Background: an optimization exercise with open tools, aiming at small area, a short achievable clock period and few clock cycles per item. Do not read the settings as production practice.
Where RTL was checked, it was by simulation tests only, not by an equivalence proof against the original.
The series may have gaps, and a smaller design here may also do less where the tests do not look.
For runs 2 and 4 to 6, only the layout was checked, not whether the RTL still works.

==> run_1/met1.png <==
Cells faint in the background.
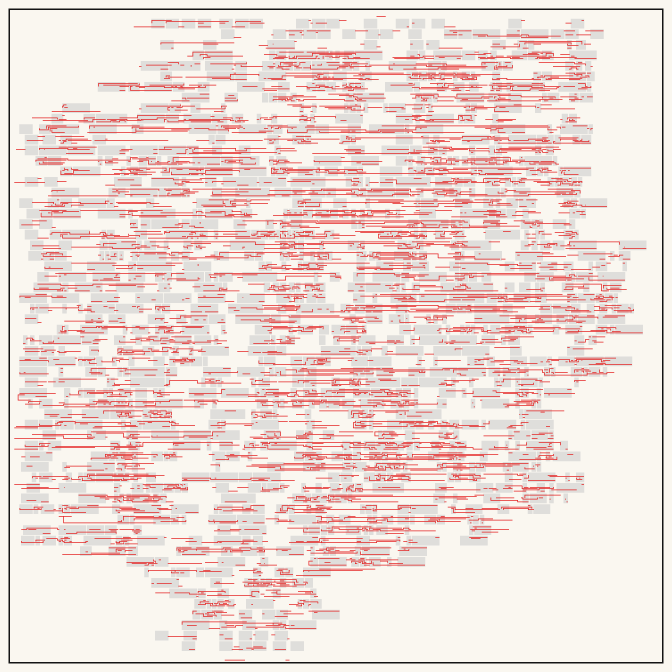
==> run_1/met2.png <==
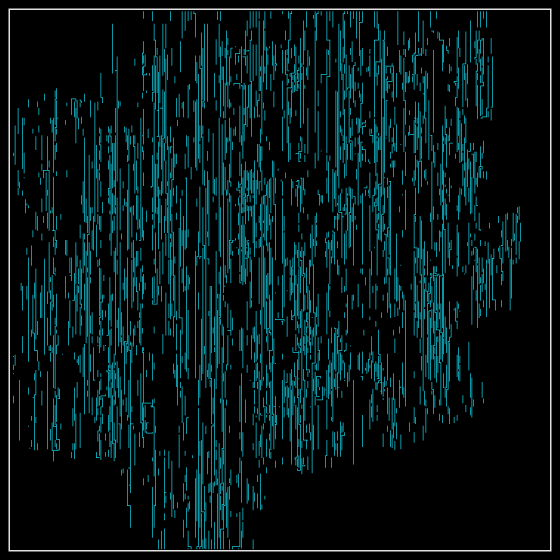
==> run_1/met3.png <==
Cells faint in the background.
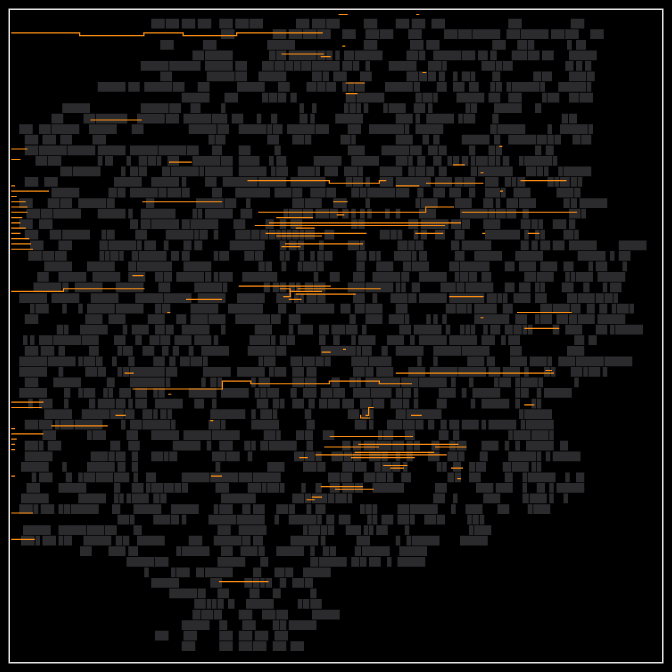
## flow/design.v

```verilog
module MyDesign
(
	input wire			go,		 
	output reg			busy,	 
	input wire 			reset,		 
	input wire			clk,		 
	output reg signed [15:0]	write_data,
	output reg [11:0]	write_address,
	output reg 			write_enable,
	output reg [11:0]	read_input_address,	 
	input wire [15:0]	read_input_data,	 
	output reg [11:0]	read_weight_address,	 
	input wire [15:0]	read_weight_data	 
);
	reg [7:0]			size_count;				 
	reg signed [15:0]	current_data;			 
	reg signed [15:0]	current_weight;			 
    reg [15:0]       	mult_counter_up;		 
	reg [7:0]       	convolution_counter_up;	 
	reg signed [15:0]	accumulator;		 
	reg [3:0]		current_state;				 
	reg [3:0]		next_state;					 
	reg [1:0]    	data_input_enable;			 
	reg [1:0]		weight_input_enable;		 
    reg [1:0]       finish_sum_mult_sel;         
    reg [1:0]		counter_mux_sel;			 
	reg [1:0]		counter_convolution_sel;	 
	reg [1:0]		address_input_mux_sel;		 
	reg [1:0]		address_weight_mux_sel;		 
	reg [1:0]		size_count_mux_sel;			 
	reg [1:0]       ref_mux_sel;                 
	reg [1:0]		accum_n_enable;				 
	reg [9:0]		reference_address;			 
   	wire signed [7:0] 	input_n0 , input_n1; 	 
   	wire signed [1:0]	weight_n0, weight_n1;	 
	wire signed [10:0]	input_mul_weight;		 
	wire [7:0]      	weight_selector;         
	assign input_n1 = current_data[15:8];
	assign input_n0 = current_data[7:0];
	assign weight_selector = {{mult_counter_up[15:2] & 14'b0} , mult_counter_up[1:0]};
	assign {weight_n1,weight_n0} = current_weight >> 4*weight_selector; 
	assign input_mul_weight = input_n1 *weight_n1 + input_n0*weight_n0;
	localparam s0  = 3'b000;
	localparam s1  = 3'b001;
	localparam s2  = 3'b010;
	localparam s3  = 3'b011;
	localparam s4  = 3'b100;
	localparam s5  = 3'b101;
	localparam s6  = 3'b110;
	localparam s7  = 3'b111;
	localparam s8  = 4'b1000;
	always @(posedge clk or negedge reset) begin
		if (!reset)
			current_state <= 4'b0;
		else
			current_state <= next_state;
	end
	always @(*) begin
		casex (current_state)
			s0 : begin								 
                data_input_enable = 2'b0;            
                weight_input_enable = 2'b0;          
                accum_n_enable  = 2'b0;              
                counter_mux_sel = 2'b0;              
				counter_convolution_sel = 2'b0;		 
                address_input_mux_sel = 2'b0;        
                address_weight_mux_sel = 2'b0;       
                size_count_mux_sel = 2'b0;           
                ref_mux_sel  = 2'b0;                 
                finish_sum_mult_sel = 2'b00;         
				busy = 1'b0;
				if (go == 1'b1)
					next_state = s1;
				else
					next_state = s0;
			end
			s1 : begin								 
                data_input_enable = 2'b01;           
                weight_input_enable = 2'b01;         
                accum_n_enable  = 2'b00;              
                counter_mux_sel = 2'b10;             
				counter_convolution_sel = 2'b10;	 
                address_input_mux_sel = 2'b00;       
                address_weight_mux_sel = 2'b00;      
                size_count_mux_sel = 2'b01;          
                ref_mux_sel  = 2'b01;                
                finish_sum_mult_sel = 2'b00;          
				busy = 1'b1;
				next_state 	= s2;
			end
			s2 : begin                               
                data_input_enable = 2'b10;           
                weight_input_enable = 2'b10;         
                accum_n_enable  = 2'b10;             
                counter_mux_sel = 2'b10;             
				counter_convolution_sel = 2'b10;	 
                address_input_mux_sel = 2'b01;        
                address_weight_mux_sel = 2'b01;       
                size_count_mux_sel = 2'b10;          
                ref_mux_sel  = 2'b11;                
                finish_sum_mult_sel = 2'b00;          
				busy = 1'b1;
				next_state 	= s3;
			end
			s3 : begin
                data_input_enable = 2'b01;           
                weight_input_enable = 2'b01;         
				accum_n_enable  = 2'b10;             
				counter_mux_sel = 2'b10;             
				counter_convolution_sel = 2'b10;	 
                address_input_mux_sel = 2'b11;        
                address_weight_mux_sel = 2'b11;       
				size_count_mux_sel = 2'b10;          
				ref_mux_sel  = 2'b11;                
				finish_sum_mult_sel = 2'b10;          
				busy = 1'b1;
				next_state 	= s4;
			end
			s4 : begin								 
                data_input_enable = 2'b01;           
                weight_input_enable = 2'b01;         
				accum_n_enable  = 2'b10;             
				counter_mux_sel = 2'b10;             
				counter_convolution_sel = 2'b10;	 
                address_input_mux_sel = 2'b11;        
                address_weight_mux_sel = 2'b11;       
				size_count_mux_sel = 2'b10;          
				ref_mux_sel  = 2'b11;                
				finish_sum_mult_sel = 2'b10;          
				busy = 1'b1;
				next_state 	= s5;
			end
			s5 : begin
				data_input_enable = 2'b10;           
                weight_input_enable = 2'b10;         
				accum_n_enable  = 2'b01;             
				counter_mux_sel = 2'b01;             
				counter_convolution_sel = 2'b01;	 
				size_count_mux_sel = 2'b10;          
				ref_mux_sel  = 2'b11;                
				finish_sum_mult_sel = 2'b10;          
				busy = 1'b1;
				if (weight_selector == 8'b00000011) 		 
				    address_weight_mux_sel = 2'b10;      	 
				else
					address_weight_mux_sel = 2'b11;      	 
				if (2*(convolution_counter_up) < size_count-2)		 
					begin	
				    	address_input_mux_sel = 2'b10;       
						next_state = s3;
					end
				else
					begin
						if ( (2*mult_counter_up)+2 == (size_count*size_count) )	 
								address_input_mux_sel = 2'b10;       
						else	
								address_input_mux_sel = 2'b01;        
						begin		
							next_state = s6;					
						end
					end
			end
			s6 : begin			 
				accum_n_enable  = 2'b00;             
				counter_mux_sel = 2'b10;             
				counter_convolution_sel = 2'b00;	 
                address_input_mux_sel = 2'b11;        
                address_weight_mux_sel = 2'b11;       
				size_count_mux_sel = 2'b10;          
				ref_mux_sel  = 2'b11;                
				finish_sum_mult_sel = 2'b01;          
				busy = 1'b1;
			if ( (2*mult_counter_up) == (size_count*size_count) )	 
				begin
					data_input_enable = 2'b00;           
                	weight_input_enable = 2'b00;         
					next_state = s7;					 
				end
			else
				begin
					data_input_enable = 2'b10;           
                	weight_input_enable = 2'b10;         
					next_state = s4;					 
				end
			end
			s7 : begin  
				data_input_enable = 2'b10;           
                weight_input_enable = 2'b10;         
			    accum_n_enable  = 2'b00;             
				counter_mux_sel = 2'b00;             
				counter_convolution_sel = 2'b00;	 
                address_input_mux_sel = 2'b10;       
                address_weight_mux_sel = 2'b10;      
                size_count_mux_sel = 2'b01;          
                ref_mux_sel  = 2'b10;                
				finish_sum_mult_sel = 2'b10;         
				busy = 1'b1;
				if(read_input_data[7:0]== 8'b11111111)	 
					next_state 	= s8;
				else
					begin
						next_state = s3;
					end
			end
			s8 : begin  
				data_input_enable = 2'b10;           
                weight_input_enable = 2'b10;         
			    accum_n_enable  = 2'b10;             
				counter_mux_sel = 2'b10;             
				counter_convolution_sel = 2'b10;	 
				address_input_mux_sel = 2'b11;       
                address_weight_mux_sel = 2'b11;      
				size_count_mux_sel = 2'b10;          
                ref_mux_sel  = 2'b11;                
				finish_sum_mult_sel = 2'b10;         
				busy = 1'b0;
				next_state 	= s0;
			end
			default : begin
                data_input_enable = 2'b0;            
                weight_input_enable = 2'b0;          
                accum_n_enable  = 2'b0;              
                counter_mux_sel = 2'b0;              
				counter_convolution_sel = 2'b00;	 
                address_input_mux_sel = 2'b0;        
                address_weight_mux_sel = 2'b0;       
                size_count_mux_sel = 2'b0;           
                ref_mux_sel  = 2'b0;                 
                finish_sum_mult_sel = 2'b00;          
                busy = 1'b1;
				next_state 	= s0;
			end
		endcase 
	end
	always @(posedge clk) 
    begin
			if (data_input_enable == 2'b0) 
				current_data <= 16'b0;               
			else if (data_input_enable == 2'b01)
				current_data <= read_input_data;     
			else if (data_input_enable == 2'b10)
				current_data <= current_data;        
	end
    always @(posedge clk) 
    begin
			if (weight_input_enable == 2'b0) 
				current_weight <= 16'b0;             
			else if (weight_input_enable == 2'b01)
				current_weight <= read_weight_data;  
    		else if (weight_input_enable == 2'b10)
				current_weight <= current_weight;    
	end
	always @(posedge clk) 
	begin
			if (accum_n_enable == 2'b0)
				accumulator <= 16'b0;							 
			else if (accum_n_enable == 2'b01)
				accumulator <= accumulator + input_mul_weight;	 
			else if(accum_n_enable == 2'b10)
				accumulator <= accumulator;						 
	end
	always @(posedge clk) 
	begin
			if (counter_mux_sel == 2'b0)
				mult_counter_up <= 16'b0;					 
			else if (counter_mux_sel == 2'b01)
				mult_counter_up <= mult_counter_up + 8'b01;	 
			else if (counter_mux_sel == 2'b10)
				mult_counter_up <= mult_counter_up;			 
    end	
	always @(posedge clk) 
	begin
			if (counter_convolution_sel == 2'b0)
				convolution_counter_up <= 8'b0;								 
			else if (counter_convolution_sel == 2'b01)
				convolution_counter_up <= convolution_counter_up + 8'b01;	 
			else if (counter_convolution_sel == 2'b10)
				convolution_counter_up <= convolution_counter_up;			 
    end	
	always @(posedge clk) 
	begin
			if (size_count_mux_sel == 2'b0)			 
				size_count <= 8'b0;
			else if (size_count_mux_sel == 2'b01)	 
				size_count <= read_input_data[7:0];
			else if (size_count_mux_sel == 2'b10)	 
				size_count <= size_count;
	end
	always @(posedge clk) 
	begin
			if (ref_mux_sel == 2'b00)	        		 
				reference_address <= 10'b0;
			else if (ref_mux_sel == 2'b01)	             
				reference_address <= reference_address + 1'b1;
			else if (ref_mux_sel == 2'b10)	             
				reference_address <= reference_address + (size_count>>1) + 1'b1;
			else if (ref_mux_sel == 2'b11)	             
				reference_address <= reference_address;
	end
	always @(posedge clk) 
	begin
			if (address_input_mux_sel == 2'b00)
                read_input_address <= 11'b0;                           
            else if (address_input_mux_sel == 2'b01)
				read_input_address <= reference_address;               
			else if (address_input_mux_sel == 2'b10)
				read_input_address <= read_input_address + 1'b1;     
			else if (address_input_mux_sel == 2'b11)
				read_input_address <= read_input_address;            
	end
	always @(posedge clk) 
	begin
			if (address_weight_mux_sel == 2'b00)
				read_weight_address <= 11'b0;                         
			else if (address_weight_mux_sel == 2'b01)
				read_weight_address <= reference_address;             
            else if (address_weight_mux_sel == 2'b10)
				read_weight_address <= read_weight_address + 1'b1;  
			else if (address_weight_mux_sel == 2'b11)
				read_weight_address <= read_weight_address;          
	end
    always@(posedge clk)
    begin
        if (finish_sum_mult_sel == 2'b0 )begin			 
            write_enable = 1'b0;
            write_address = 12'b111111111111;   
            write_data = 16'b0;
		end
        else if (finish_sum_mult_sel == 2'b01 )begin	 
            	write_enable = 1'b1;
            	write_address = write_address + 1'b1;
           		write_data = accumulator;
		end
		else if(finish_sum_mult_sel == 2'b10 )			 
		begin
			write_enable = 1'b0;
			write_address = write_address;
			write_data = write_data; 
		end
    end
endmodule	 
```

## flow/run.sh

```bash
#!/bin/bash
# synth_recipe.tcl (not shown) runs the flow's synth.tcl, then flattens the netlist and writes it again
# the make line also repeats each setting of config.mk as NAME=value (left out here)
make -C /OpenROAD-flow-scripts/flow DESIGN_CONFIG=/design/flow/config.mk WORK_HOME=/design/flow/orfs CLKGATE_MAP_FILE= SYNTH_SCRIPT=/design/flow/synth_recipe.tcl finish
```

## flow/config.mk

```make
export PLATFORM = sky130hd
export DESIGN_NAME = MyDesign
export DESIGN_NICKNAME = MyDesign
export VERILOG_FILES = /design/flow/design.v
export SDC_FILE = /design/flow/constraint.sdc
export NUM_CORES = 4
export LEC_CHECK = 0
export CAP_MARGIN = 20
export CORE_MARGIN = 2
export CORE_UTILIZATION = 40
export SLEW_MARGIN = 20
```

## flow/constraint.sdc

```tcl
create_clock -name core_clock -period 6.5 [get_ports {clk}]
set_input_delay 1.3000 -clock core_clock [delete_from_list [all_inputs] [get_ports {clk}]]
set_output_delay 1.3000 -clock core_clock [all_outputs]
set_load 0.01 [all_outputs]
```

==> results.json, run 1 <==
{
  "cts_made_buffers": 17,
  "firstDrtPassIters": 5,
  "cap_viol_max_count": 0,
  "routabilityCongestion": 0.896,
  "crit_family": "adder cells",
  "fin_ws_ns": 0.424,
  "synth_seq_cells": 147,
  "drive_above_1_share_pct": 6.28,
  "netlist_area_um2": 10800,
  "vias_per_cell": 5.48,
  "numClockSinks": 147,
  "finalCritPeriodShare_pct": 93.5,
  "ys_seq_area_share_pct": 27.5,
  "worst_hold_slack_ns": 0.471,
  "cts-root-buf": "clkbuf_16",
  "htree_levels": 4,
  "maxUsedRoutingLayer": "met5",
  "synth_compound_area_share_pct": 19.0,
  "dp_hpwl_mm": 20.3,
  "core_um2": 26700,
  "worstMarginPinSlew_ns": 0.894,
  "wl_met3_mm": 1.08,
  "io_buffer_count": 88,
  "nNetsFinal": 1475,
  "crit_path_frequent_cell": "fa_1",
  "area_growth_pct": 17.4,
  "clockBufferDepth": 2,
  "path_cells": "nand2_1 -> fa_1 -> fa_1 -> fa_1 -> inv_1 -> fa_1 -> ha_1 -> a21o_1 -> a2111oi_0 -> a311oi_1 -> and2_1 -> a22o_1 -> mux2i_1 -> o41ai_4 -> a211oi_2 -> ha_1 -> buf_6 -> nor2_1 -> a22o_1 -> a22oi_1 -> nor2_1",
  "die_h_um": 168,
  "synth_simple_gate_area_share_pct": 18.1,
  "finClkSkew_ns": 0.0161,
  "grt_use_total_pct": 19.9,
  "cts_tree": "built",
  "detailedPlace.worstSlack_ns": 0.0362,
  "ioPinCount": 89,
  "top_usage_layer": "met2",
  "die_area_um2": 28300,
  "ys_async_sr_fraction_pct": 2.72,
  "synth_most_common_cell": "dfxtp_1",
  "design_area_um2": 12600,
  "synth_area_leaders": "dfxtp_1 (27%), fa_1 (10%), ha_1 (8.9%)",
  "fin_util_pct": 47.3,
  "clkLatencyLatePin_ns": 0.44,
  "yosys.area.top_type": "dfxtp_1",
  "outcome": "no timing/DRC/antenna violations",
  "place_area_um2": 12000,
  "path_max_fanout": 27,
  "holdBufCountCts": 0,
  "synthXorXnorAreaFrac_pct": 7.28,
  "fin_crit_ns": 6.08,
  "critPathSlowestCell": "fa_1",
  "synth_cell_types": 76,
  "drc": 0,
  "critPathKind": "reg -> reg",
  "drt_iter0_drc": 585,
  "clkSlewWorstSetupHoldPaths_ns": 0.07,
  "yosysTopAreaCellShare_pct": 26.6,
  "syn_avg_cell_area_um2": 8.70,
  "die_w_um": 168,
  "grt_max_degree": 33,
  "max_clock_freq_mhz": 165,
  "cts_resized": 0,
  "grt_pass1_wl_mm": 45.7,
  "hold_path.class": "reg -> reg",
  "overflow": 0,
  "yosysWarningCount": 1,
  "met1_length_mm": 12.6,
  "yosys-top-cells-count": "dfxtp_1 (143), nor2_1 (106), nand2_1 (104)",
  "final_hold_viol_count": 0,
  "synthAdderAreaFrac_pct": 19.2,
  "cts_setup_buffers": 0,
  "critPathMaxStageDelay_ns": 0.55,
  "cp_num_buf_inv": 2,
  "finalSetupViolCount": 0,
  "synth-main-ff-cell": "dfxtp_1",
  "synth_cells": 1238,
  "synth-edff-count": 0,
  "slew_headroom_pct": 40.4,
  "ant_nets": 0,
  "core.rowCount": 60,
  "antenna_found_initial": 2,
  "final-instance-count-excl-fill": 1662,
  "cp-end-kind": "register",
  "antenna-diode-count": 0,
  "drv_slew": 0,
  "grt_pass1_vias": 9070,
  "critPathLaunchType": "register",
  "rsz0062_at_grt": "no",
  "placedCellCount": 1627,
  "routed-wl-met2_mm": 13.2,
  "start_util_pct": 40.3,
  "wire_per_inst_um": 16.4,
  "synth_top_family_by_area": "adder cells",
  "setup_tns_ns": 0,
  "synth.area.mux_share_pct": 3.91,
  "crit_arrival_ns": 6.40,
  "critPathRequiredTime_ns": 6.82
}
Testbench counts for the RTL of run 1, summed over its fixed seeds: cycles 128,942, macs 85,808.
-- met1.png (at the start) --
1,387 nets have wire on it. The layer holds 46% of the routed length. The longest straight run is 46.9 um. The wires run mostly horizontal. The layer carries 12,600 um of wire.
drt total wl: 27.2 mm
met1 Use GR: 26.4%
total number of vias: 9,111

-- met2.png (at the start) --
The wires run mostly vertical. The layer carries 13,200 um of wire. The layer holds 48% of the routed length. The longest straight run is 62.2 um.
met2 layer usage reported by global route: 33.3%

-- met3.png (at the start) --
The layer carries 1,080 um of wire. The wires run mostly horizontal. The longest straight run is 49.2 um. 80 nets have wire on it. The layer holds 4.0% of the routed length.
met3 Use GR: 3.41%

## run 1: registers in the layout (all words and copies together), names as in the netlist
| name | cells |
|---|---|
| read_weight_address | 12 |
| write_address | 12 |
| reference_address | 10 |
| size_count | 8 |
| current_data | 16 |
| mult_counter_up | 16 |
| accumulator | 16 |
| convolution_counter_up | 8 |
| current_state | 4 |
| current_weight | 16 |
| read_input_address | 12 |
| write_enable | 1 |
| write_data | 16 |
## run 1: final timing paths
| kind | slack, ns | from | to | cells past startpoint |
|---|---|---|---|---|
| setup / recovery | 0.42 | size_count[7] | read_input_address[9] | 21 |
| hold / removal | 0.47 | current_weight[9] | current_weight[9] | 1 |
| setup reg to reg | 0.42 | size_count[7] | read_input_address[9] | 21 |
| hold reg to reg | 0.47 | current_weight[9] | current_weight[9] | 1 |
| max in group asynchronous | 5.27 | reset | current_state[0] | 1 |
| min in group asynchronous | 1.06 | reset | current_state[3] | 1 |
## run 1: cell families after synthesis
family	count (synthesis)
buffers and inverters	137
adder cells (fa/ha/maj)	132
AND/OR/NAND/NOR	399
AO/OA/AOI/OAI	296
multiplexers	39
flip-flops	147
XOR/XNOR	88
## run 1: cell usage in the layout, fill, tap and decap left out, types with 6 or more instances in the layout
cell,n
nand3_1,26
xor2_1,43
fa_1,55
nand2_1,104
o22ai_1,11
clkdlybuf4s50_1,88
nand2b_1,25
a22oi_1,18
nor3_1,30
o21ai_0,46
o21bai_1,8
ha_1,75
nor4_1,7
a21o_1,21
a211oi_1,14
a21oi_1,63
nor2_1,105
inv_1,77
buf_4,21
and3_1,21
a211o_1,6
and2_1,26
a22o_1,38
dfxtp_1,141
clkbuf_16,17
nand4_1,20
xnor2_1,44
mux2i_1,32
nor2b_1,9
a31oi_1,9
o21a_1,8
o211ai_1,9
## run 1: layout make-up
type / count / area [um^2]
clock buffers: 17 / 425
clock inverters: 15 / 161
fillers: 2588 / 14100
inverters: 77 / 289
multi-input cells: 954 / 7310
flip-flops and latches: 147 / 2970
well taps: 341 / 427
repair buffers: 111 / 1060
==> run_1/cts_layout.png <==
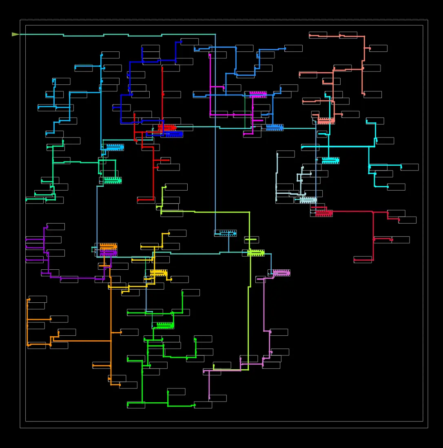

## Run 2: files that changed since run 1, shown whole
==> flow/design.v <==
module MyDesign
(
	input  wire        go,
	output reg         busy,
	input  wire        reset,
	input  wire        clk,
	output wire [15:0] write_data,
	output wire [11:0] write_address,
	output wire        write_enable,
	output wire [11:0] read_input_address,
	input  wire [15:0] read_input_data,
	output wire [11:0] read_weight_address,
	input  wire [15:0] read_weight_data
);
	localparam S_IDLE = 2'd0, S_RUN = 2'd1, S_FLUSH = 2'd2, S_TAIL = 2'd3;
	reg [1:0]  st;
	reg        bub;         
	reg [4:0]  p;           
	reg [3:0]  g;           
	reg [4:0]  K;           
	reg [4:0]  Kn;          
	reg        endn;        
	reg        l1;          
	reg [9:0]  XB;          
	reg [9:0]  IA;
	reg [11:0] B;           
	reg [11:0] WA;
	reg [11:0] OC;
	assign read_input_address  = {2'b00, IA};
	assign read_weight_address = WA;
	assign write_address       = OC;
	wire       sg   = K[0];                   
	wire [4:0] off1 = {1'b0, K[4:1]};         
	wire [4:0] off2 = K;                      
	wire [5:0] off3 = K + K[4:1];             
	wire [4:0] KP   = K + {4'b0, sg};         
	wire [4:0] Pm1  = {KP[3:0] - 4'd1, 1'b1};  
	wire       lastp = (p == Pm1);
	wire       lastg = (g == K[3:0] - 4'd1);
	wire       adv   = sg ? (p[1:0] == 2'd2) : (p[1:0] == 2'd3);
	wire       blkl  = sg ? (p[4:1] == {KP[3:0] - 4'd1}) : lastp;
	wire       dummy = (p[4:1] >= K);
	reg  t_f, t_w, t_z, t_cap;
	always @(*) begin
		t_f = 1'b0; t_w = 1'b0; t_z = 1'b1; t_cap = 1'b0;
		case (st)
			S_RUN: begin
				if (bub) t_cap = 1'b1;
				else begin
					t_f = (p == 5'd0);
					t_w = ~(l1 & (g == 4'd0));
					t_z = dummy;
				end
			end
			S_FLUSH: begin t_f = 1'b1; t_w = 1'b1; end
			default: ;
		endcase
	end
	reg  [5:0]  incB;
	reg  [11:0] Bn;
	reg  [4:0]  pn;
	reg  [5:0]  offn;
	always @(*) begin
		if (adv) incB = blkl ? (lastg ? off3 + 6'd2 : off3 + 6'd1) : 6'd1;
		else     incB = 6'd0;
		Bn = B + {6'b0, incB};
		pn = lastp ? 5'd0 : p + 5'd1;
		case (sg ? (2'd0 - pn[1:0]) : pn[1:0])
			2'd0: offn = 6'd0;
			2'd1: offn = {1'b0, off1};
			2'd2: offn = {1'b0, off2};
			default: offn = off3;
		endcase
	end
	wire [9:0] XBn = XB + {4'b0, K, 1'b1};    
	always @(posedge clk or negedge reset) begin
		if (!reset) begin
			st <= S_IDLE; busy <= 1'b0; bub <= 1'b0; IA <= 10'd0;
		end else begin
			case (st)
				S_IDLE: begin
					IA <= 10'd0;
					if (go) begin
						busy <= 1'b1;
						st   <= S_RUN;
						bub  <= 1'b1;
						IA   <= {4'b0, read_input_data[6:2], 1'b1};
					end
				end
				S_RUN: begin
					if (bub) begin
						bub <= 1'b0;
						IA  <= XB;
					end else if (!lastp) begin
						IA <= IA + 10'd1;
					end else if (!lastg) begin
						IA <= XB;
					end else if (endn) begin
						st <= S_FLUSH;
					end else begin
						bub <= 1'b1;
						IA  <= XBn + {4'b0, Kn, 1'b0};
					end
				end
				S_FLUSH: st <= S_TAIL;
				default: begin
					if (p == 5'd4) begin
						st   <= S_IDLE;
						busy <= 1'b0;
						IA   <= 10'd0;
					end
				end
			endcase
		end
	end
	always @(posedge clk) begin
		case (st)
			S_IDLE: begin
				K  <= read_input_data[6:2];
				l1 <= 1'b1;
				XB <= 10'd1;
				B  <= 12'd1;
				WA <= 12'd1 + {8'b0, read_input_data[6:3]};
				OC <= 12'd0;
			end
			S_RUN: begin
				if (bub) begin
					p  <= 5'd0;
					g  <= 4'd0;
					WA <= B;
				end else begin
					B <= Bn;
					p <= pn;
					if (lastp) g <= g + 4'd1;
					if (lastp && lastg) begin
						K  <= Kn;
						XB <= XBn;
						l1 <= 1'b0;
						WA <= Bn + {8'b0, Kn[4:1]};
					end else
						WA <= Bn + {6'b0, offn};
				end
			end
			S_FLUSH: p <= 5'd0;
			default: p <= p + 5'd1;
		endcase
		if (write_enable) OC <= OC + 12'd1;
	end
	reg        fA, wA, zA, capA, mA;
	reg [1:0]  pA;
	always @(posedge clk or negedge reset) begin
		if (!reset) fA <= 1'b0;
		else        fA <= t_f;
	end
	always @(posedge clk) begin
		wA <= t_w; zA <= t_z; capA <= t_cap; mA <= sg; pA <= p[1:0];
		if (capA) begin
			Kn   <= read_input_data[6:2];
			endn <= &read_input_data[7:0];
		end
	end
	reg [15:0] X0, X1, X2, X3;
	reg [3:0]  xf;
	reg [3:0]  xw, xm;
	reg [1:0]  xp0, xp1, xp2, xp3;
	always @(posedge clk or negedge reset) begin
		if (!reset) xf <= 4'b0;
		else        xf <= {xf[2:0], fA};
	end
	always @(posedge clk) begin
		X0 <= zA ? 16'd0 : read_input_data;
		X1 <= X0; X2 <= X1; X3 <= X2;
		xw <= {xw[2:0], wA};
		xm <= {xm[2:0], mA};
		xp0 <= pA; xp1 <= xp0; xp2 <= xp1; xp3 <= xp2;
	end
	reg [15:0]  S1;
	reg [15:4]  S2;
	reg [15:8]  S3;
	always @(posedge clk) begin
		S1 <= read_weight_data;
		S2 <= S1[15:4];
		S3 <= S2[15:8];
	end
	wire [3:0] c0 = read_weight_data[3:0];
	wire [3:0] c1 = S1[7:4];
	wire [3:0] c2 = S2[11:8];
	wire [3:0] c3 = S3[15:12];
	wire [15:0] acc0, acc1, acc2, acc3;
	wire [3:0]  we = xf & xw;
	nn_row #(.ODD(0)) r0 (.clk(clk), .x(X0), .f(xf[0]), .m(mA), .pi(pA),
		.c0(c0), .c1(c1), .c2(c2), .c3(c3), .acc(acc0));
	nn_row #(.ODD(1)) r1 (.clk(clk), .x(X1), .f(xf[1]), .m(xm[0]), .pi(xp0),
		.c0(c0), .c1(c1), .c2(c2), .c3(c3), .acc(acc1));
	nn_row #(.ODD(0)) r2 (.clk(clk), .x(X2), .f(xf[2]), .m(xm[1]), .pi(xp1),
		.c0(c0), .c1(c1), .c2(c2), .c3(c3), .acc(acc2));
	nn_row #(.ODD(1)) r3 (.clk(clk), .x(X3), .f(xf[3]), .m(xm[2]), .pi(xp2),
		.c0(c0), .c1(c1), .c2(c2), .c3(c3), .acc(acc3));
	assign write_enable = |we;
	assign write_data = ({16{we[0]}} & acc0) | ({16{we[1]}} & acc1)
	                  | ({16{we[2]}} & acc2) | ({16{we[3]}} & acc3);
endmodule
module nn_row #(parameter ODD = 0)
(
	input  wire        clk,
	input  wire [15:0] x,
	input  wire        f,
	input  wire        m,
	input  wire [1:0]  pi,
	input  wire [3:0]  c0, c1, c2, c3,
	output reg  [15:0] acc
);
	wire [1:0] j = {pi[1] ^ (m & (ODD != 0)), pi[0]};
	reg  [3:0] wn;
	always @(posedge clk) begin
		case (j)
			2'd0: wn <= c0;
			2'd1: wn <= c1;
			2'd2: wn <= c2;
			default: wn <= c3;
		endcase
	end
	wire [15:0] xl = {{8{x[7]}}, x[7:0]};
	wire [15:0] xh = {{8{x[15]}}, x[15:8]};
	wire [15:0] tl = wn[0] ? xl : (wn[1] ? {xl[14:0], 1'b0} : 16'd0);
	wire [15:0] th = wn[2] ? xh : (wn[3] ? {xh[14:0], 1'b0} : 16'd0);
	wire [15:0] pl = tl ^ {16{wn[1]}};
	wire [15:0] ph = th ^ {16{wn[3]}};
	wire [15:0] a  = f ? 16'd0 : acc;
	always @(posedge clk)
		acc <= a + pl + ph + {14'd0, wn[3] & wn[1], wn[3] ^ wn[1]};
endmodule
==> flow/config.mk <==
export PLATFORM = sky130hd
export DESIGN_NAME = MyDesign
export DESIGN_NICKNAME = MyDesign
export VERILOG_FILES = /design/flow/design.v
export SDC_FILE = /design/flow/constraint.sdc
export NUM_CORES = 4
export LEC_CHECK = 0
export ABC_CLOCK_PERIOD_IN_PS = 3000
export CAP_MARGIN = 20
export CORE_MARGIN = 2
export CORE_UTILIZATION = 40
export SETUP_SLACK_MARGIN = 3.5
export SLEW_MARGIN = 20
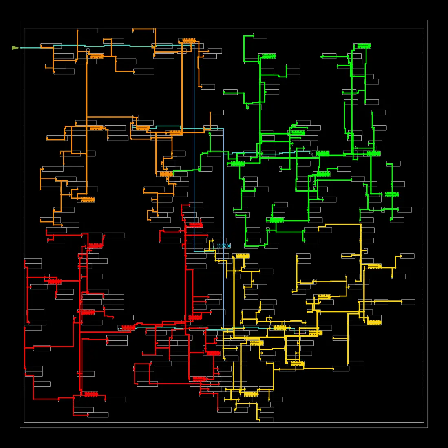
(run_2/cts_layout.png)
H-tree depth: 2
clk sink count: 273
CTS Root Cell: clkbuf_16

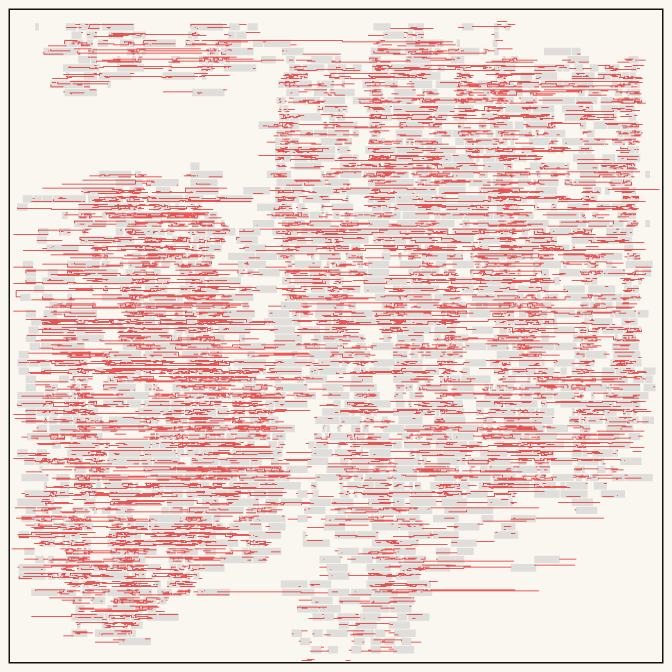
(run_2/met1.png)
Cells faint in the background.
The longest straight run is 46.7 um. The layer holds 43% of the routed length. 2,303 nets have wire on it. The layer carries 21.9 mm of wire.
met1 Use GR: 27.3%
total number of vias: 15,000
drt total wl: 51.4 mm

==> results.json, run 2 <==
{
  "outcome": "no timing/DRC/antenna violations",
  "grt_max_degree": 37,
  "synth_cells": 1897,
  "r2r-end": "WA[8]",
  "critPathRequiredTime_ns": 6.84,
  "critPathCapture": "WA[8]",
  "fin_crit_ns": 4.75,
  "multi_input_area_um2": 13100,
  "met1_length_mm": 21.9,
  "crit_arrival_ns": 5.09,
  "layout_common_cells": "dfxtp_1 (170), buf_4 (149), nand2_1 (133), inv_1 (122), nor2_1 (122)",
  "die_h_um": 216,
  "worstMarginPinSlew_ns": 0.674,
  "cp-end-kind": "register",
  "synth_area_leaders": "dfxtp_1 (21%), ha_1 (11%), edfxtp_1 (11%)",
  "vias_per_cell": 5.39,
  "core.rowCount": 77,
  "rrSetupSlack_ns": 1.75,
  "hold_depth": 0,
  "grt_util_met2_pct": 38.1,
  "netlist_area_um2": 18000,
  "core_um2": 44400,
  "routed-wl-met2_mm": 25.4,
  "grt_use_total_pct": 21.8,
  "nNetsFinal": 2439,
  "synth_most_common_cell": "dfxtp_1",
  "die_w_um": 216,
  "yosys-top-cells-count": "dfxtp_1 (187), ha_1 (163), inv_1 (151)",
  "gr-usage-met3_pct": 3.56,
  "antenna_found_initial": 3,
  "slew_headroom_pct": 54.8,
  "yosysTopAreaCellShare_pct": 20.7,
  "critPathLaunchType": "register",
  "yosys.area.top_type": "dfxtp_1",
  "critPathKind": "reg -> reg",
  "maxUsedRoutingLayer": "met4",
  "syn_avg_cell_area_um2": 9.51,
  "yosysWarningCount": 3,
  "synth_seq_cells": 273,
  "cap_viol_max_count": 0,
  "grt_pass1_vias": 15600,
  "area_growth_pct": 37.0,
  "max_clock_freq_mhz": 210,
  "min_to": "S3[15]",
  "timing.rr.start": "K[1]",
  "wire_per_inst_um": 18.5,
  "start_util_pct": 40.6,
  "drv_slew": 0,
  "die_area_um2": 46800
}
==> run 2: cell count changes after synthesis, sizes merged, moves of 33 or more <==
| cell | previous run | this run |
|---|---|---|
| ha | 77 | 163 |
| xnor2 | 44 | 77 |
| nor2b | 9 | 56 |
| dfxtp | 143 | 187 |
| a22o | 38 | 1 |
| nand2b | 25 | 70 |
| nand2 | 104 | 146 |
| inv | 77 | 151 |
| edfxtp | 0 | 67 |
| a21oi | 64 | 114 |
==> run 2: per-stage QoR <==
| step | hold slack [ns] | area [um^2] | util (%) | instances | worst slack (ns) |
|---|---|---|---|---|---|
| 3_3_place_gp | 0.311 | 19800 | 44.6 | 2509 | 1.32 |
| 4_1_cts | 0.326 | 23800 | 53.6 | 2732 | 1.90 |
| 2_1_floorplan | 0.310 | 18600 | - | 1898 | 1.76 |
| 6_report | 0.324 | 24700 | 55.7 | 2787 | 1.75 |
| 5_1_grt | 0.332 | 24700 | 55.6 | 2785 | 1.61 |
| 3_5_place_dp | 0.312 | 19800 | 44.6 | 2509 | 1.16 |
==> run 2: final cells by class <==
type	instances	share of cell area (%)
Inverter	152	2.38
Sequential cell	273	25.5
Tap cell	592	3.00
Multi-Input combinational cell	1401	52.9
Timing Repair Buffer	305	11.5
Antenna cell	2	0.0202
Clock inverter	12	0.673
Clock buffer	50	4.06
==> run 2: cell families (layout without fill, tap and decap cells) <==
group	count (synthesis)	in the layout	share of synthesized area, %
other	1	4	0.0208
buffers and inverters	227	519	4.85
AOI/OAI and AO/OA	394	395	14.2
xor gates and xnor gates	133	133	6.54
muxes	66	66	4.81
adders and majority gates	236	236	19.4
and+or+nand+nor	567	569	15.6
DFF	273	273	34.5
==> run 2: critical path, cell delays in order (launching register included) <==
cell and delay [ns]:
edfxtp_1 0.44, buf_4 0.17, buf_6 0.13, ha_4 0.16, inv_1 0.06, fa_2 0.47
inv_2 0.11, ha_2 0.19, a21oi_1 0.08, nor3b_1 0.27, xnor2_1 0.17, nor2_1 0.08
ha_1 0.35, o21a_1 0.13, o31a_1 0.13, buf_6 0.13, or4b_4 0.55, nand2b_4 0.17
buf_4 0.14, a211oi_2 0.21, and3b_1 0.21, o32ai_2 0.20
==> run 2: timing repair <==
action / 4_1_cts / 5_1_grt
resized for setup: 393 / 104
cloned: 4 / 0
hold buffers: 0 / 0
pin swaps: 174 / 114
endpoints found under the setup margin: 122 / 110
setup buffers: 157 / 53
==> run_2/met3.png <==
Cells faint in the background.
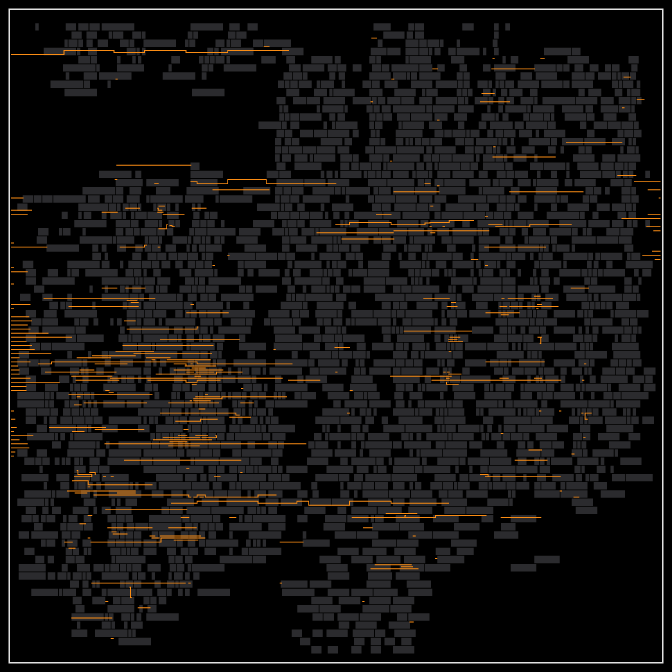

--- run 3 (diff from run 2) ---
--- a/flow/design.v
+++ b/flow/design.v
@@ -174,28 +174,26 @@
 		xm <= {xm[2:0], mA};
 		xp0 <= pA; xp1 <= xp0; xp2 <= xp1; xp3 <= xp2;
 	end
-	reg [15:0]  S1;
-	reg [15:4]  S2;
-	reg [15:8]  S3;
+	reg [15:0] S1;
+	reg [15:4] S2;
+	reg [15:8] S3;
+	reg [15:12] S4;
 	always @(posedge clk) begin
 		S1 <= read_weight_data;
 		S2 <= S1[15:4];
 		S3 <= S2[15:8];
-	end
-	wire [3:0] c0 = read_weight_data[3:0];
-	wire [3:0] c1 = S1[7:4];
-	wire [3:0] c2 = S2[11:8];
-	wire [3:0] c3 = S3[15:12];
+		S4 <= S3[15:12];
+	end
 	wire [15:0] acc0, acc1, acc2, acc3;
 	wire [3:0]  we = xf & xw;
-	nn_row #(.ODD(0)) r0 (.clk(clk), .x(X0), .f(xf[0]), .m(mA), .pi(pA),
-		.c0(c0), .c1(c1), .c2(c2), .c3(c3), .acc(acc0));
-	nn_row #(.ODD(1)) r1 (.clk(clk), .x(X1), .f(xf[1]), .m(xm[0]), .pi(xp0),
-		.c0(c0), .c1(c1), .c2(c2), .c3(c3), .acc(acc1));
-	nn_row #(.ODD(0)) r2 (.clk(clk), .x(X2), .f(xf[2]), .m(xm[1]), .pi(xp1),
-		.c0(c0), .c1(c1), .c2(c2), .c3(c3), .acc(acc2));
-	nn_row #(.ODD(1)) r3 (.clk(clk), .x(X3), .f(xf[3]), .m(xm[2]), .pi(xp2),
-		.c0(c0), .c1(c1), .c2(c2), .c3(c3), .acc(acc3));
+	nn_row #(.ODD(0)) r0 (.clk(clk), .x(X0), .f(xf[0]), .m(xm[0]), .pi(xp0),
+		.n0(S1[3:0]), .n1(S2[7:4]), .n2(S3[11:8]), .n3(S4[15:12]), .acc(acc0));
+	nn_row #(.ODD(1)) r1 (.clk(clk), .x(X1), .f(xf[1]), .m(xm[1]), .pi(xp1),
+		.n0(S1[3:0]), .n1(S2[7:4]), .n2(S3[11:8]), .n3(S4[15:12]), .acc(acc1));
+	nn_row #(.ODD(0)) r2 (.clk(clk), .x(X2), .f(xf[2]), .m(xm[2]), .pi(xp2),
+		.n0(S1[3:0]), .n1(S2[7:4]), .n2(S3[11:8]), .n3(S4[15:12]), .acc(acc2));
+	nn_row #(.ODD(1)) r3 (.clk(clk), .x(X3), .f(xf[3]), .m(xm[3]), .pi(xp3),
+		.n0(S1[3:0]), .n1(S2[7:4]), .n2(S3[11:8]), .n3(S4[15:12]), .acc(acc3));
 	assign write_enable = |we;
 	assign write_data = ({16{we[0]}} & acc0) | ({16{we[1]}} & acc1)
 	                  | ({16{we[2]}} & acc2) | ({16{we[3]}} & acc3);
@@ -207,26 +205,24 @@
 	input  wire        f,
 	input  wire        m,
 	input  wire [1:0]  pi,
-	input  wire [3:0]  c0, c1, c2, c3,
+	input  wire [3:0]  n0, n1, n2, n3,
 	output reg  [15:0] acc
 );
 	wire [1:0] j = {pi[1] ^ (m & (ODD != 0)), pi[0]};
 	reg  [3:0] wn;
-	always @(posedge clk) begin
+	always @(*) begin
 		case (j)
-			2'd0: wn <= c0;
-			2'd1: wn <= c1;
-			2'd2: wn <= c2;
-			default: wn <= c3;
-		endcase
-	end
-	wire [15:0] xl = {{8{x[7]}}, x[7:0]};
-	wire [15:0] xh = {{8{x[15]}}, x[15:8]};
-	wire [15:0] tl = wn[0] ? xl : (wn[1] ? {xl[14:0], 1'b0} : 16'd0);
-	wire [15:0] th = wn[2] ? xh : (wn[3] ? {xh[14:0], 1'b0} : 16'd0);
-	wire [15:0] pl = tl ^ {16{wn[1]}};
-	wire [15:0] ph = th ^ {16{wn[3]}};
-	wire [15:0] a  = f ? 16'd0 : acc;
+			2'd0: wn = n0;
+			2'd1: wn = n1;
+			2'd2: wn = n2;
+			default: wn = n3;
+		endcase
+	end
+	wire signed [7:0]  xl = x[7:0];
+	wire signed [7:0]  xh = x[15:8];
+	wire signed [1:0]  wl = wn[1:0];
+	wire signed [1:0]  wh = wn[3:2];
+	wire signed [10:0] s  = xl * wl + xh * wh;
 	always @(posedge clk)
-		acc <= a + pl + ph + {14'd0, wn[3] & wn[1], wn[3] ^ wn[1]};
+		acc <= (f ? 16'd0 : acc) + {{5{s[10]}}, s};
 endmodule
==> flow/config.mk (replaced) <==
export PLATFORM = sky130hd
export DESIGN_NAME = MyDesign
export DESIGN_NICKNAME = MyDesign
export VERILOG_FILES = /design/flow/design.v
export SDC_FILE = /design/flow/constraint.sdc
export NUM_CORES = 4
export LEC_CHECK = 0
export CAP_MARGIN = 20
export CORE_MARGIN = 2
export CORE_UTILIZATION = 40
export SLEW_MARGIN = 20
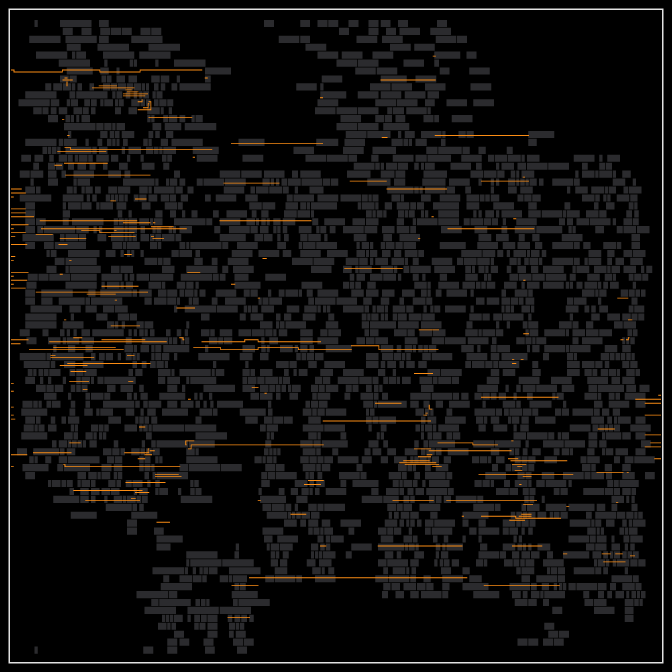
(run_3/met3.png)
Cells faint in the background.
The longest straight run is 74.5 um. 147 nets have wire on it. The wires run mostly horizontal.
drt total wl: 47.3 mm
total number of vias: 15,000

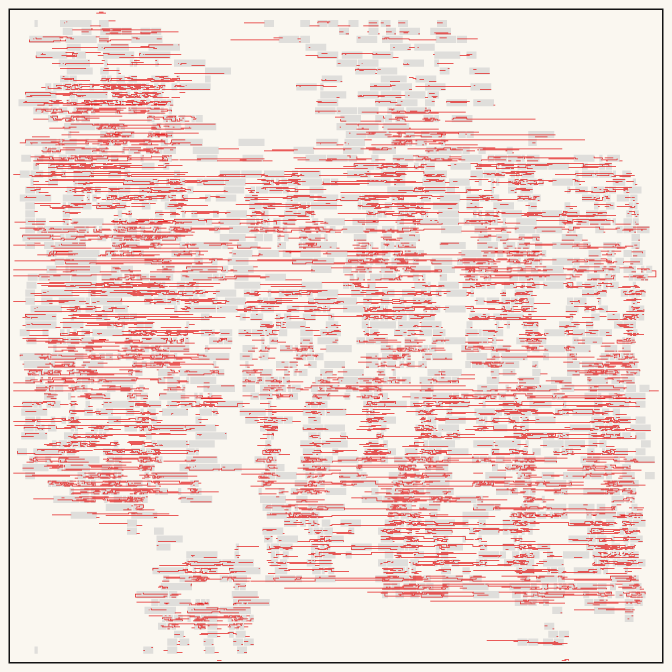
(run_3/met1.png)
Cells faint in the background.
The layer holds 45% of the routed length. 2,347 nets have wire on it. The layer carries 21.1 mm of wire. The wires run mostly horizontal.
met1 Use GR: 24.5%

==> results.json, run 3 <==
{
  "synth_cells": 2060,
  "htree_levels": 2,
  "synth_most_common_cell": "ha_1",
  "layout.cells.most_common": "ha_1",
  "yosys-top-cells-count": "ha_1 (253), dfxtp_1 (190), nor2_1 (190)",
  "ys_seq_area_share_pct": 32.6,
  "synth_seq_cells": 276,
  "slew_headroom_pct": 38.7,
  "dp_hpwl_mm": 36.5,
  "die_h_um": 224,
  "grt_pass1_wl_mm": 76.5,
  "design_area_um2": 22000,
  "drive_above_1_share_pct": 6.32,
  "finalCritPeriodShare_pct": 93.1,
  "placedCellCount": 2735,
  "start_util_pct": 40.5,
  "clockBufferDepth": 3,
  "firstDrtPassIters": 5,
  "synth-edff-count": 67,
  "cp-end-kind": "register",
  "antenna_found_initial": 0,
  "syn_avg_cell_area_um2": 9.36,
  "worstMarginPinSlew_ns": 0.913,
  "r2r-end": "r1.acc[13]",
  "fin_ws_ns": 0.450,
  "timing.rr.start": "xm[1]",
  "worst_hold_slack_ns": 0.323,
  "finClkSkew_ns": 0.0221,
  "critPathRequiredTime_ns": 6.89,
  "die_area_um2": 50000,
  "gr-usage-met3_pct": 2.19,
  "routabilityCongestion": 0.883,
  "outcome": "no timing/DRC/antenna violations",
  "synth_area_leaders": "dfxtp_1 (20%), ha_1 (16%), edfxtp_1 (10%)",
  "layout_common_cells": "ha_1 (251), nor2_1 (190), dfxtp_1 (189), a21oi_1 (145), xnor2_1 (144)",
  "routed-wl-met2_mm": 22.8,
  "cts_tree": "built",
  "detailedPlace.worstSlack_ns": 0.219,
  "rrSetupSlack_ns": 0.45,
  "clkLatencyLatePin_ns": 0.54,
  "cts-root-buf": "clkbuf_16",
  "synth-main-ff-cell": "dfxtp_1",
  "maxUsedRoutingLayer": "met4",
  "path_max_fanout": 8,
  "io_buffer_count": 86,
  "critPathLaunchType": "register",
  "hold_path.startpoint": "S2[11]",
  "netlist_area_um2": 19300,
  "core.rowCount": 80,
  "vias_per_cell": 5.36,
  "numClockSinks": 276,
  "grt_util_met2_pct": 32.8,
  "ioPinCount": 89,
  "wire_per_inst_um": 16.9,
  "clkSlewWorstSetupHoldPaths_ns": 0.06,
  "wl_met3_mm": 1.93,
  "critPathKind": "reg -> reg",
  "ant_nets": 0,
  "drc": 0,
  "finalSetupViolCount": 0,
  "drv_slew": 0,
  "fin_crit_ns": 6.05,
  "fill_cells": 4524,
  "yosysTopAreaCellShare_pct": 19.7,
  "hold_path.class": "reg -> reg",
  "place_area_um2": 20900,
  "crit_arrival_ns": 6.44,
  "die_w_um": 224,
  "cts_made_buffers": 35,
  "final_hold_viol_count": 0,
  "final-instance-count-excl-fill": 2799,
  "grt_use_total_pct": 19.0,
  "top_usage_layer": "met2",
  "overflow": 0,
  "antenna-diode-count": 0,
  "core_um2": 47600,
  "yosys.area.top_type": "dfxtp_1",
  "hold_depth": 0,
  "cts_setup_buffers": 0,
  "cap_viol_max_count": 0,
  "fin_util_pct": 46.2,
  "grt_pass1_vias": 14900,
  "met1_length_mm": 21.1,
  "max_clock_freq_mhz": 165,
  "synth_cell_types": 88,
  "nNetsFinal": 2474
}
Testbench counts for the RTL of run 3, summed over its fixed seeds: cycles 11,403, macs 85,808.
[run 3: through the flow]
stage                TNS (ns)
floorplan                   0
global placement            0
detailed placement          0
CTS                         0
global route        -0.000620
finish                      0
[run 3: area by class of cell]
cell class | instances | area share [%]
clock buffer | 48 | 4.51
sequential | 276 | 28.6
multi-input combinational | 1633 | 56.4
tap | 615 | 3.49
timing repair buffer | 109 | 4.69
clock inverter | 16 | 0.602
inverter | 102 | 1.74
[run 3: how the worst max path moves through the flow]
stage	depth (start not counted)	slack, ns	start	end
floorplan	27	0.42	xm[1]	r1.acc[13]
global placement	26	0.34	xm[1]	r1.acc[13]
detailed placement	26	0.22	xm[1]	r1.acc[13]
CTS	26	0.19	xm[1]	r1.acc[13]
global route	25	-0.0006	xm[1]	r1.acc[13]
finish	25	0.45	xm[1]	r1.acc[13]
[run 3: cells by family (layout without fill, tap and decap cells)]
| kind of cell | Yosys count | after routing | share of synthesized area, % |
|---|---|---|---|
| mux | 41 | 41 | 2.73 |
| simple gates | 641 | 641 | 16.7 |
| flops | 276 | 276 | 32.6 |
| compound gates | 468 | 468 | 16.2 |
| buf+inv | 152 | 275 | 3.15 |
| other cells | 1 | 2 | 0.0194 |
| xor+xnor | 199 | 199 | 9.11 |
| fa+ha+maj | 282 | 282 | 19.4 |
[run 3: timing repair]
action | CTS | global route
resized for setup | 0 | 8
endpoints found under the setup margin | 0 | 6
endpoints found under the hold margin | 0 | 0
[run 3: critical path, cell delays in order, from the launching register on]
cell      delay (ns)
dfxtp_1         0.32
xnor2_1         0.15
buf_4           0.19
mux4_2          0.59
and2_1          0.20
ha_1            0.31
ha_1            0.31
a21o_1          0.17
a21oi_1         0.21
o21bai_1        0.09
a21oi_1         0.23
o21bai_1        0.09
a21oi_1         0.18
xnor2_1         0.13
ha_4            0.34
inv_1           0.11
or4b_2          0.68
o211ai_1        0.13
ha_2            0.35
and3_1          0.20
a21oi_2         0.15
a21oi_1         0.10
a21oi_2         0.23
mux2i_1         0.22
o21a_1          0.14
o32ai_2         0.07
==> run_3/met2.png <==
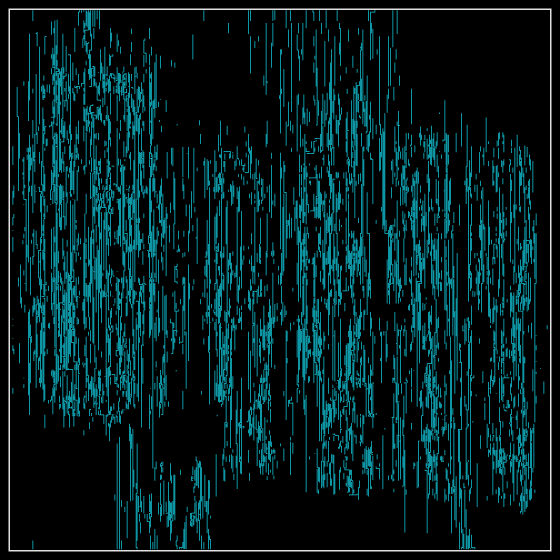

## Run 4: files that changed since run 3, shown whole
==> flow/design.v <==
module MyDesign
(
	input  wire        go,
	output reg         busy,
	input  wire        reset,
	input  wire        clk,
	output reg  [15:0] write_data,
	output wire [11:0] write_address,
	output reg         write_enable,
	output wire [11:0] read_input_address,
	input  wire [15:0] read_input_data,
	output wire [11:0] read_weight_address,
	input  wire [15:0] read_weight_data
);
	localparam S_IDLE = 2'd0, S_RUN = 2'd1, S_FLUSH = 2'd2, S_TAIL = 2'd3;
	reg [1:0]  st;
	reg        bub;         
	reg [4:0]  pd;          
	reg [3:0]  gd;          
	reg        f0;          
	reg        wfl;         
	reg [4:0]  K;           
	reg [4:0]  Kn;          
	reg        endn;        
	reg [9:0]  XB;          
	reg [9:0]  IA;
	reg [11:0] WA;
	reg [11:0] OC;
	assign read_input_address  = {2'b00, IA};
	assign read_weight_address = WA;
	assign write_address       = OC;
	wire       sg    = K[0];                  
	wire [3:0] h     = K[4:1];                
	wire [3:0] hn    = Kn[4:1];
	wire [4:0] KP    = K + {4'd0, sg};        
	wire [4:0] Pm1   = {KP[3:0] - 4'd1, 1'b1};
	wire       lastp = (pd == 5'd0);
	wire       lastg = (gd == 4'd0);
	wire [1:0] pq    = 2'd0 - pd[1:0];        
	wire       dummy = sg & (pd[4:1] == 4'd0);
	reg  [6:0] dlt;
	always @(*) begin
		if (bub)
			dlt = -{3'd0, h};
		else if (lastp & lastg)
			dlt = sg ? {3'd0, hn} - {3'd0, h} + 7'd1 : {3'd0, hn} + 7'd2;
		else if (sg) begin
			case (pq)
				2'd1:    dlt = {2'd0, K} + {3'd0, h};
				2'd3:    dlt = (pd == 5'd1) ? {2'd0, K} : -{3'd0, h};
				default: dlt = -{3'd0, h};
			endcase
		end else begin
			if (pq != 2'd0)  dlt = {3'd0, h};
			else if (lastp)  dlt = 7'd1;
			else             dlt = 7'd1 - {2'd0, K} - {3'd0, h};
		end
	end
	reg  t_f, t_z;
	always @(*) begin
		t_f = 1'b0; t_z = 1'b1;
		if (st == S_RUN && !bub) begin
			t_f = f0;
			t_z = dummy;
		end else if (st == S_FLUSH)
			t_f = 1'b1;
	end
	wire [9:0] XBn = XB + {4'b0, K, 1'b1};    
	always @(posedge clk or negedge reset) begin
		if (!reset) begin
			st <= S_IDLE; busy <= 1'b0; bub <= 1'b0;
		end else begin
			case (st)
				S_IDLE: if (go) begin
					busy <= 1'b1;
					st   <= S_RUN;
					bub  <= 1'b1;
				end
				S_RUN: begin
					if (bub)
						bub <= 1'b0;
					else if (lastp & lastg) begin
						if (endn) st <= S_FLUSH;
						else      bub <= 1'b1;
					end
				end
				S_FLUSH: st <= S_TAIL;
				default: if (pd == 5'd5) begin
					st   <= S_IDLE;
					busy <= 1'b0;
				end
			endcase
		end
	end
	always @(posedge clk) begin
		case (st)
			S_IDLE: begin
				K   <= read_input_data[6:2];
				XB  <= 10'd1;
				IA  <= go ? {4'b0, read_input_data[6:2], 1'b1} : 10'd0;
				WA  <= 12'd1 + {8'b0, read_input_data[6:3]};
				wfl <= 1'b0;
			end
			S_RUN: begin
				WA <= WA + {{5{dlt[6]}}, dlt};
				if (bub) begin
					pd <= Pm1;
					gd <= K[3:0] - 4'd1;
					f0 <= 1'b1;
					IA <= XB;
				end else if (!lastp) begin
					pd <= pd - 5'd1;
					f0 <= 1'b0;
					IA <= IA + 10'd1;
				end else begin
					pd  <= Pm1;
					gd  <= gd - 4'd1;
					f0  <= 1'b1;
					wfl <= 1'b1;
					IA  <= XB;
					if (lastg) begin
						K  <= Kn;
						XB <= XBn;
						IA <= XBn + {4'b0, Kn, 1'b0};
					end
				end
			end
			S_FLUSH: pd <= 5'd0;
			default: begin
				pd <= pd + 5'd1;
				IA <= 10'd0;
			end
		endcase
	end
	reg        fA, wA, zA, capA, mA;
	reg [1:0]  pA;
	always @(posedge clk or negedge reset) begin
		if (!reset) fA <= 1'b0;
		else        fA <= t_f;
	end
	always @(posedge clk) begin
		wA <= wfl | (st == S_FLUSH); zA <= t_z; capA <= bub; mA <= sg; pA <= ~pd[1:0];
		if (capA) begin
			Kn   <= read_input_data[6:2];
			endn <= &read_input_data[7:0];
		end
	end
	reg [15:0] X0, X1, X2, X3;
	reg [3:0]  xf, xw;
	reg [2:0]  xm;
	reg [1:0]  xp0, xp1, xp2;
	always @(posedge clk or negedge reset) begin
		if (!reset) xf <= 4'b0;
		else        xf <= {xf[2:0], fA};
	end
	always @(posedge clk) begin
		X0 <= zA ? 16'd0 : read_input_data;
		X1 <= X0; X2 <= X1; X3 <= X2;
		xw <= {xw[2:0], wA};
		xm <= {xm[1:0], mA};
		xp0 <= pA; xp1 <= xp0; xp2 <= xp1;
	end
	reg [15:0]  S1;
	reg [15:4]  S2;
	reg [15:8]  S3;
	always @(posedge clk) begin
		S1 <= read_weight_data;
		S2 <= S1[15:4];
		S3 <= S2[15:8];
	end
	wire [3:0] c0 = read_weight_data[3:0];
	wire [3:0] c1 = S1[7:4];
	wire [3:0] c2 = S2[11:8];
	wire [3:0] c3 = S3[15:12];
	wire [15:0] acc0, acc1, acc2, acc3;
	wire [15:0] cy0, cy1, cy2, cy3;
	nn_row #(.ODD(0)) r0 (.clk(clk), .x(X0), .f(xf[0]), .m(mA), .pi(pA),
		.c0(c0), .c1(c1), .c2(c2), .c3(c3), .acc(acc0), .cy(cy0));
	nn_row #(.ODD(1)) r1 (.clk(clk), .x(X1), .f(xf[1]), .m(xm[0]), .pi(xp0),
		.c0(c0), .c1(c1), .c2(c2), .c3(c3), .acc(acc1), .cy(cy1));
	nn_row #(.ODD(0)) r2 (.clk(clk), .x(X2), .f(xf[2]), .m(xm[1]), .pi(xp1),
		.c0(c0), .c1(c1), .c2(c2), .c3(c3), .acc(acc2), .cy(cy2));
	nn_row #(.ODD(1)) r3 (.clk(clk), .x(X3), .f(xf[3]), .m(xm[2]), .pi(xp2),
		.c0(c0), .c1(c1), .c2(c2), .c3(c3), .acc(acc3), .cy(cy3));
	wire [3:0]  we = xf & xw;
	wire [15:0] wacc = ({16{we[0]}} & acc0) | ({16{we[1]}} & acc1)
	                 | ({16{we[2]}} & acc2) | ({16{we[3]}} & acc3);
	wire [15:0] wcy  = ({16{we[0]}} & cy0) | ({16{we[1]}} & cy1)
	                 | ({16{we[2]}} & cy2) | ({16{we[3]}} & cy3);
	always @(posedge clk or negedge reset) begin
		if (!reset) write_enable <= 1'b0;
		else        write_enable <= |we;
	end
	always @(posedge clk) begin
		write_data <= wacc + wcy;
		if (st == S_IDLE) OC <= 12'd0;
		else if (write_enable) OC <= OC + 12'd1;
	end
endmodule
module nn_row #(parameter ODD = 0)
(
	input  wire        clk,
	input  wire [15:0] x,
	input  wire        f,
	input  wire        m,
	input  wire [1:0]  pi,
	input  wire [3:0]  c0, c1, c2, c3,
	output reg  [15:0] acc,
	output wire [15:0] cy
);
	wire [1:0] j = {pi[1] ^ (m & (ODD != 0)), pi[0]};
	reg  [3:0] wn;
	always @(posedge clk) begin
		case (j)
			2'd0: wn <= c0;
			2'd1: wn <= c1;
			2'd2: wn <= c2;
			default: wn <= c3;
		endcase
	end
	reg [7:1] k;                
	assign cy = {1'b0, k[7], 1'b0, k[6], 1'b0, k[5], 1'b0, k[4],
	             1'b0, k[3], 1'b0, k[2], 1'b0, k[1], 2'b00};
	wire [9:0] xl = {{2{x[7]}}, x[7:0]};
	wire [9:0] xh = {{2{x[15]}}, x[15:8]};
	wire [9:0] tl = wn[0] ? xl : (wn[1] ? {xl[8:0], 1'b0} : 10'd0);
	wire [9:0] th = wn[2] ? xh : (wn[3] ? {xh[8:0], 1'b0} : 10'd0);
	wire [9:0] vl = tl ^ {10{wn[1]}};
	wire [9:0] vh = th ^ {10{wn[3]}};
	wire [9:0] ul = {~vl[9], vl[8:0]};
	wire [9:0] uh = {~vh[9], vh[8:0]};
	wire [15:0] a  = f ? 16'd0 : acc;
	wire [7:1]  kk = f ? 7'd0 : k;
	wire [15:0] s, cc;
	assign s[9:0]  = a[9:0] ^ ul ^ uh;
	assign cc[0]   = wn[1];
	assign cc[10:1] = (a[9:0] & ul) | (a[9:0] & uh) | (ul & uh);
	assign s[10]   = ~(a[10] ^ cc[10]);
	assign s[15:11] = ~a[15:11];
	wire   cc11    = a[10] | cc[10];
	wire [15:0] cc2 = {a[14:11], cc11, 1'b0, cc[9:0]};
	wire [8:0]  ci = {1'b0, kk, wn[3]};
	wire [15:0] sum;
	wire [7:0]  co;
	genvar i;
	generate for (i = 0; i < 8; i = i + 1) begin : seg
		wire [2:0] t = {1'b0, s[2*i+1:2*i]} + {1'b0, cc2[2*i+1:2*i]} + {2'b0, ci[i]};
		assign sum[2*i+1:2*i] = t[1:0];
		assign co[i] = t[2];
	end endgenerate
	always @(posedge clk) begin
		acc <= sum;
		k   <= co[6:0];
	end
endmodule
==> flow/config.mk <==
export PLATFORM = sky130hd
export DESIGN_NAME = MyDesign
export DESIGN_NICKNAME = MyDesign
export VERILOG_FILES = /design/flow/design.v
export SDC_FILE = /design/flow/constraint.sdc
export NUM_CORES = 4
export LEC_CHECK = 0
export CAP_MARGIN = 20
export CORE_MARGIN = 2
export CORE_UTILIZATION = 40
export SETUP_SLACK_MARGIN = 3.0
export SLEW_MARGIN = 20
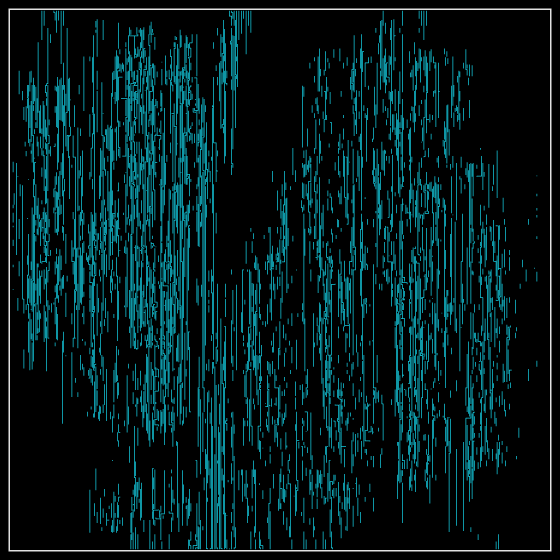
(run_4/met2.png)
1,668 nets have wire on it. The wires run mostly vertical. The layer holds 50% of the routed length. The layer carries 19,400 um of wire. The longest straight run is 88.1 um.
total number of vias: 11,700
drt total wl: 38.6 mm
met2 layer usage reported by global route: 33.4%

==> results.json, run 4 <==
{
  "final_hold_viol_count": 0,
  "finalSetupViolCount": 0,
  "die_w_um": 207,
  "grt_pass1_vias": 12200,
  "overflow": 0,
  "slew_headroom_pct": 48.8,
  "ys_async_sr_fraction_pct": 3.26,
  "crit_path_frequent_cell": "o21ai_2",
  "rrSetupSlack_ns": 2.78,
  "path_cells": "inv_2 -> ha_4 -> or4b_4 -> or2_4 -> o311ai_1 -> o21ai_2 -> nor2_1 -> a21oi_2 -> ha_2 -> buf_4 -> a211oi_4 -> o21ai_2 -> a31oi_4 -> o31ai_4 -> xnor2_2 -> xnor2_1 -> and2_1",
  "fin_util_pct": 48.8,
  "cp-end-kind": "register",
  "drv_slew": 0,
  "yosysWarningCount": 3,
  "ant_nets": 0,
  "grt_max_degree": 53,
  "outcome": "no timing/DRC/antenna violations",
  "clockBufferDepth": 3,
  "setup_tns_ns": 0,
  "routabilityCongestion": 0.832,
  "area_growth_pct": 21.0,
  "die_h_um": 207,
  "crit_arrival_ns": 4.02,
  "drive_above_1_share_pct": 13.9,
  "critPathSlowestCell": "or4b_4",
  "synth_cell_types": 68,
  "synth-main-ff-cell": "dfxtp_1",
  "yosysTopAreaCellShare_pct": 29.6,
  "crit_family": "simple AND/OR/NAND/NOR gates",
  "netlist_area_um2": 16400,
  "cts-root-buf": "clkbuf_16",
  "finalCritPeriodShare_pct": 57.2,
  "antenna-diode-count": 0,
  "wire_per_inst_um": 16.7,
  "synth_cells": 1619,
  "max_clock_freq_mhz": 269,
  "grt_pass1_wl_mm": 63.5,
  "rsz0062_at_grt": "yes",
  "synth_area_leaders": "dfxtp_1 (30%), fa_1 (12%), edfxtp_1 (9.9%)",
  "critPathKind": "reg -> reg",
  "critPathLaunchType": "register",
  "cts_tree": "built",
  "ioPinCount": 89,
  "grt_use_total_pct": 18.9,
  "drc": 0,
  "fin_crit_ns": 3.72,
  "critPathMaxStageDelay_ns": 0.52,
  "core_um2": 40700,
  "yosys-top-cells-count": "dfxtp_1 (243), inv_1 (148), nand2_1 (118)",
  "critPathRequiredTime_ns": 6.80,
  "drt_iter0_drc": 517,
  "synth_most_common_cell": "dfxtp_1",
  "cap_viol_max_count": 0,
  "layout_common_cells": "dfxtp_1 (243), inv_1 (141), nand2_1 (118), fa_1 (98), clkdlybuf4s50_1 (86)",
  "nNetsFinal": 1952,
  "yosys.area.top_type": "dfxtp_1",
  "vias_per_cell": 5.08,
  "die_area_um2": 42700,
  "synth_seq_cells": 307,
  "worstMarginPinSlew_ns": 0.767,
  "start_util_pct": 40.4,
  "synth-edff-count": 54,
  "io_buffer_count": 86,
  "finClkSkew_ns": 0.0200,
  "core.rowCount": 74,
  "syn_avg_cell_area_um2": 10.2,
  "clkLatencyLatePin_ns": 0.55,
  "design_area_um2": 19900,
  "htree_levels": 2,
  "place_area_um2": 17700,
  "worst_hold_slack_ns": 0.325,
  "dp_hpwl_mm": 27.9,
  "path_max_fanout": 7,
  "holdBufCountCts": 0,
  "ys_seq_area_share_pct": 41.0,
  "firstDrtPassIters": 5,
  "layout.cells.most_common": "dfxtp_1",
  "cp_num_buf_inv": 2,
  "clkSlewWorstSetupHoldPaths_ns": 0.06,
  "hold_path.class": "reg -> reg",
  "antenna_found_initial": 0
}
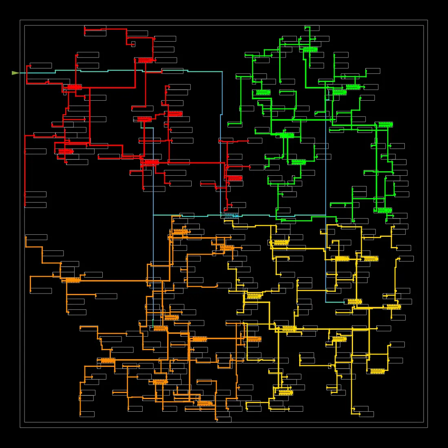
(run_4/cts_layout.png)
clk sink count: 307
TritonCTS Buffers: 36
sequential cell count: 307

==> run 4: cell types whose count changed after synthesis, moves of 23 or more <==
cell | previous run | this run
o21bai_1 | 51 | 7
nor2b_1 | 86 | 63
dfxtp_1 | 190 | 243
and2_1 | 85 | 25
nand2b_1 | 24 | 83
a21o_1 | 38 | 14
ha_1 | 253 | 70
xnor2_1 | 144 | 67
fa_1 | 29 | 102
nand3_1 | 41 | 68
nor2_1 | 190 | 66
inv_1 | 101 | 148
a21oi_1 | 148 | 79
==> run 4: repair_timing <==
action | CTS | global route
setup buffers | 61 | 11
setup endpoints to repair | 19 | 17
gates resized for setup | 49 | 51
pin swaps | 59 | 49
==> run 4: path summary, 6_finish.rpt <==
| kind | startpoint | endpoint | cells past startpoint |
|---|---|---|---|
| max | pd[1] | WA[11] | 17 |
| min | S2[12] | S3[12] | 0 |
| max reg2reg | pd[1] | WA[11] | 17 |
| min reg2reg | S2[12] | S3[12] | 0 |
| max in group asynchronous | reset | xf[3] | 1 |
| min in group asynchronous | reset | xf[1] | 1 |
==> run 4: stage by stage <==
step                std cells  setup slack, ns
floorplan                1620             2.79
global route             2304             2.63
detailed placement       2167             2.13
finish                   2304             2.78
CTS                      2293             2.83
global placement         2167             2.19
==> run 4: cell type report <==
class / count / area, um^2
fillers: 3776 / 20800
clock inverters: 13 / 108
repair buffers: 160 / 1480
multi-input cells: 1090 / 9310
clock buffers: 52 / 1030
flip-flops and latches: 307 / 6740
inverters: 150 / 566
well taps: 532 / 666
==> run 4: per-layer routing <==
| metal | vias to the layer above | GRT usage (%) | wire (um) |
|---|---|---|---|
| met5 | - | 0 | 0 |
| met4 | 0 | 6.21 | 908 |
| met3 | 59 | 2.90 | 1280 |
| met2 | 176 | 33.4 | 19400 |
| met1 | 5759 | 23.6 | 16900 |
| li1 | 5699 | - | - |
==> run 4: kinds of logic after synthesis <==
logic type | share of synthesized area (%)
buf+inv | 5.29
other cells | 0.0228
mux | 4.54
fa+ha+maj | 17.7
compound gates | 10.6
flops | 41.0
xor+xnor | 5.59
simple gates | 15.2
==> run_4/met1.png <==
Cells faint in the background.
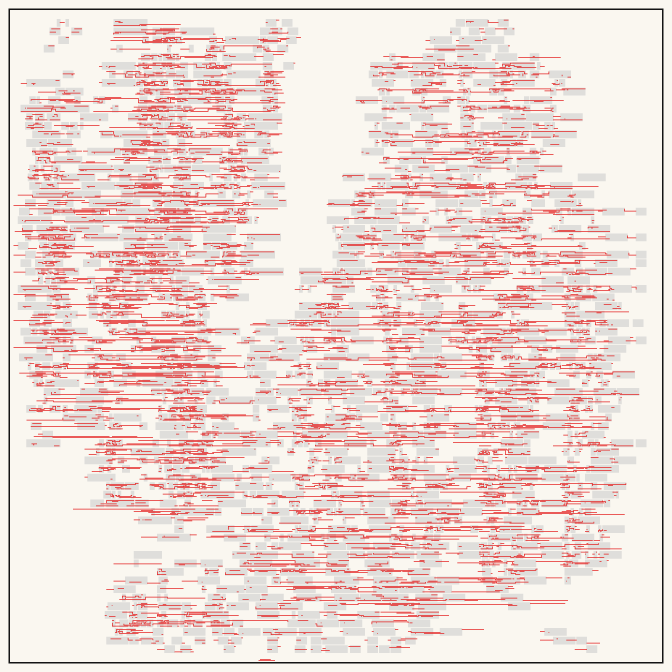

--- run 5 (diff from run 4) ---
--- a/flow/design.v
+++ b/flow/design.v
@@ -23,8 +23,10 @@
 	reg [4:0]  Kn;          
 	reg        endn;        
 	reg [9:0]  XB;          
+	reg [9:0]  XBN;         
 	reg [9:0]  IA;
 	reg [11:0] WA;
+	reg [6:0]  dW;          
 	reg [11:0] OC;
 	assign read_input_address  = {2'b00, IA};
 	assign read_weight_address = WA;
@@ -34,38 +36,45 @@
 	wire [3:0] hn    = Kn[4:1];
 	wire [4:0] KP    = K + {4'd0, sg};        
 	wire [4:0] Pm1   = {KP[3:0] - 4'd1, 1'b1};
-	wire       lastp = (pd == 5'd0);
-	wire       lastg = (gd == 4'd0);
-	wire [1:0] pq    = 2'd0 - pd[1:0];        
+	reg        lastp;       
+	reg        lastg;       
+	wire       lastl = lastp & lastg;
 	wire       dummy = sg & (pd[4:1] == 4'd0);
-	reg  [6:0] dlt;
+	wire       run   = (st == S_RUN);
+	wire       bub_n = run & ~bub & lastl & ~endn;
+	wire       rel   = bub | lastp;           
+	wire [4:0] pd_n  = rel ? Pm1 : pd - 5'd1;
+	wire       l0_n  = ~rel & (pd == 5'd1);   
+	wire       l1_n  = ~rel & (pd == 5'd2);
+	wire       lg_n  = bub ? (K == 5'd1) : (lastp ? (gd == 4'd1) : lastg);
+	wire [1:0] pq_n  = 2'd0 - pd_n[1:0];         
+	reg [6:0] dW_n;
 	always @(*) begin
-		if (bub)
-			dlt = -{3'd0, h};
-		else if (lastp & lastg)
-			dlt = sg ? {3'd0, hn} - {3'd0, h} + 7'd1 : {3'd0, hn} + 7'd2;
+		if (bub_n)
+			dW_n = -{3'd0, hn};
+		else if (l0_n & lg_n)
+			dW_n = sg ? {3'd0, hn} - {3'd0, h} + 7'd1 : {3'd0, hn} + 7'd2;
 		else if (sg) begin
-			case (pq)
-				2'd1:    dlt = {2'd0, K} + {3'd0, h};
-				2'd3:    dlt = (pd == 5'd1) ? {2'd0, K} : -{3'd0, h};
-				default: dlt = -{3'd0, h};
+			case (pq_n)
+				2'd1:    dW_n = {2'd0, K} + {3'd0, h};
+				2'd3:    dW_n = l1_n ? {2'd0, K} : -{3'd0, h};
+				default: dW_n = -{3'd0, h};
 			endcase
 		end else begin
-			if (pq != 2'd0)  dlt = {3'd0, h};
-			else if (lastp)  dlt = 7'd1;
-			else             dlt = 7'd1 - {2'd0, K} - {3'd0, h};
+			if (pq_n != 2'd0) dW_n = {3'd0, h};
+			else if (l0_n)    dW_n = 7'd1;
+			else              dW_n = 7'd1 - {2'd0, K} - {3'd0, h};
 		end
 	end
 	reg  t_f, t_z;
 	always @(*) begin
 		t_f = 1'b0; t_z = 1'b1;
-		if (st == S_RUN && !bub) begin
+		if (run && !bub) begin
 			t_f = f0;
 			t_z = dummy;
 		end else if (st == S_FLUSH)
 			t_f = 1'b1;
 	end
-	wire [9:0] XBn = XB + {4'b0, K, 1'b1};    
 	always @(posedge clk or negedge reset) begin
 		if (!reset) begin
 			st <= S_IDLE; busy <= 1'b0; bub <= 1'b0;
@@ -77,12 +86,8 @@
 					bub  <= 1'b1;
 				end
 				S_RUN: begin
-					if (bub)
-						bub <= 1'b0;
-					else if (lastp & lastg) begin
-						if (endn) st <= S_FLUSH;
-						else      bub <= 1'b1;
-					end
+					bub <= bub_n;
+					if (~bub & lastl & endn) st <= S_FLUSH;
 				end
 				S_FLUSH: st <= S_TAIL;
 				default: if (pd == 5'd5) begin
@@ -92,38 +97,37 @@
 			endcase
 		end
 	end
+	wire [3:0] hp = read_input_data[6:3];
 	always @(posedge clk) begin
 		case (st)
 			S_IDLE: begin
 				K   <= read_input_data[6:2];
 				XB  <= 10'd1;
+				XBN <= {4'b0, read_input_data[6:2] + 5'd1, 1'b0};
 				IA  <= go ? {4'b0, read_input_data[6:2], 1'b1} : 10'd0;
-				WA  <= 12'd1 + {8'b0, read_input_data[6:3]};
+				WA  <= 12'd1 + {8'b0, hp};
+				dW  <= -{3'd0, hp};
 				wfl <= 1'b0;
+				lastp <= 1'b0;
 			end
 			S_RUN: begin
-				WA <= WA + {{5{dlt[6]}}, dlt};
-				if (bub) begin
-					pd <= Pm1;
-					gd <= K[3:0] - 4'd1;
-					f0 <= 1'b1;
+				WA <= WA + {{5{dW[6]}}, dW};
+				dW <= dW_n;
+				pd <= pd_n;
+				lastp <= l0_n;
+				lastg <= lg_n;
+				f0 <= rel;
+				if (bub)        gd <= K[3:0] - 4'd1;
+				else if (lastp) gd <= gd - 4'd1;
+				if (lastp) wfl <= 1'b1;
+				if (~rel)       IA <= IA + 10'd1;
+				else if (~bub & lastl) begin
+					K   <= Kn;
+					XB  <= XBN;
+					XBN <= XBN + {4'b0, Kn, 1'b1};
+					IA  <= XBN + {4'b0, Kn, 1'b0};
+				end else
 					IA <= XB;
-				end else if (!lastp) begin
-					pd <= pd - 5'd1;
-					f0 <= 1'b0;
-					IA <= IA + 10'd1;
-				end else begin
-					pd  <= Pm1;
-					gd  <= gd - 4'd1;
-					f0  <= 1'b1;
-					wfl <= 1'b1;
-					IA  <= XB;
-					if (lastg) begin
-						K  <= Kn;
-						XB <= XBn;
-						IA <= XBn + {4'b0, Kn, 1'b0};
-					end
-				end
 			end
 			S_FLUSH: pd <= 5'd0;
 			default: begin
--- a/flow/config.mk
+++ b/flow/config.mk
@@ -8,5 +8,5 @@
 export CAP_MARGIN = 20
 export CORE_MARGIN = 2
 export CORE_UTILIZATION = 40
-export SETUP_SLACK_MARGIN = 3.0
+export SETUP_SLACK_MARGIN = 4.0
 export SLEW_MARGIN = 20
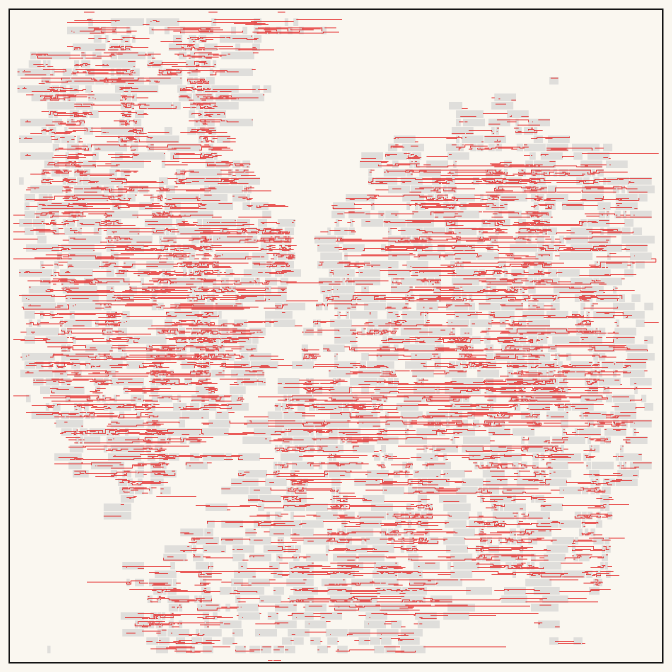
(run_5/met1.png)
Cells faint in the background.
The wires run mostly horizontal. The layer carries 18,600 um of wire. The layer holds 45% of the routed length. The longest straight run is 54.7 um. 1,888 nets have wire on it.
met1 Use GR: 24.7%
total number of vias: 12,200
drt total wl: 41.8 mm

==> results.json, run 5 <==
{
  "outcome": "no timing/DRC/antenna violations",
  "drv_slew": 0,
  "critPathLaunchType": "register",
  "setup_tns_ns": 0,
  "critPathSlowestCell": "fa_2",
  "cts-root-buf": "clkbuf_16",
  "clkSlewWorstSetupHoldPaths_ns": 0.06,
  "detailedPlace.worstSlack_ns": 3.04,
  "path_max_fanout": 4,
  "synth_cell_types": 82,
  "fill_cells": 3961,
  "antenna-diode-count": 0,
  "netlist_area_um2": 17300,
  "rrSetupSlack_ns": 3.96,
  "timing.rr.start": "Kn[1]",
  "die_h_um": 212,
  "r2r-end": "dW[4]",
  "synth_most_common_cell": "dfxtp_1",
  "cp-end-kind": "register",
  "crit_arrival_ns": 2.84,
  "fin_ws_ns": 3.96,
  "crit_family": "adder cells",
  "grt_use_total_pct": 19.1,
  "cts_tree": "built",
  "area_growth_pct": 20.4,
  "ys_seq_area_share_pct": 42.2,
  "ant_nets": 0,
  "final_hold_viol_count": 0,
  "dp_hpwl_mm": 30.0,
  "critPathKind": "reg -> reg",
  "overflow": 0,
  "cp_num_buf_inv": 2,
  "fin_util_pct": 48.6,
  "die_w_um": 212,
  "area.sequential_um2": 7390,
  "fin_crit_ns": 2.54,
  "ys_async_sr_fraction_pct": 3.07,
  "hold_path.startpoint": "S1[15]",
  "min_to": "S2[15]",
  "synth-edff-count": 73,
  "clkLatencyLatePin_ns": 0.55,
  "synth_area_leaders": "dfxtp_1 (28%), edfxtp_1 (13%), fa_1 (12%)",
  "yosys-top-cells-count": "dfxtp_1 (243), inv_1 (162), nand2_1 (135)",
  "r2r_cells": 10,
  "htree_levels": 2,
  "synth-main-ff-cell": "dfxtp_1",
  "start_util_pct": 40.4,
  "finalCritPeriodShare_pct": 39.1,
  "yosys.area.top_type": "dfxtp_1",
  "yosysWarningCount": 3,
  "critPathMaxStageDelay_ns": 0.56,
  "routabilityCongestion": 0.861,
  "worstMarginPinSlew_ns": 0.728,
  "max_clock_freq_mhz": 393,
  "firstDrtPassIters": 5,
  "ioPinCount": 89,
  "numClockSinks": 326,
  "nNetsFinal": 2017,
  "hold_depth": 0,
  "multi_input_area_um2": 9450,
  "slew_headroom_pct": 51.3,
  "synth_cells": 1678,
  "hold_path.class": "reg -> reg",
  "layout.cells.most_common": "dfxtp_1",
  "finClkSkew_ns": 0.0281,
  "core.rowCount": 76
}
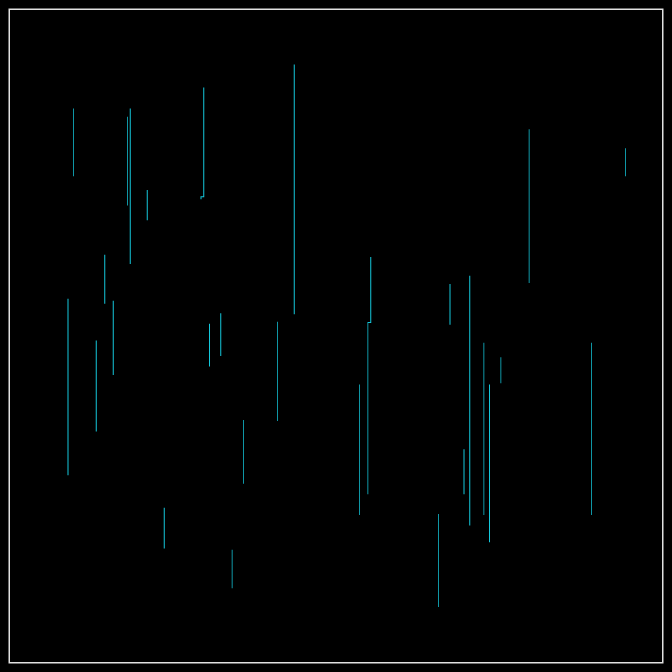
(run_5/met4.png)
The layer holds 2.3% of the routed length. 19 nets have wire on it. The layer carries 946 um of wire. The longest straight run is 80.9 um. The wires run mostly vertical.

## run 5: changes by cell type in the layout (fill, tap and decap cells not counted), sizes merged, moves of 14 or more
cell and delta:
nand2 +17, edfxtp +19, xnor2 -16, dlygate4sd2 +18
inv +16, nor2 +14, a21oi -21, clkdlybuf4s50 -56
o21ai +14, buf +28
## run 5: per-layer routing
metal  GRT usage, %  up-vias  routed length, um
met2           32.7      250              20400
met4           5.32        0                945
met1           24.7     5926              18600
met3           3.59       63               1830
li1               -     5950                  -
met5              0        -                  0
## run 5: layout make-up
type	instances	share of cell area, %
repair buffers	166	6.63
multi-input cells	1116	45.3
flip-flops and latches	326	35.5
inverters	163	2.95
clock buffers	51	5.25
clock inverters	17	0.882
well taps	585	3.51
## run 5: worst max path at each step
stage,startpoint,end,slack [ns],cells past startpoint
after floorplan,xw[2],write_data[14],4.02,13
after global placement,xf[2],write_data[12],3.19,11
after detailed placement,xf[1],write_data[14],3.04,10
after CTS,xf[0],write_data[14],3.94,12
after global routing,Kn[1],dW[4],3.87,10
final,Kn[1],dW[4],3.96,10
## run 5: repair_timing
action	in CTS	in global routing
gates cloned	1	4
buffers inserted	53	21
pin swaps	20	34
gates resized for setup	213	87
setup endpoints to repair	122	47
## run 5: logic make-up (layout without fill, tap and decap cells)
logic type	Yosys count	in the layout	synth area share [%]
other cells	1	2	0.0217
xor+xnor	94	94	4.80
buf+inv	240	397	5.59
flops	326	326	42.2
compound gates	274	274	10.6
simple gates	510	513	15.1
mux	62	62	4.85
fa+ha+maj	171	171	16.8
## run 5: stage by stage
stage                     cell area (um^2)  std cells
final                                20800       2424
after global placement               18600       2277
after detailed placement             18600       2277
after global routing                 20800       2424
after floorplan                      17300       1679
after CTS                            20400       2399
==> run_5/cts_layout.png <==
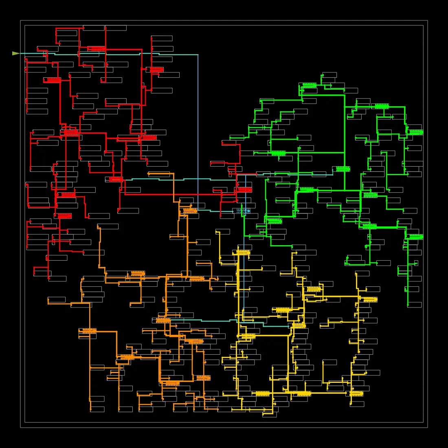

--- run 6 (diff from run 5) ---
--- a/flow/config.mk
+++ b/flow/config.mk
@@ -8,5 +8,5 @@
 export CAP_MARGIN = 20
 export CORE_MARGIN = 2
 export CORE_UTILIZATION = 40
-export SETUP_SLACK_MARGIN = 4.0
+export SETUP_SLACK_MARGIN = 3.6
 export SLEW_MARGIN = 20
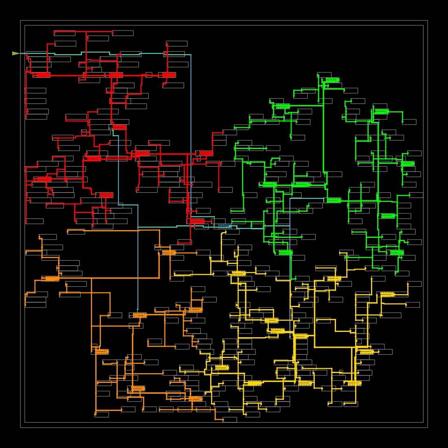
(run_6/cts_layout.png)
TritonCTS Buffers: 39
sequential cell count: 326
clk sink count: 326

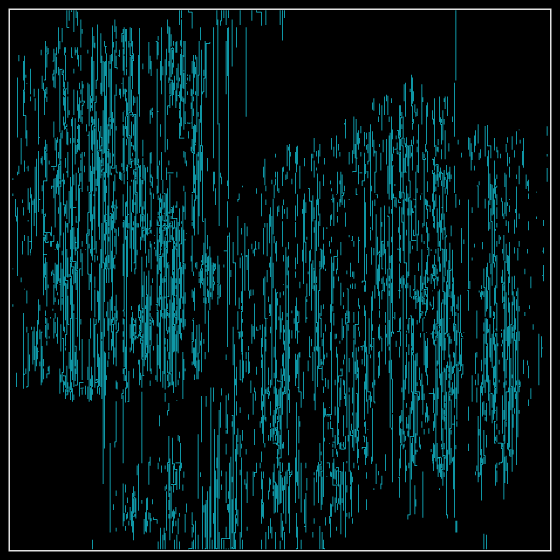
(run_6/met2.png)
The wires run mostly vertical. The layer holds 49% of the routed length. The layer carries 19,900 um of wire.
drt total wl: 40.8 mm
met2 layer usage reported by global route: 31.5%

==> results.json, run 6 <==
{
  "yosysWarningCount": 3,
  "synth_area_leaders": "dfxtp_1 (28%), edfxtp_1 (13%), fa_1 (12%)",
  "met1_length_mm": 18.3,
  "synth_cells": 1678,
  "worstMarginPinSlew_ns": 0.933,
  "netlist_area_um2": 17300,
  "setup_tns_ns": 0,
  "layout.cells.most_common": "dfxtp_1",
  "die_w_um": 212,
  "wire_per_inst_um": 17.3,
  "critPathRequiredTime_ns": 5.20,
  "yosys.area.top_type": "dfxtp_1",
  "wl_met3_mm": 1.70,
  "design_area_um2": 20200,
  "synth_seq_cells": 326,
  "rsz0062_at_grt": "yes",
  "vias_per_cell": 5.06,
  "gr-usage-met3_pct": 2.79,
  "outcome": "no timing/DRC/antenna violations",
  "clkSlewWorstSetupHoldPaths_ns": 0.06,
  "cap_viol_max_count": 0,
  "antenna_found_initial": 0,
  "ant_nets": 0,
  "finalCritPeriodShare_pct": 43.9,
  "hold_depth": 0,
  "crit_family": "buffers and inverters",
  "synth-main-ff-cell": "dfxtp_1",
  "yosysTopAreaCellShare_pct": 28.1,
  "overflow": 0,
  "layout_common_cells": "dfxtp_1 (243), inv_1 (160), nand2_1 (134), fa_1 (101), nand2b_1 (87)",
  "grt_pass1_vias": 12000,
  "clockBufferDepth": 3,
  "nNetsFinal": 1954,
  "drive_above_1_share_pct": 9.35,
  "routed-wl-met2_mm": 19.9,
  "drv_slew": 0,
  "io_buffer_count": 86,
  "ys_seq_area_share_pct": 42.2,
  "hold_path.startpoint": "xm[1]",
  "final_hold_viol_count": 0,
  "critPathKind": "reg -> out",
  "core.rowCount": 76,
  "cp_num_buf_inv": 1,
  "slew_headroom_pct": 37.6,
  "ys_async_sr_fraction_pct": 3.07,
  "synth_most_common_cell": "dfxtp_1",
  "vias": 11900,
  "synth-edff-count": 73,
  "fin_crit_ns": 2.85,
  "htree_levels": 2,
  "dp_hpwl_mm": 30.4,
  "drt_iter0_drc": 769,
  "finClkSkew_ns": 0.00998,
  "max_clock_freq_mhz": 351,
  "grt_max_degree": 49,
  "die_area_um2": 45000,
  "min_to": "xm[2]",
  "fill_cells": 3966,
  "firstDrtPassIters": 5,
  "core_um2": 42900,
  "finalSetupViolCount": 0,
  "start_util_pct": 40.4,
  "cts_tree": "built",
  "path_cells": "clkdlybuf4s50_1",
  "ioPinCount": 89,
  "maxUsedRoutingLayer": "met4",
  "place_area_um2": 18600,
  "grt_pass1_wl_mm": 65.0,
  "critPathMaxStageDelay_ns": 0.57,
  "crit_arrival_ns": 1.55,
  "routabilityCongestion": 0.880,
  "critPathSlowestCell": "clkdlybuf4s50_1",
  "synth_cell_types": 82,
  "antenna-diode-count": 0,
  "cp-end-kind": "output port",
  "rrSetupSlack_ns": 3.68,
  "cts-root-buf": "clkbuf_16",
  "yosys-top-cells-count": "dfxtp_1 (243), inv_1 (162), nand2_1 (135)",
  "syn_avg_cell_area_um2": 10.3,
  "clkLatencyLatePin_ns": 0.56,
  "path_max_fanout": 3,
  "hold_path.class": "reg -> reg",
  "drc": 0,
  "top_usage_layer": "met2",
  "r2r-end": "write_data[14]",
  "worst_hold_slack_ns": 0.320,
  "r2r_cells": 11,
  "grt_util_met1_pct": 24.3,
  "area_growth_pct": 16.5,
  "critPathLaunchType": "register",
  "grt_use_total_pct": 18.5,
  "die_h_um": 212,
  "timing.rr.start": "xf[2]"
}
## run 6: cell types whose count changed in the layout (fill, tap and decap cells not counted), sizes merged
cell           delta
inv               +1
clkinvlp          +4
clkinv            -5
buf              -84
clkdlybuf4s15    -10
clkbuf            -3
and2              -3
clkdlybuf4s50    +55
dlygate4sd2      -18
## run 6: timing repair
item,4_1_cts,5_1_grt
resized for setup,17,13
hold buffers,0,0
setup buffers,6,9
endpoints found under the setup margin,19,12
pin swaps,0,3
## run 6: stage by stage
| stage | instances | utilization [%] | setup WS [ns] |
|---|---|---|---|
| after floorplan | 1679 | - | 3.88 |
| after global placement | 2277 | 43.3 | 3.18 |
| after detailed placement | 2277 | 43.3 | 3.01 |
| after CTS | 2352 | 46.7 | 3.60 |
| after global routing | 2361 | 47.0 | 3.55 |
| final | 2361 | 47.0 | 3.65 |
## run 6: logic make-up after synthesis
family,synth area share (%)
simple gates,15.1
flops,42.2
compound gates,10.6
buf+inv,5.59
fa+ha+maj,16.8
xor+xnor,4.80
mux,4.85
other cells,0.0217
## run 6: how the worst max path moves through the flow
stage	cells after the start	slack (ns)	end	from
finish	1	3.65	read_input_address[0]	IA[0]
global route	11	3.55	write_data[14]	xf[1]
CTS	1	3.60	read_input_address[5]	IA[5]
detailed placement	11	3.01	write_data[12]	xf[0]
global placement	10	3.18	write_data[14]	xf[2]
floorplan	10	3.88	dW[5]	Kn[1]
## run 6: area by class of cell
| cell class | count | area [um^2] | area share [%] |
|---|---|---|---|
| repair buffers | 105 | 1020 | 5.04 |
| well taps | 585 | 732 | 3.63 |
| flip-flops and latches | 326 | 7320 | 36.3 |
| clock inverters | 17 | 225 | 1.12 |
| clock buffers | 52 | 1170 | 5.79 |
| multi-input cells | 1113 | 9100 | 45.1 |
| inverters | 163 | 612 | 3.03 |
==> run_6/met3.png <==
Cells faint in the background.
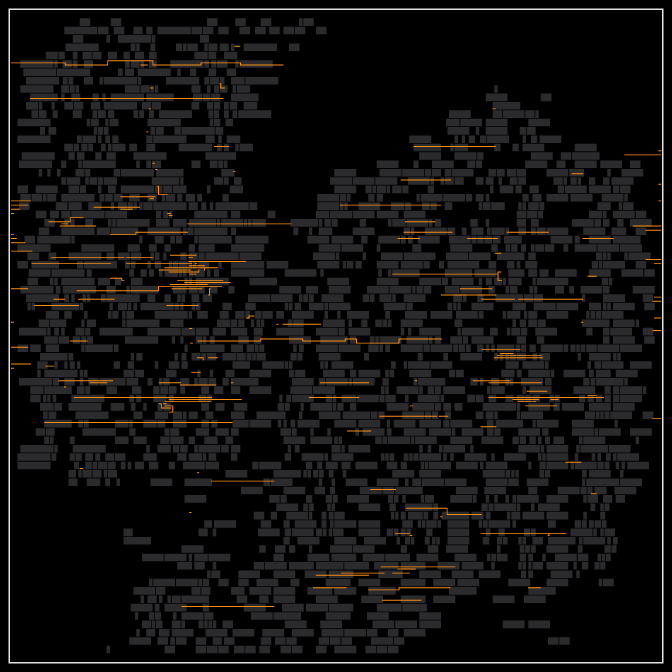

==> run 7: a larger rewrite; changed files in full <==
==> flow/design.v <==
module MyDesign
(
	input  wire        go,
	output reg         busy,
	input  wire        reset,
	input  wire        clk,
	output reg  [15:0] write_data,
	output wire [11:0] write_address,
	output reg         write_enable,
	output wire [11:0] read_input_address,
	input  wire [15:0] read_input_data,
	output wire [11:0] read_weight_address,
	input  wire [15:0] read_weight_data
);
	localparam S_IDLE = 2'd0, S_RUN = 2'd1, S_FLUSH = 2'd2, S_TAIL = 2'd3;
	reg [1:0]  st;
	reg        bub;         
	reg [4:0]  pd;          
	reg [3:0]  gd;          
	reg        f0;          
	reg        wfl;         
	reg [4:0]  K;           
	reg [4:0]  Kn;          
	reg        endn;        
	reg [9:0]  XB;          
	reg [9:0]  XBN;         
	reg [9:0]  IA;
	reg [11:0] WA;
	reg [6:0]  dW;          
	reg [5:0]  ckh;         
	reg [6:0]  cL;          
	reg [11:0] OC;
	assign read_input_address  = {2'b00, IA};
	assign read_weight_address = WA;
	assign write_address       = OC;
	wire       sg    = K[0];                  
	wire [3:0] h     = K[4:1];                
	wire [3:0] hn    = Kn[4:1];
	wire [4:0] KP    = K + {4'd0, sg};        
	wire [4:0] Pm1   = {KP[3:0] - 4'd1, 1'b1};
	reg        lastp;       
	reg        lastg;       
	wire       lastl = lastp & lastg;
	wire       dummy = sg & (pd[4:1] == 4'd0);
	wire       run   = (st == S_RUN);
	wire       bub_n = run & ~bub & lastl & ~endn;
	wire       rel   = bub | lastp;           
	wire [4:0] pd_n  = rel ? Pm1 : pd - 5'd1;
	wire       l0_n  = ~rel & (pd == 5'd1);   
	wire       l1_n  = ~rel & (pd == 5'd2);
	wire       lg_n  = bub ? (K == 5'd1) : (lastp ? (gd == 4'd1) : lastg);
	wire [1:0] pq_n  = 2'd0 - pd_n[1:0];         
	reg [6:0] dW_n;
	always @(*) begin
		if (bub_n)
			dW_n = -{3'd0, hn};
		else if (l0_n & lg_n)
			dW_n = cL;
		else if (sg) begin
			case (pq_n)
				2'd1:    dW_n = bub ? {2'd0, K} + {3'd0, h} : {1'b0, ckh};
				2'd3:    dW_n = l1_n ? {2'd0, K} : -{3'd0, h};
				default: dW_n = -{3'd0, h};
			endcase
		end else begin
			if (pq_n != 2'd0) dW_n = {3'd0, h};
			else if (l0_n)    dW_n = 7'd1;
			else              dW_n = 7'd1 - {1'b0, ckh};
		end
	end
	reg  t_f, t_z;
	always @(*) begin
		t_f = 1'b0; t_z = 1'b1;
		if (run && !bub) begin
			t_f = f0;
			t_z = dummy;
		end else if (st == S_FLUSH)
			t_f = 1'b1;
	end
	always @(posedge clk or negedge reset) begin
		if (!reset) begin
			st <= S_IDLE; busy <= 1'b0; bub <= 1'b0;
		end else begin
			case (st)
				S_IDLE: if (go) begin
					busy <= 1'b1;
					st   <= S_RUN;
					bub  <= 1'b1;
				end
				S_RUN: begin
					bub <= bub_n;
					if (~bub & lastl & endn) st <= S_FLUSH;
				end
				S_FLUSH: st <= S_TAIL;
				default: if (pd == 5'd5) begin
					st   <= S_IDLE;
					busy <= 1'b0;
				end
			endcase
		end
	end
	wire [3:0] hp = read_input_data[6:3];
	always @(posedge clk) begin
		ckh <= K + {1'b0, h};
		cL  <= sg ? {3'd0, hn} - {3'd0, h} + 7'd1 : {3'd0, hn} + 7'd2;
	end
	always @(posedge clk) begin
		WA    <= WA + {{5{dW[6]}}, dW};
		dW    <= dW_n;
		pd    <= pd_n;
		lastp <= l0_n;
		lastg <= lg_n;
		f0    <= rel;
		IA    <= 10'd0;
		case (st)
			S_IDLE: begin
				K   <= read_input_data[6:2];
				XB  <= 10'd1;
				XBN <= {4'b0, read_input_data[6:2] + 5'd1, 1'b0};
				IA  <= go ? {4'b0, read_input_data[6:2], 1'b1} : 10'd0;
				WA  <= 12'd1 + {8'b0, hp};
				dW  <= -{3'd0, hp};
				wfl <= 1'b0;
				lastp <= 1'b0;
			end
			S_RUN: begin
				if (bub)        gd <= K[3:0] - 4'd1;
				else if (lastp) gd <= gd - 4'd1;
				if (lastp) wfl <= 1'b1;
				if (~rel)       IA <= IA + 10'd1;
				else if (~bub & lastl) begin
					K   <= Kn;
					XB  <= XBN;
					XBN <= XBN + {4'b0, Kn, 1'b1};
					IA  <= XBN + {4'b0, Kn, 1'b0};
				end else
					IA <= XB;
			end
			S_FLUSH: pd <= 5'd0;
			default: pd <= pd + 5'd1;
		endcase
	end
	reg        fA, wA, zA, capA, mA;
	reg [1:0]  pA;
	always @(posedge clk or negedge reset) begin
		if (!reset) begin
			fA <= 1'b0; wA <= 1'b0;
		end else begin
			fA <= t_f;
			wA <= t_f & (wfl | (st == S_FLUSH));    
		end
	end
	always @(posedge clk) begin
		zA <= t_z; capA <= bub; mA <= sg; pA <= ~pd[1:0];
		if (capA) begin
			Kn   <= read_input_data[6:2];
			endn <= &read_input_data[7:0];
		end
	end
	reg [15:0] X0, X1, X2, X3;
	reg [3:0]  xf, xw;
	reg [2:0]  xm;
	reg [1:0]  xp0, xp1, xp2;
	always @(posedge clk or negedge reset) begin
		if (!reset) begin
			xf <= 4'b0; xw <= 4'b0;
		end else begin
			xf <= {xf[2:0], fA};
			xw <= {xw[2:0], wA};
		end
	end
	always @(posedge clk) begin
		X0 <= zA ? 16'd0 : read_input_data;
		X1 <= X0; X2 <= X1; X3 <= X2;
		xm <= {xm[1:0], mA};
		xp0 <= pA; xp1 <= xp0; xp2 <= xp1;
	end
	reg [15:0]  S1;
	reg [15:4]  S2;
	reg [15:8]  S3;
	always @(posedge clk) begin
		S1 <= read_weight_data;
		S2 <= S1[15:4];
		S3 <= S2[15:8];
	end
	wire [3:0] c0 = read_weight_data[3:0];
	wire [3:0] c1 = S1[7:4];
	wire [3:0] c2 = S2[11:8];
	wire [3:0] c3 = S3[15:12];
	wire [15:0] acc0, acc1, acc2, acc3;
	wire [15:0] cy0, cy1, cy2, cy3;
	nn_row #(.ODD(0)) r0 (.clk(clk), .x(X0), .f(xf[0]), .m(mA), .pi(pA),
		.c0(c0), .c1(c1), .c2(c2), .c3(c3), .acc(acc0), .cy(cy0));
	nn_row #(.ODD(1)) r1 (.clk(clk), .x(X1), .f(xf[1]), .m(xm[0]), .pi(xp0),
		.c0(c0), .c1(c1), .c2(c2), .c3(c3), .acc(acc1), .cy(cy1));
	nn_row #(.ODD(0)) r2 (.clk(clk), .x(X2), .f(xf[2]), .m(xm[1]), .pi(xp1),
		.c0(c0), .c1(c1), .c2(c2), .c3(c3), .acc(acc2), .cy(cy2));
	nn_row #(.ODD(1)) r3 (.clk(clk), .x(X3), .f(xf[3]), .m(xm[2]), .pi(xp2),
		.c0(c0), .c1(c1), .c2(c2), .c3(c3), .acc(acc3), .cy(cy3));
	wire [3:0]  we = xw;
	wire [15:0] wacc = ({16{we[0]}} & acc0) | ({16{we[1]}} & acc1)
	                 | ({16{we[2]}} & acc2) | ({16{we[3]}} & acc3);
	wire [15:0] wcy  = ({16{we[0]}} & cy0) | ({16{we[1]}} & cy1)
	                 | ({16{we[2]}} & cy2) | ({16{we[3]}} & cy3);
	always @(posedge clk or negedge reset) begin
		if (!reset) write_enable <= 1'b0;
		else        write_enable <= |we;
	end
	always @(posedge clk) begin
		write_data <= wacc + wcy;
		OC <= (st == S_IDLE) ? 12'd0 : OC + {11'd0, write_enable};
	end
endmodule
module nn_row #(parameter ODD = 0)
(
	input  wire        clk,
	input  wire [15:0] x,
	input  wire        f,
	input  wire        m,
	input  wire [1:0]  pi,
	input  wire [3:0]  c0, c1, c2, c3,
	output reg  [15:0] acc,
	output wire [15:0] cy
);
	wire [1:0] j = {pi[1] ^ (m & (ODD != 0)), pi[0]};
	reg  [3:0] wsel;
	always @(*) begin
		case (j)
			2'd0: wsel = c0;
			2'd1: wsel = c1;
			2'd2: wsel = c2;
			default: wsel = c3;
		endcase
	end
	reg  [2:0] dl, dh;
	always @(posedge clk) begin
		dl <= {wsel[1], wsel[1] & ~wsel[0], wsel[0]};
		dh <= {wsel[3], wsel[3] & ~wsel[2], wsel[2]};
	end
	reg [7:1] k;                
	assign cy = {1'b0, k[7], 1'b0, k[6], 1'b0, k[5], 1'b0, k[4],
	             1'b0, k[3], 1'b0, k[2], 1'b0, k[1], 2'b00};
	wire [9:0] xl = {{2{x[7]}}, x[7:0]};
	wire [9:0] xh = {{2{x[15]}}, x[15:8]};
	wire [9:0] tl = ({10{dl[0]}} & xl) | ({10{dl[1]}} & {xl[8:0], 1'b0});
	wire [9:0] th = ({10{dh[0]}} & xh) | ({10{dh[1]}} & {xh[8:0], 1'b0});
	wire [9:0] vl = tl ^ {10{dl[2]}};
	wire [9:0] vh = th ^ {10{dh[2]}};
	wire [9:0] ul = {~vl[9], vl[8:0]};
	wire [9:0] uh = {~vh[9], vh[8:0]};
	wire [15:0] a  = f ? 16'd0 : acc;
	wire [7:1]  kk = f ? 7'd0 : k;
	wire [15:0] s, cc;
	assign s[9:0]  = a[9:0] ^ ul ^ uh;
	assign cc[0]   = dl[2];
	assign cc[10:1] = (a[9:0] & ul) | (a[9:0] & uh) | (ul & uh);
	assign s[10]   = ~(a[10] ^ cc[10]);
	assign s[15:11] = ~a[15:11];
	wire   cc11    = a[10] | cc[10];
	wire [15:0] cc2 = {a[14:11], cc11, 1'b0, cc[9:0]};
	wire [8:0]  ci = {1'b0, kk, dh[2]};
	wire [15:0] sum;
	wire [7:0]  co;
	genvar i;
	generate for (i = 0; i < 8; i = i + 1) begin : seg
		wire [2:0] t = {1'b0, s[2*i+1:2*i]} + {1'b0, cc2[2*i+1:2*i]} + {2'b0, ci[i]};
		assign sum[2*i+1:2*i] = t[1:0];
		assign co[i] = t[2];
	end endgenerate
	always @(posedge clk) begin
		acc <= sum;
		k   <= co[6:0];
	end
endmodule
==> flow/config.mk <==
export PLATFORM = sky130hd
export DESIGN_NAME = MyDesign
export DESIGN_NICKNAME = MyDesign
export VERILOG_FILES = /design/flow/design.v
export SDC_FILE = /design/flow/constraint.sdc
export NUM_CORES = 4
export LEC_CHECK = 0
export CAP_MARGIN = 20
export CORE_MARGIN = 2
export CORE_UTILIZATION = 40
export SETUP_SLACK_MARGIN = 4.3
export SLEW_MARGIN = 20
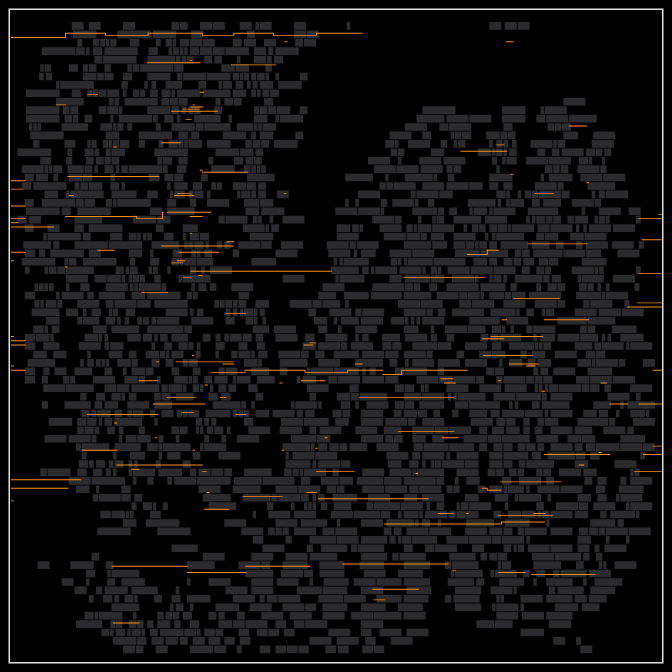
(run_7/met3.png)
Cells faint in the background.
The longest straight run is 45.3 um. The layer holds 3.3% of the routed length. The layer carries 1,400 um of wire. 88 nets have wire on it. The wires run mostly horizontal.
drt total wl: 42.3 mm
met3 Use GR: 2.79%
total number of vias: 11,800

==> results.json, run 7 <==
{
  "outcome": "no timing/DRC/antenna violations",
  "layout_common_cells": "dfxtp_1 (223), inv_1 (120), buf_4 (92), xor2_1 (81), nand2_1 (74)",
  "cts-root-buf": "clkbuf_16",
  "synth_most_common_cell": "dfxtp_1",
  "critPathMaxStageDelay_ns": 0.40,
  "routabilityCongestion": 0.841,
  "die_area_um2": 44300,
  "synth_area_leaders": "dfxtp_1 (35%), fa_1 (12%), edfxtp_1 (6.3%)",
  "finalSetupViolCount": 0,
  "clkSlewWorstSetupHoldPaths_ns": 0.06,
  "firstDrtPassIters": 4,
  "area_growth_pct": 27.9,
  "dp_hpwl_mm": 29.0,
  "syn_avg_cell_area_um2": 10.7,
  "ys_async_sr_fraction_pct": 4.34,
  "final-instance-count-excl-fill": 2330,
  "cp-end-kind": "output port",
  "drive_above_1_share_pct": 30.9,
  "yosysTopAreaCellShare_pct": 34.6,
  "placedCellCount": 2150,
  "grt_pass1_wl_mm": 67.8,
  "synth_cell_types": 73,
  "start_util_pct": 40.6,
  "cts_resized": 511,
  "io_buffer_count": 86,
  "finalCritPeriodShare_pct": 36.9,
  "yosys-top-cells-count": "dfxtp_1 (295), inv_1 (147), a22oi_1 (104)",
  "layout.cells.most_common": "dfxtp_1",
  "hold_path.class": "reg -> reg",
  "critPathRequiredTime_ns": 5.20,
  "core_um2": 42000,
  "yosys.area.top_type": "dfxtp_1",
  "rsz0062_at_grt": "yes",
  "fin_crit_ns": 2.40,
  "path_max_fanout": 2,
  "critPathLaunchType": "register",
  "overflow": 0,
  "ioPinCount": 89,
  "die_w_um": 210,
  "critPathKind": "reg -> out",
  "grt_use_total_pct": 19.6,
  "drt_iter0_drc": 600,
  "setup_tns_ns": 0,
  "vias_per_cell": 5.08,
  "ant_nets": 0,
  "finClkSkew_ns": 0.0152,
  "numClockSinks": 346,
  "antenna-diode-count": 0,
  "core.rowCount": 75,
  "grt_max_degree": 52
}
Testbench counts for the RTL of run 7, summed over its fixed seeds: cycles 11,427, macs 85,808.
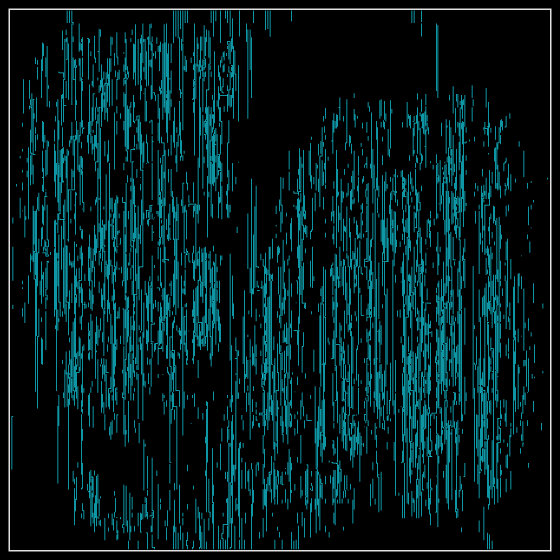
(run_7/met2.png)
The layer carries 21.3 mm of wire. The wires run mostly vertical. 1,671 nets have wire on it. The longest straight run is 82.1 um.
met2 layer usage reported by global route: 34.7%

==> run 7: cell count changes after synthesis, sizes merged, moves of 14 or more <==
cell,change
dfxtp,+52
o21ai,-24
xor2,+42
a21oi,-20
nor2,-24
a22oi,+66
nand2,-50
xnor2,+21
nand2b,-20
inv,-14
mux2i,-19
edfxtp,-37
clkbuf,+14
nand3,-51
==> run 7: area by class of cell <==
cell class | instances | area [um^2]
Multi-Input combinational cell | 1024 | 9920
Clock inverter | 12 | 97.6
Clock buffer | 61 | 1160
Fill cell | 3743 | 20200
Sequential cell | 346 | 7560
Timing Repair Buffer | 199 | 1840
Tap cell | 539 | 674
Inverter | 149 | 573
==> run 7: path summary, 6_finish.rpt <==
kind | from | endpoint | slack (ns) | cells past startpoint
setup / recovery | write_enable | write_enable | 4.10 | 1
hold / removal | S2[14] | S3[14] | 0.32 | 0
setup reg to reg | xw[0] | write_data[14] | 4.13 | 9
hold reg to reg | S2[14] | S3[14] | 0.32 | 0
max in group asynchronous | reset | xf[0] | 5.33 | 1
min in group asynchronous | reset | xw[0] | 0.74 | 1
==> run 7: stage by stage <==
| step | setup WS [ns] | utilization [%] | area (um^2) |
|---|---|---|---|
| finish | 4.10 | 51.9 | 21800 |
| global route | 4.05 | 51.9 | 21800 |
| CTS | 4.05 | 50.8 | 21400 |
| detailed placement | 3.51 | 44.5 | 18700 |
| global placement | 3.53 | 44.5 | 18700 |
| floorplan | 4.25 | - | 17700 |
==> run 7: layer usage <==
layer  wire length (um)  global-route usage [%]
met3               1390                    2.79
met4               1210                    7.12
met5                  0                       0
met1              18400                    24.4
met2              21300                    34.7
==> run 7: kinds of logic after synthesis <==
logic type               Yosys count  share of synthesized area [%]
AO/OA/AOI/OAI                    282                           11.3
XOR/XNOR                         157                           8.06
adder cells (fa/ha/maj)          171                           17.0
buffers and inverters            228                           5.14
flip-flops                       346                           43.2
multiplexers                      41                           3.68
other                              1                         0.0220
AND/OR/NAND/NOR                  371                           11.6
==> run_7/met1.png <==
Cells faint in the background.
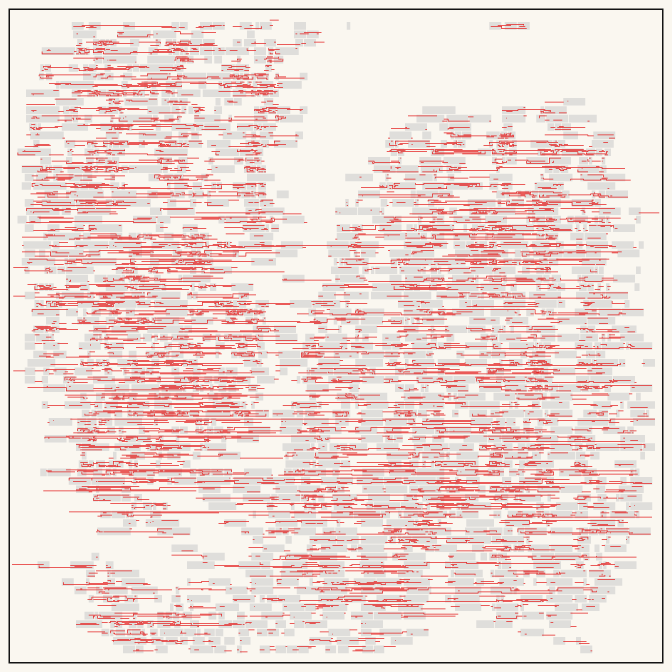

--- run 8 (diff from run 7) ---
--- a/flow/config.mk
+++ b/flow/config.mk
@@ -7,6 +7,7 @@
 export LEC_CHECK = 0
 export CAP_MARGIN = 20
 export CORE_MARGIN = 2
-export CORE_UTILIZATION = 40
-export SETUP_SLACK_MARGIN = 4.3
+export CORE_UTILIZATION = 65
+export CTS_BUF_LIST = sky130_fd_sc_hd__clkbuf_8
+export SETUP_SLACK_MARGIN = 4.0
 export SLEW_MARGIN = 20
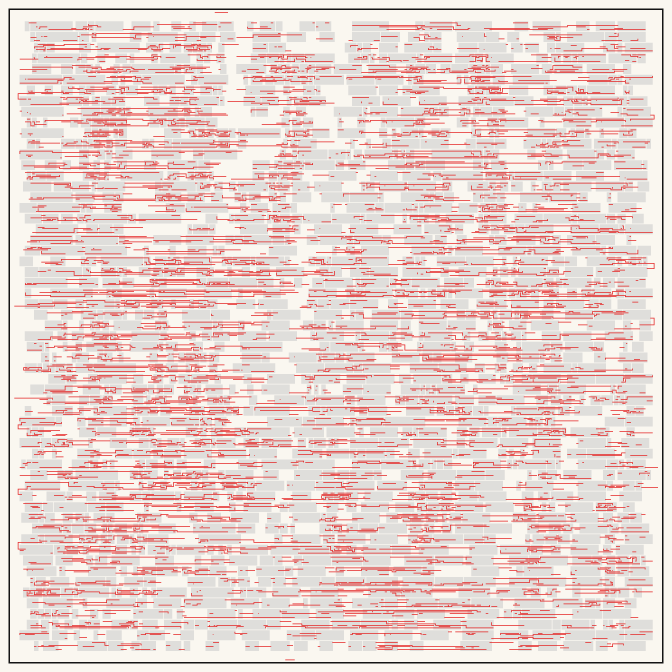
(run_8/met1.png)
Cells faint in the background.
The longest straight run is 40.9 um. 1,785 nets have wire on it. The layer carries 15,900 um of wire. The layer holds 43% of the routed length.
met1 Use GR: 36.2%
total number of vias: 11,400
drt total wl: 37.0 mm

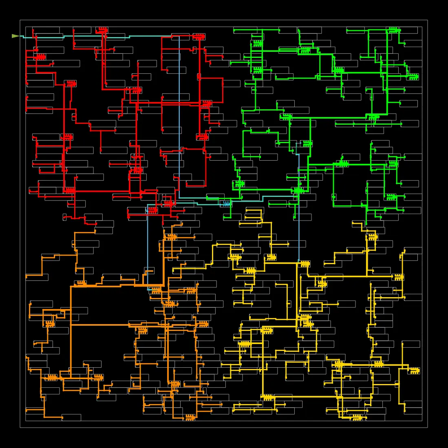
(run_8/cts_layout.png)
sequential cell count: 346
TritonCTS Buffers: 55
CTS Root Cell: clkbuf_8
clk sink count: 346

==> results.json, run 8 <==
{
  "path_cells": "buf_2",
  "synth_cells": 1597,
  "layout_common_cells": "dfxtp_1 (240), inv_1 (159), a22oi_1 (102), fa_1 (101), nand2_1 (85)",
  "synthXorXnorAreaFrac_pct": 8.06,
  "finalCritPeriodShare_pct": 38.4,
  "synth_cell_types": 73,
  "io_buffer_count": 86,
  "htree_levels": 2,
  "core.rowCount": 59,
  "routabilityCongestion": 0.887,
  "layout.cells.most_common": "dfxtp_1",
  "die_w_um": 166,
  "nNetsFinal": 1899,
  "yosysTopAreaCellShare_pct": 34.6,
  "yosys.area.top_type": "dfxtp_1",
  "crit_family": "flip-flops",
  "synth_area_leaders": "dfxtp_1 (35%), fa_1 (12%), edfxtp_1 (6.3%)",
  "crit_arrival_ns": 1.19,
  "crit_path_start": "write_enable",
  "area_growth_pct": 14.5,
  "clkLatencyLatePin_ns": 0.60,
  "finalSetupViolCount": 0,
  "timing.rr.start": "r2.dh[0]",
  "synth.area.mux_share_pct": 3.68,
  "fin_crit_ns": 2.49,
  "drt_iter0_drc": 788,
  "ys_async_sr_fraction_pct": 4.34,
  "ioPinCount": 89,
  "path_max_fanout": 2,
  "yosys-top-cells-count": "dfxtp_1 (295), inv_1 (147), a22oi_1 (104)",
  "die_area_um2": 27600,
  "critPathMaxStageDelay_ns": 0.43,
  "core_um2": 25900,
  "overflow": 0,
  "critPathLaunchType": "register",
  "critPathKind": "reg -> out",
  "cp_num_buf_inv": 1,
  "outcome": "no timing/DRC/antenna violations",
  "place_area_um2": 18100,
  "vias_per_cell": 5.52,
  "ys_seq_area_share_pct": 43.2,
  "max_clock_freq_mhz": 401,
  "wire_per_inst_um": 17.9,
  "synth_most_common_cell": "dfxtp_1",
  "cts_tree": "built",
  "fill_cells": 1825,
  "clkSlewWorstSetupHoldPaths_ns": 0.06,
  "synth_seq_cells": 346,
  "drv_slew": 0,
  "r2r_cells": 6,
  "final_hold_viol_count": 0,
  "synth-main-ff-cell": "dfxtp_1",
  "synth_simple_gate_area_share_pct": 11.6,
  "drc": 0,
  "dp_hpwl_mm": 27.1,
  "start_util_pct": 65.8,
  "worstMarginPinSlew_ns": 0.998,
  "cp-end-kind": "output port",
  "critPathSlowestCell": "dfrtp_1",
  "finClkSkew_ns": 0.0166,
  "design_area_um2": 19500,
  "rrSetupSlack_ns": 4.05,
  "hold_path.class": "reg -> reg",
  "die_h_um": 166,
  "slew_headroom_pct": 33.3,
  "grt_pass1_vias": 11900,
  "critPathRequiredTime_ns": 5.20,
  "rsz0062_at_grt": "yes",
  "critPathCapture": "write_enable",
  "synthAdderAreaFrac_pct": 17.0,
  "final-instance-count-excl-fill": 2073,
  "synth_top_family_by_area": "adder cells",
  "cp.depth": 1
}
[run 8: worst min-delay path by stage]
stage          startpoint  endpoint  slack [ns]  depth (start not counted)
2_1_floorplan      S1[10]    S2[10]        0.31                          0
5_1_grt            S2[13]    S3[13]        0.33                          0
4_1_cts             S1[8]     S2[8]        0.32                          0
3_3_place_gp       S1[13]    S2[13]        0.31                          0
3_5_place_dp        S1[8]     S2[8]        0.31                          0
6_report            S1[8]     S2[8]        0.32                          0
[run 8: final cells by class]
class	instances	area, um^2	area share, %
Inverter	149	559	2.86
Timing Repair Buffer	117	1030	5.27
Multi-Input combinational cell	1024	8920	45.7
Sequential cell	346	7460	38.2
Clock buffer	67	922	4.72
Tap cell	335	419	2.15
Clock inverter	35	218	1.11
[run 8: kinds of logic (layout without fill, tap and decap cells)]
group	Yosys count	in the layout
AND/OR/NAND/NOR	371	371
flip-flops	346	346
AO/OA/AOI/OAI	282	282
buffers and inverters	228	368
adder cells (fa/ha/maj)	171	171
XOR/XNOR	157	157
multiplexers	41	41
other	1	2
[run 8: layer usage]
metal	vias up	global-route usage [%]	routed length, um
met1	5460	36.2	15900
met4	0	9.72	1250
met5	-	0	0
met3	94	3.67	1650
met2	304	47.3	18200
li1	5576	-	-
[run 8: repair_timing]
action | in CTS | in global routing
cloned | 0 | 0
setup buffers | 14 | 11
resized for setup | 194 | 50
endpoints found under the hold margin | 0 | 0
setup endpoints to repair | 74 | 48
pin swaps | 0 | 4
[run 8: stage by stage]
stage	utilization (%)	hold WS [ns]	worst slack (ns)
after global placement	69.7	0.310	3.44
after global routing	75.4	0.333	3.93
after floorplan	-	0.310	3.99
final	75.4	0.324	4.01
after detailed placement	69.7	0.312	3.42
after CTS	74.8	0.324	3.89

## Gallery

Met3 routing.
Cells faint in the background.
panel A
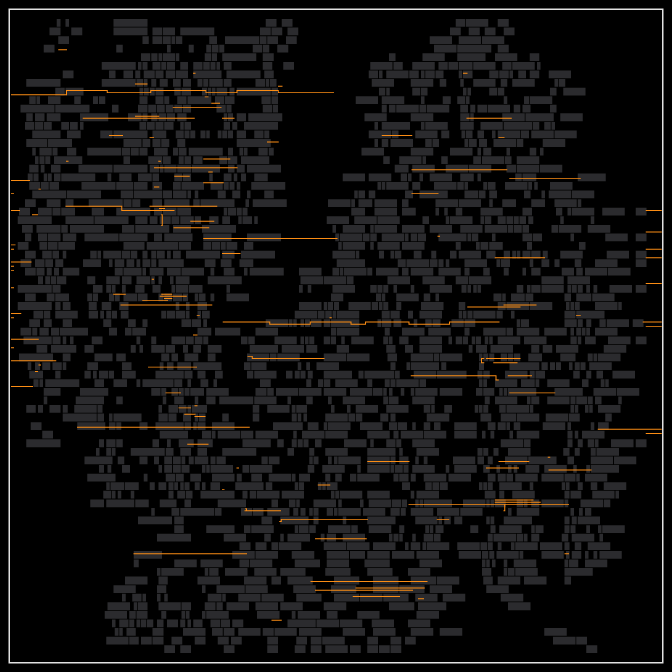
panel B
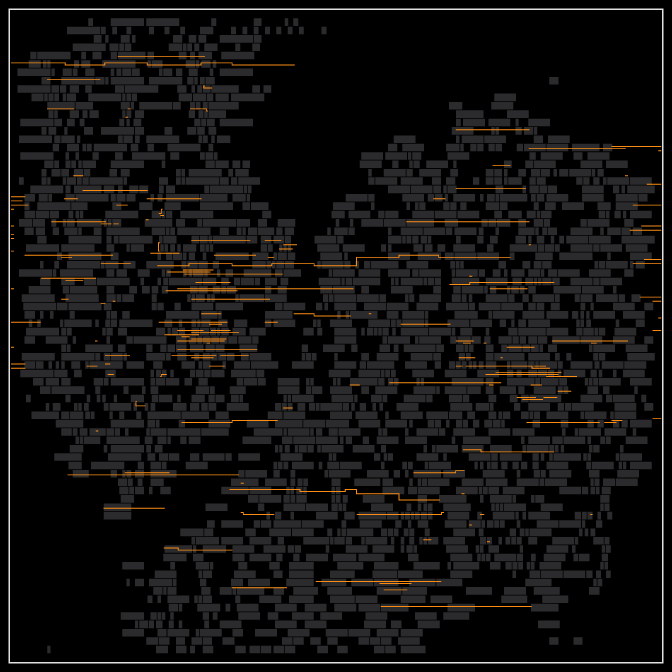
panel C
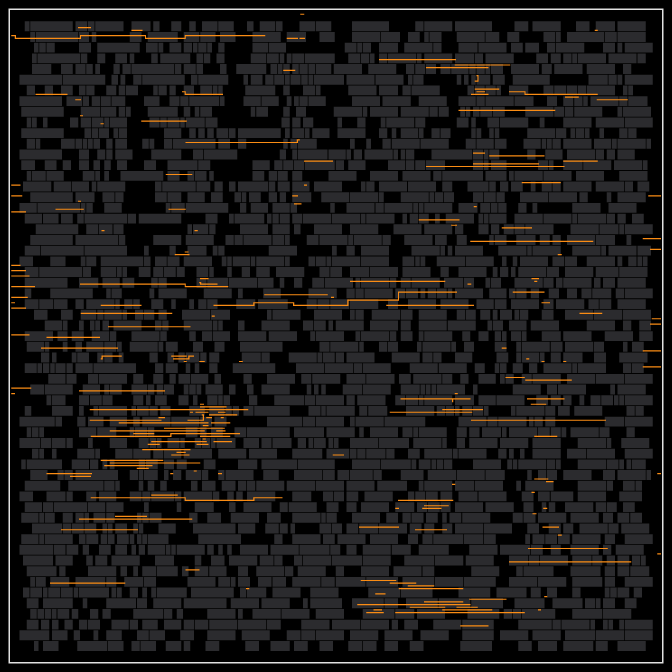
panel A: run 4
panel C: run 8
panel B: run 5

Key to panel A:
The wires run mostly horizontal. 77 nets have wire on it. The layer holds 3.3% of the routed length. The layer carries 1,280 um of wire. The longest straight run is 54.5 um.


==> screenshots <==
Metal 2.
(a)
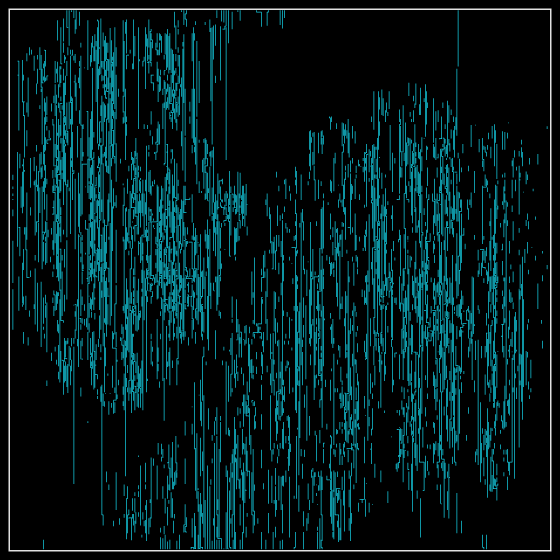
(b)
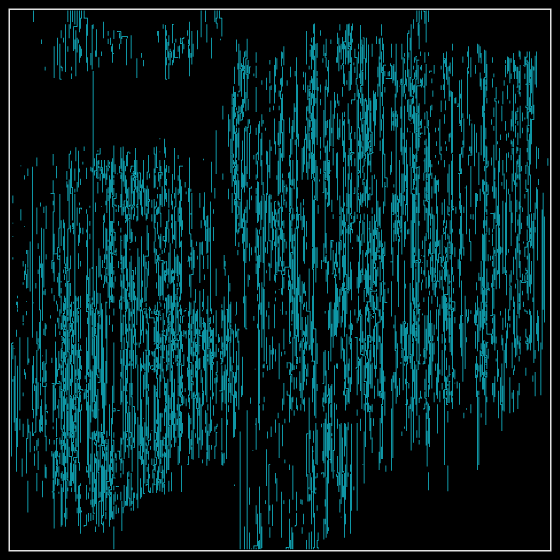
(c)
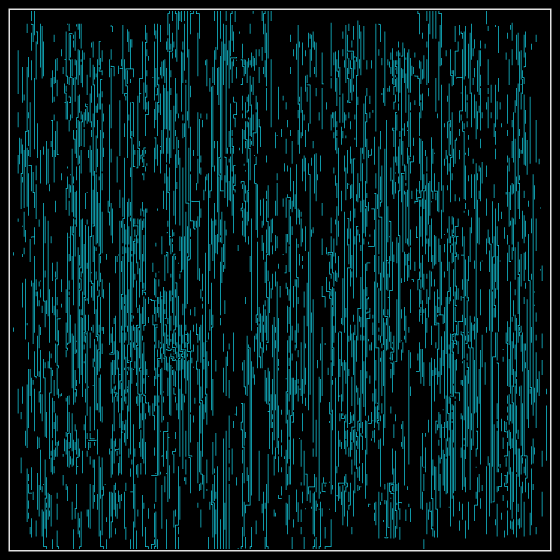
(c) comes from run 8.
(b) comes from run 2.
(a) comes from run 5.

==> separate check: timing with driven ports <==
Ports are ideal in the flow. The routed layouts listed here were re-timed in OpenROAD.
Step 1: set_driving_cell puts a clkbuf_16 on clk and a buf_2 on each other input, an assumption about the parent block.
Step 2 adds t to the input delays and takes it off the output delays; t is the mean of the earliest and latest rising clock arrival at the registers after step 1. Input paths then give back, and output paths get back, about the clock's delay inside the block.
a / b / c = ideal ports / drivers / drivers and shift; a / b = the first two.
run	t (ns)	slack for setup (ns)	hold WS [ns]	slew at the worst register clock pin (ns)	pins driven straight from the clock port
run 1	0.478	0.424 / 0.424 / 0.424	0.471 / 0.471 / 0.471	0.08 / 0.08	1
run 2	0.587	1.747 / 1.747 / 1.747	0.324 / 0.324 / 0.324	0.06 / 0.06	1
run 3	0.587	0.450 / 0.450 / 0.450	0.323 / 0.323 / 0.323	0.06 / 0.06	1
run 4	0.596	2.779 / 2.779 / 2.779	0.325 / 0.325 / 0.325	0.06 / 0.06	1
run 5	0.593	3.957 / 3.957 / 3.513	0.320 / 0.320 / 0.320	0.06 / 0.06	1
run 6	0.607	3.647 / 3.594 / 3.141	0.320 / 0.320 / 0.320	0.06 / 0.06	1
run 7	0.604	4.102 / 4.044 / 3.792	0.321 / 0.321 / 0.321	0.06 / 0.06	1
run 8	0.641	4.007 / 3.960 / 3.528	0.324 / 0.324 / 0.324	0.07 / 0.07	1
After both steps setup and hold are still met in every run listed. The setup slack of run 6, which loses most, moves by -0.053 ns with the drivers and by -0.506 ns with both steps.
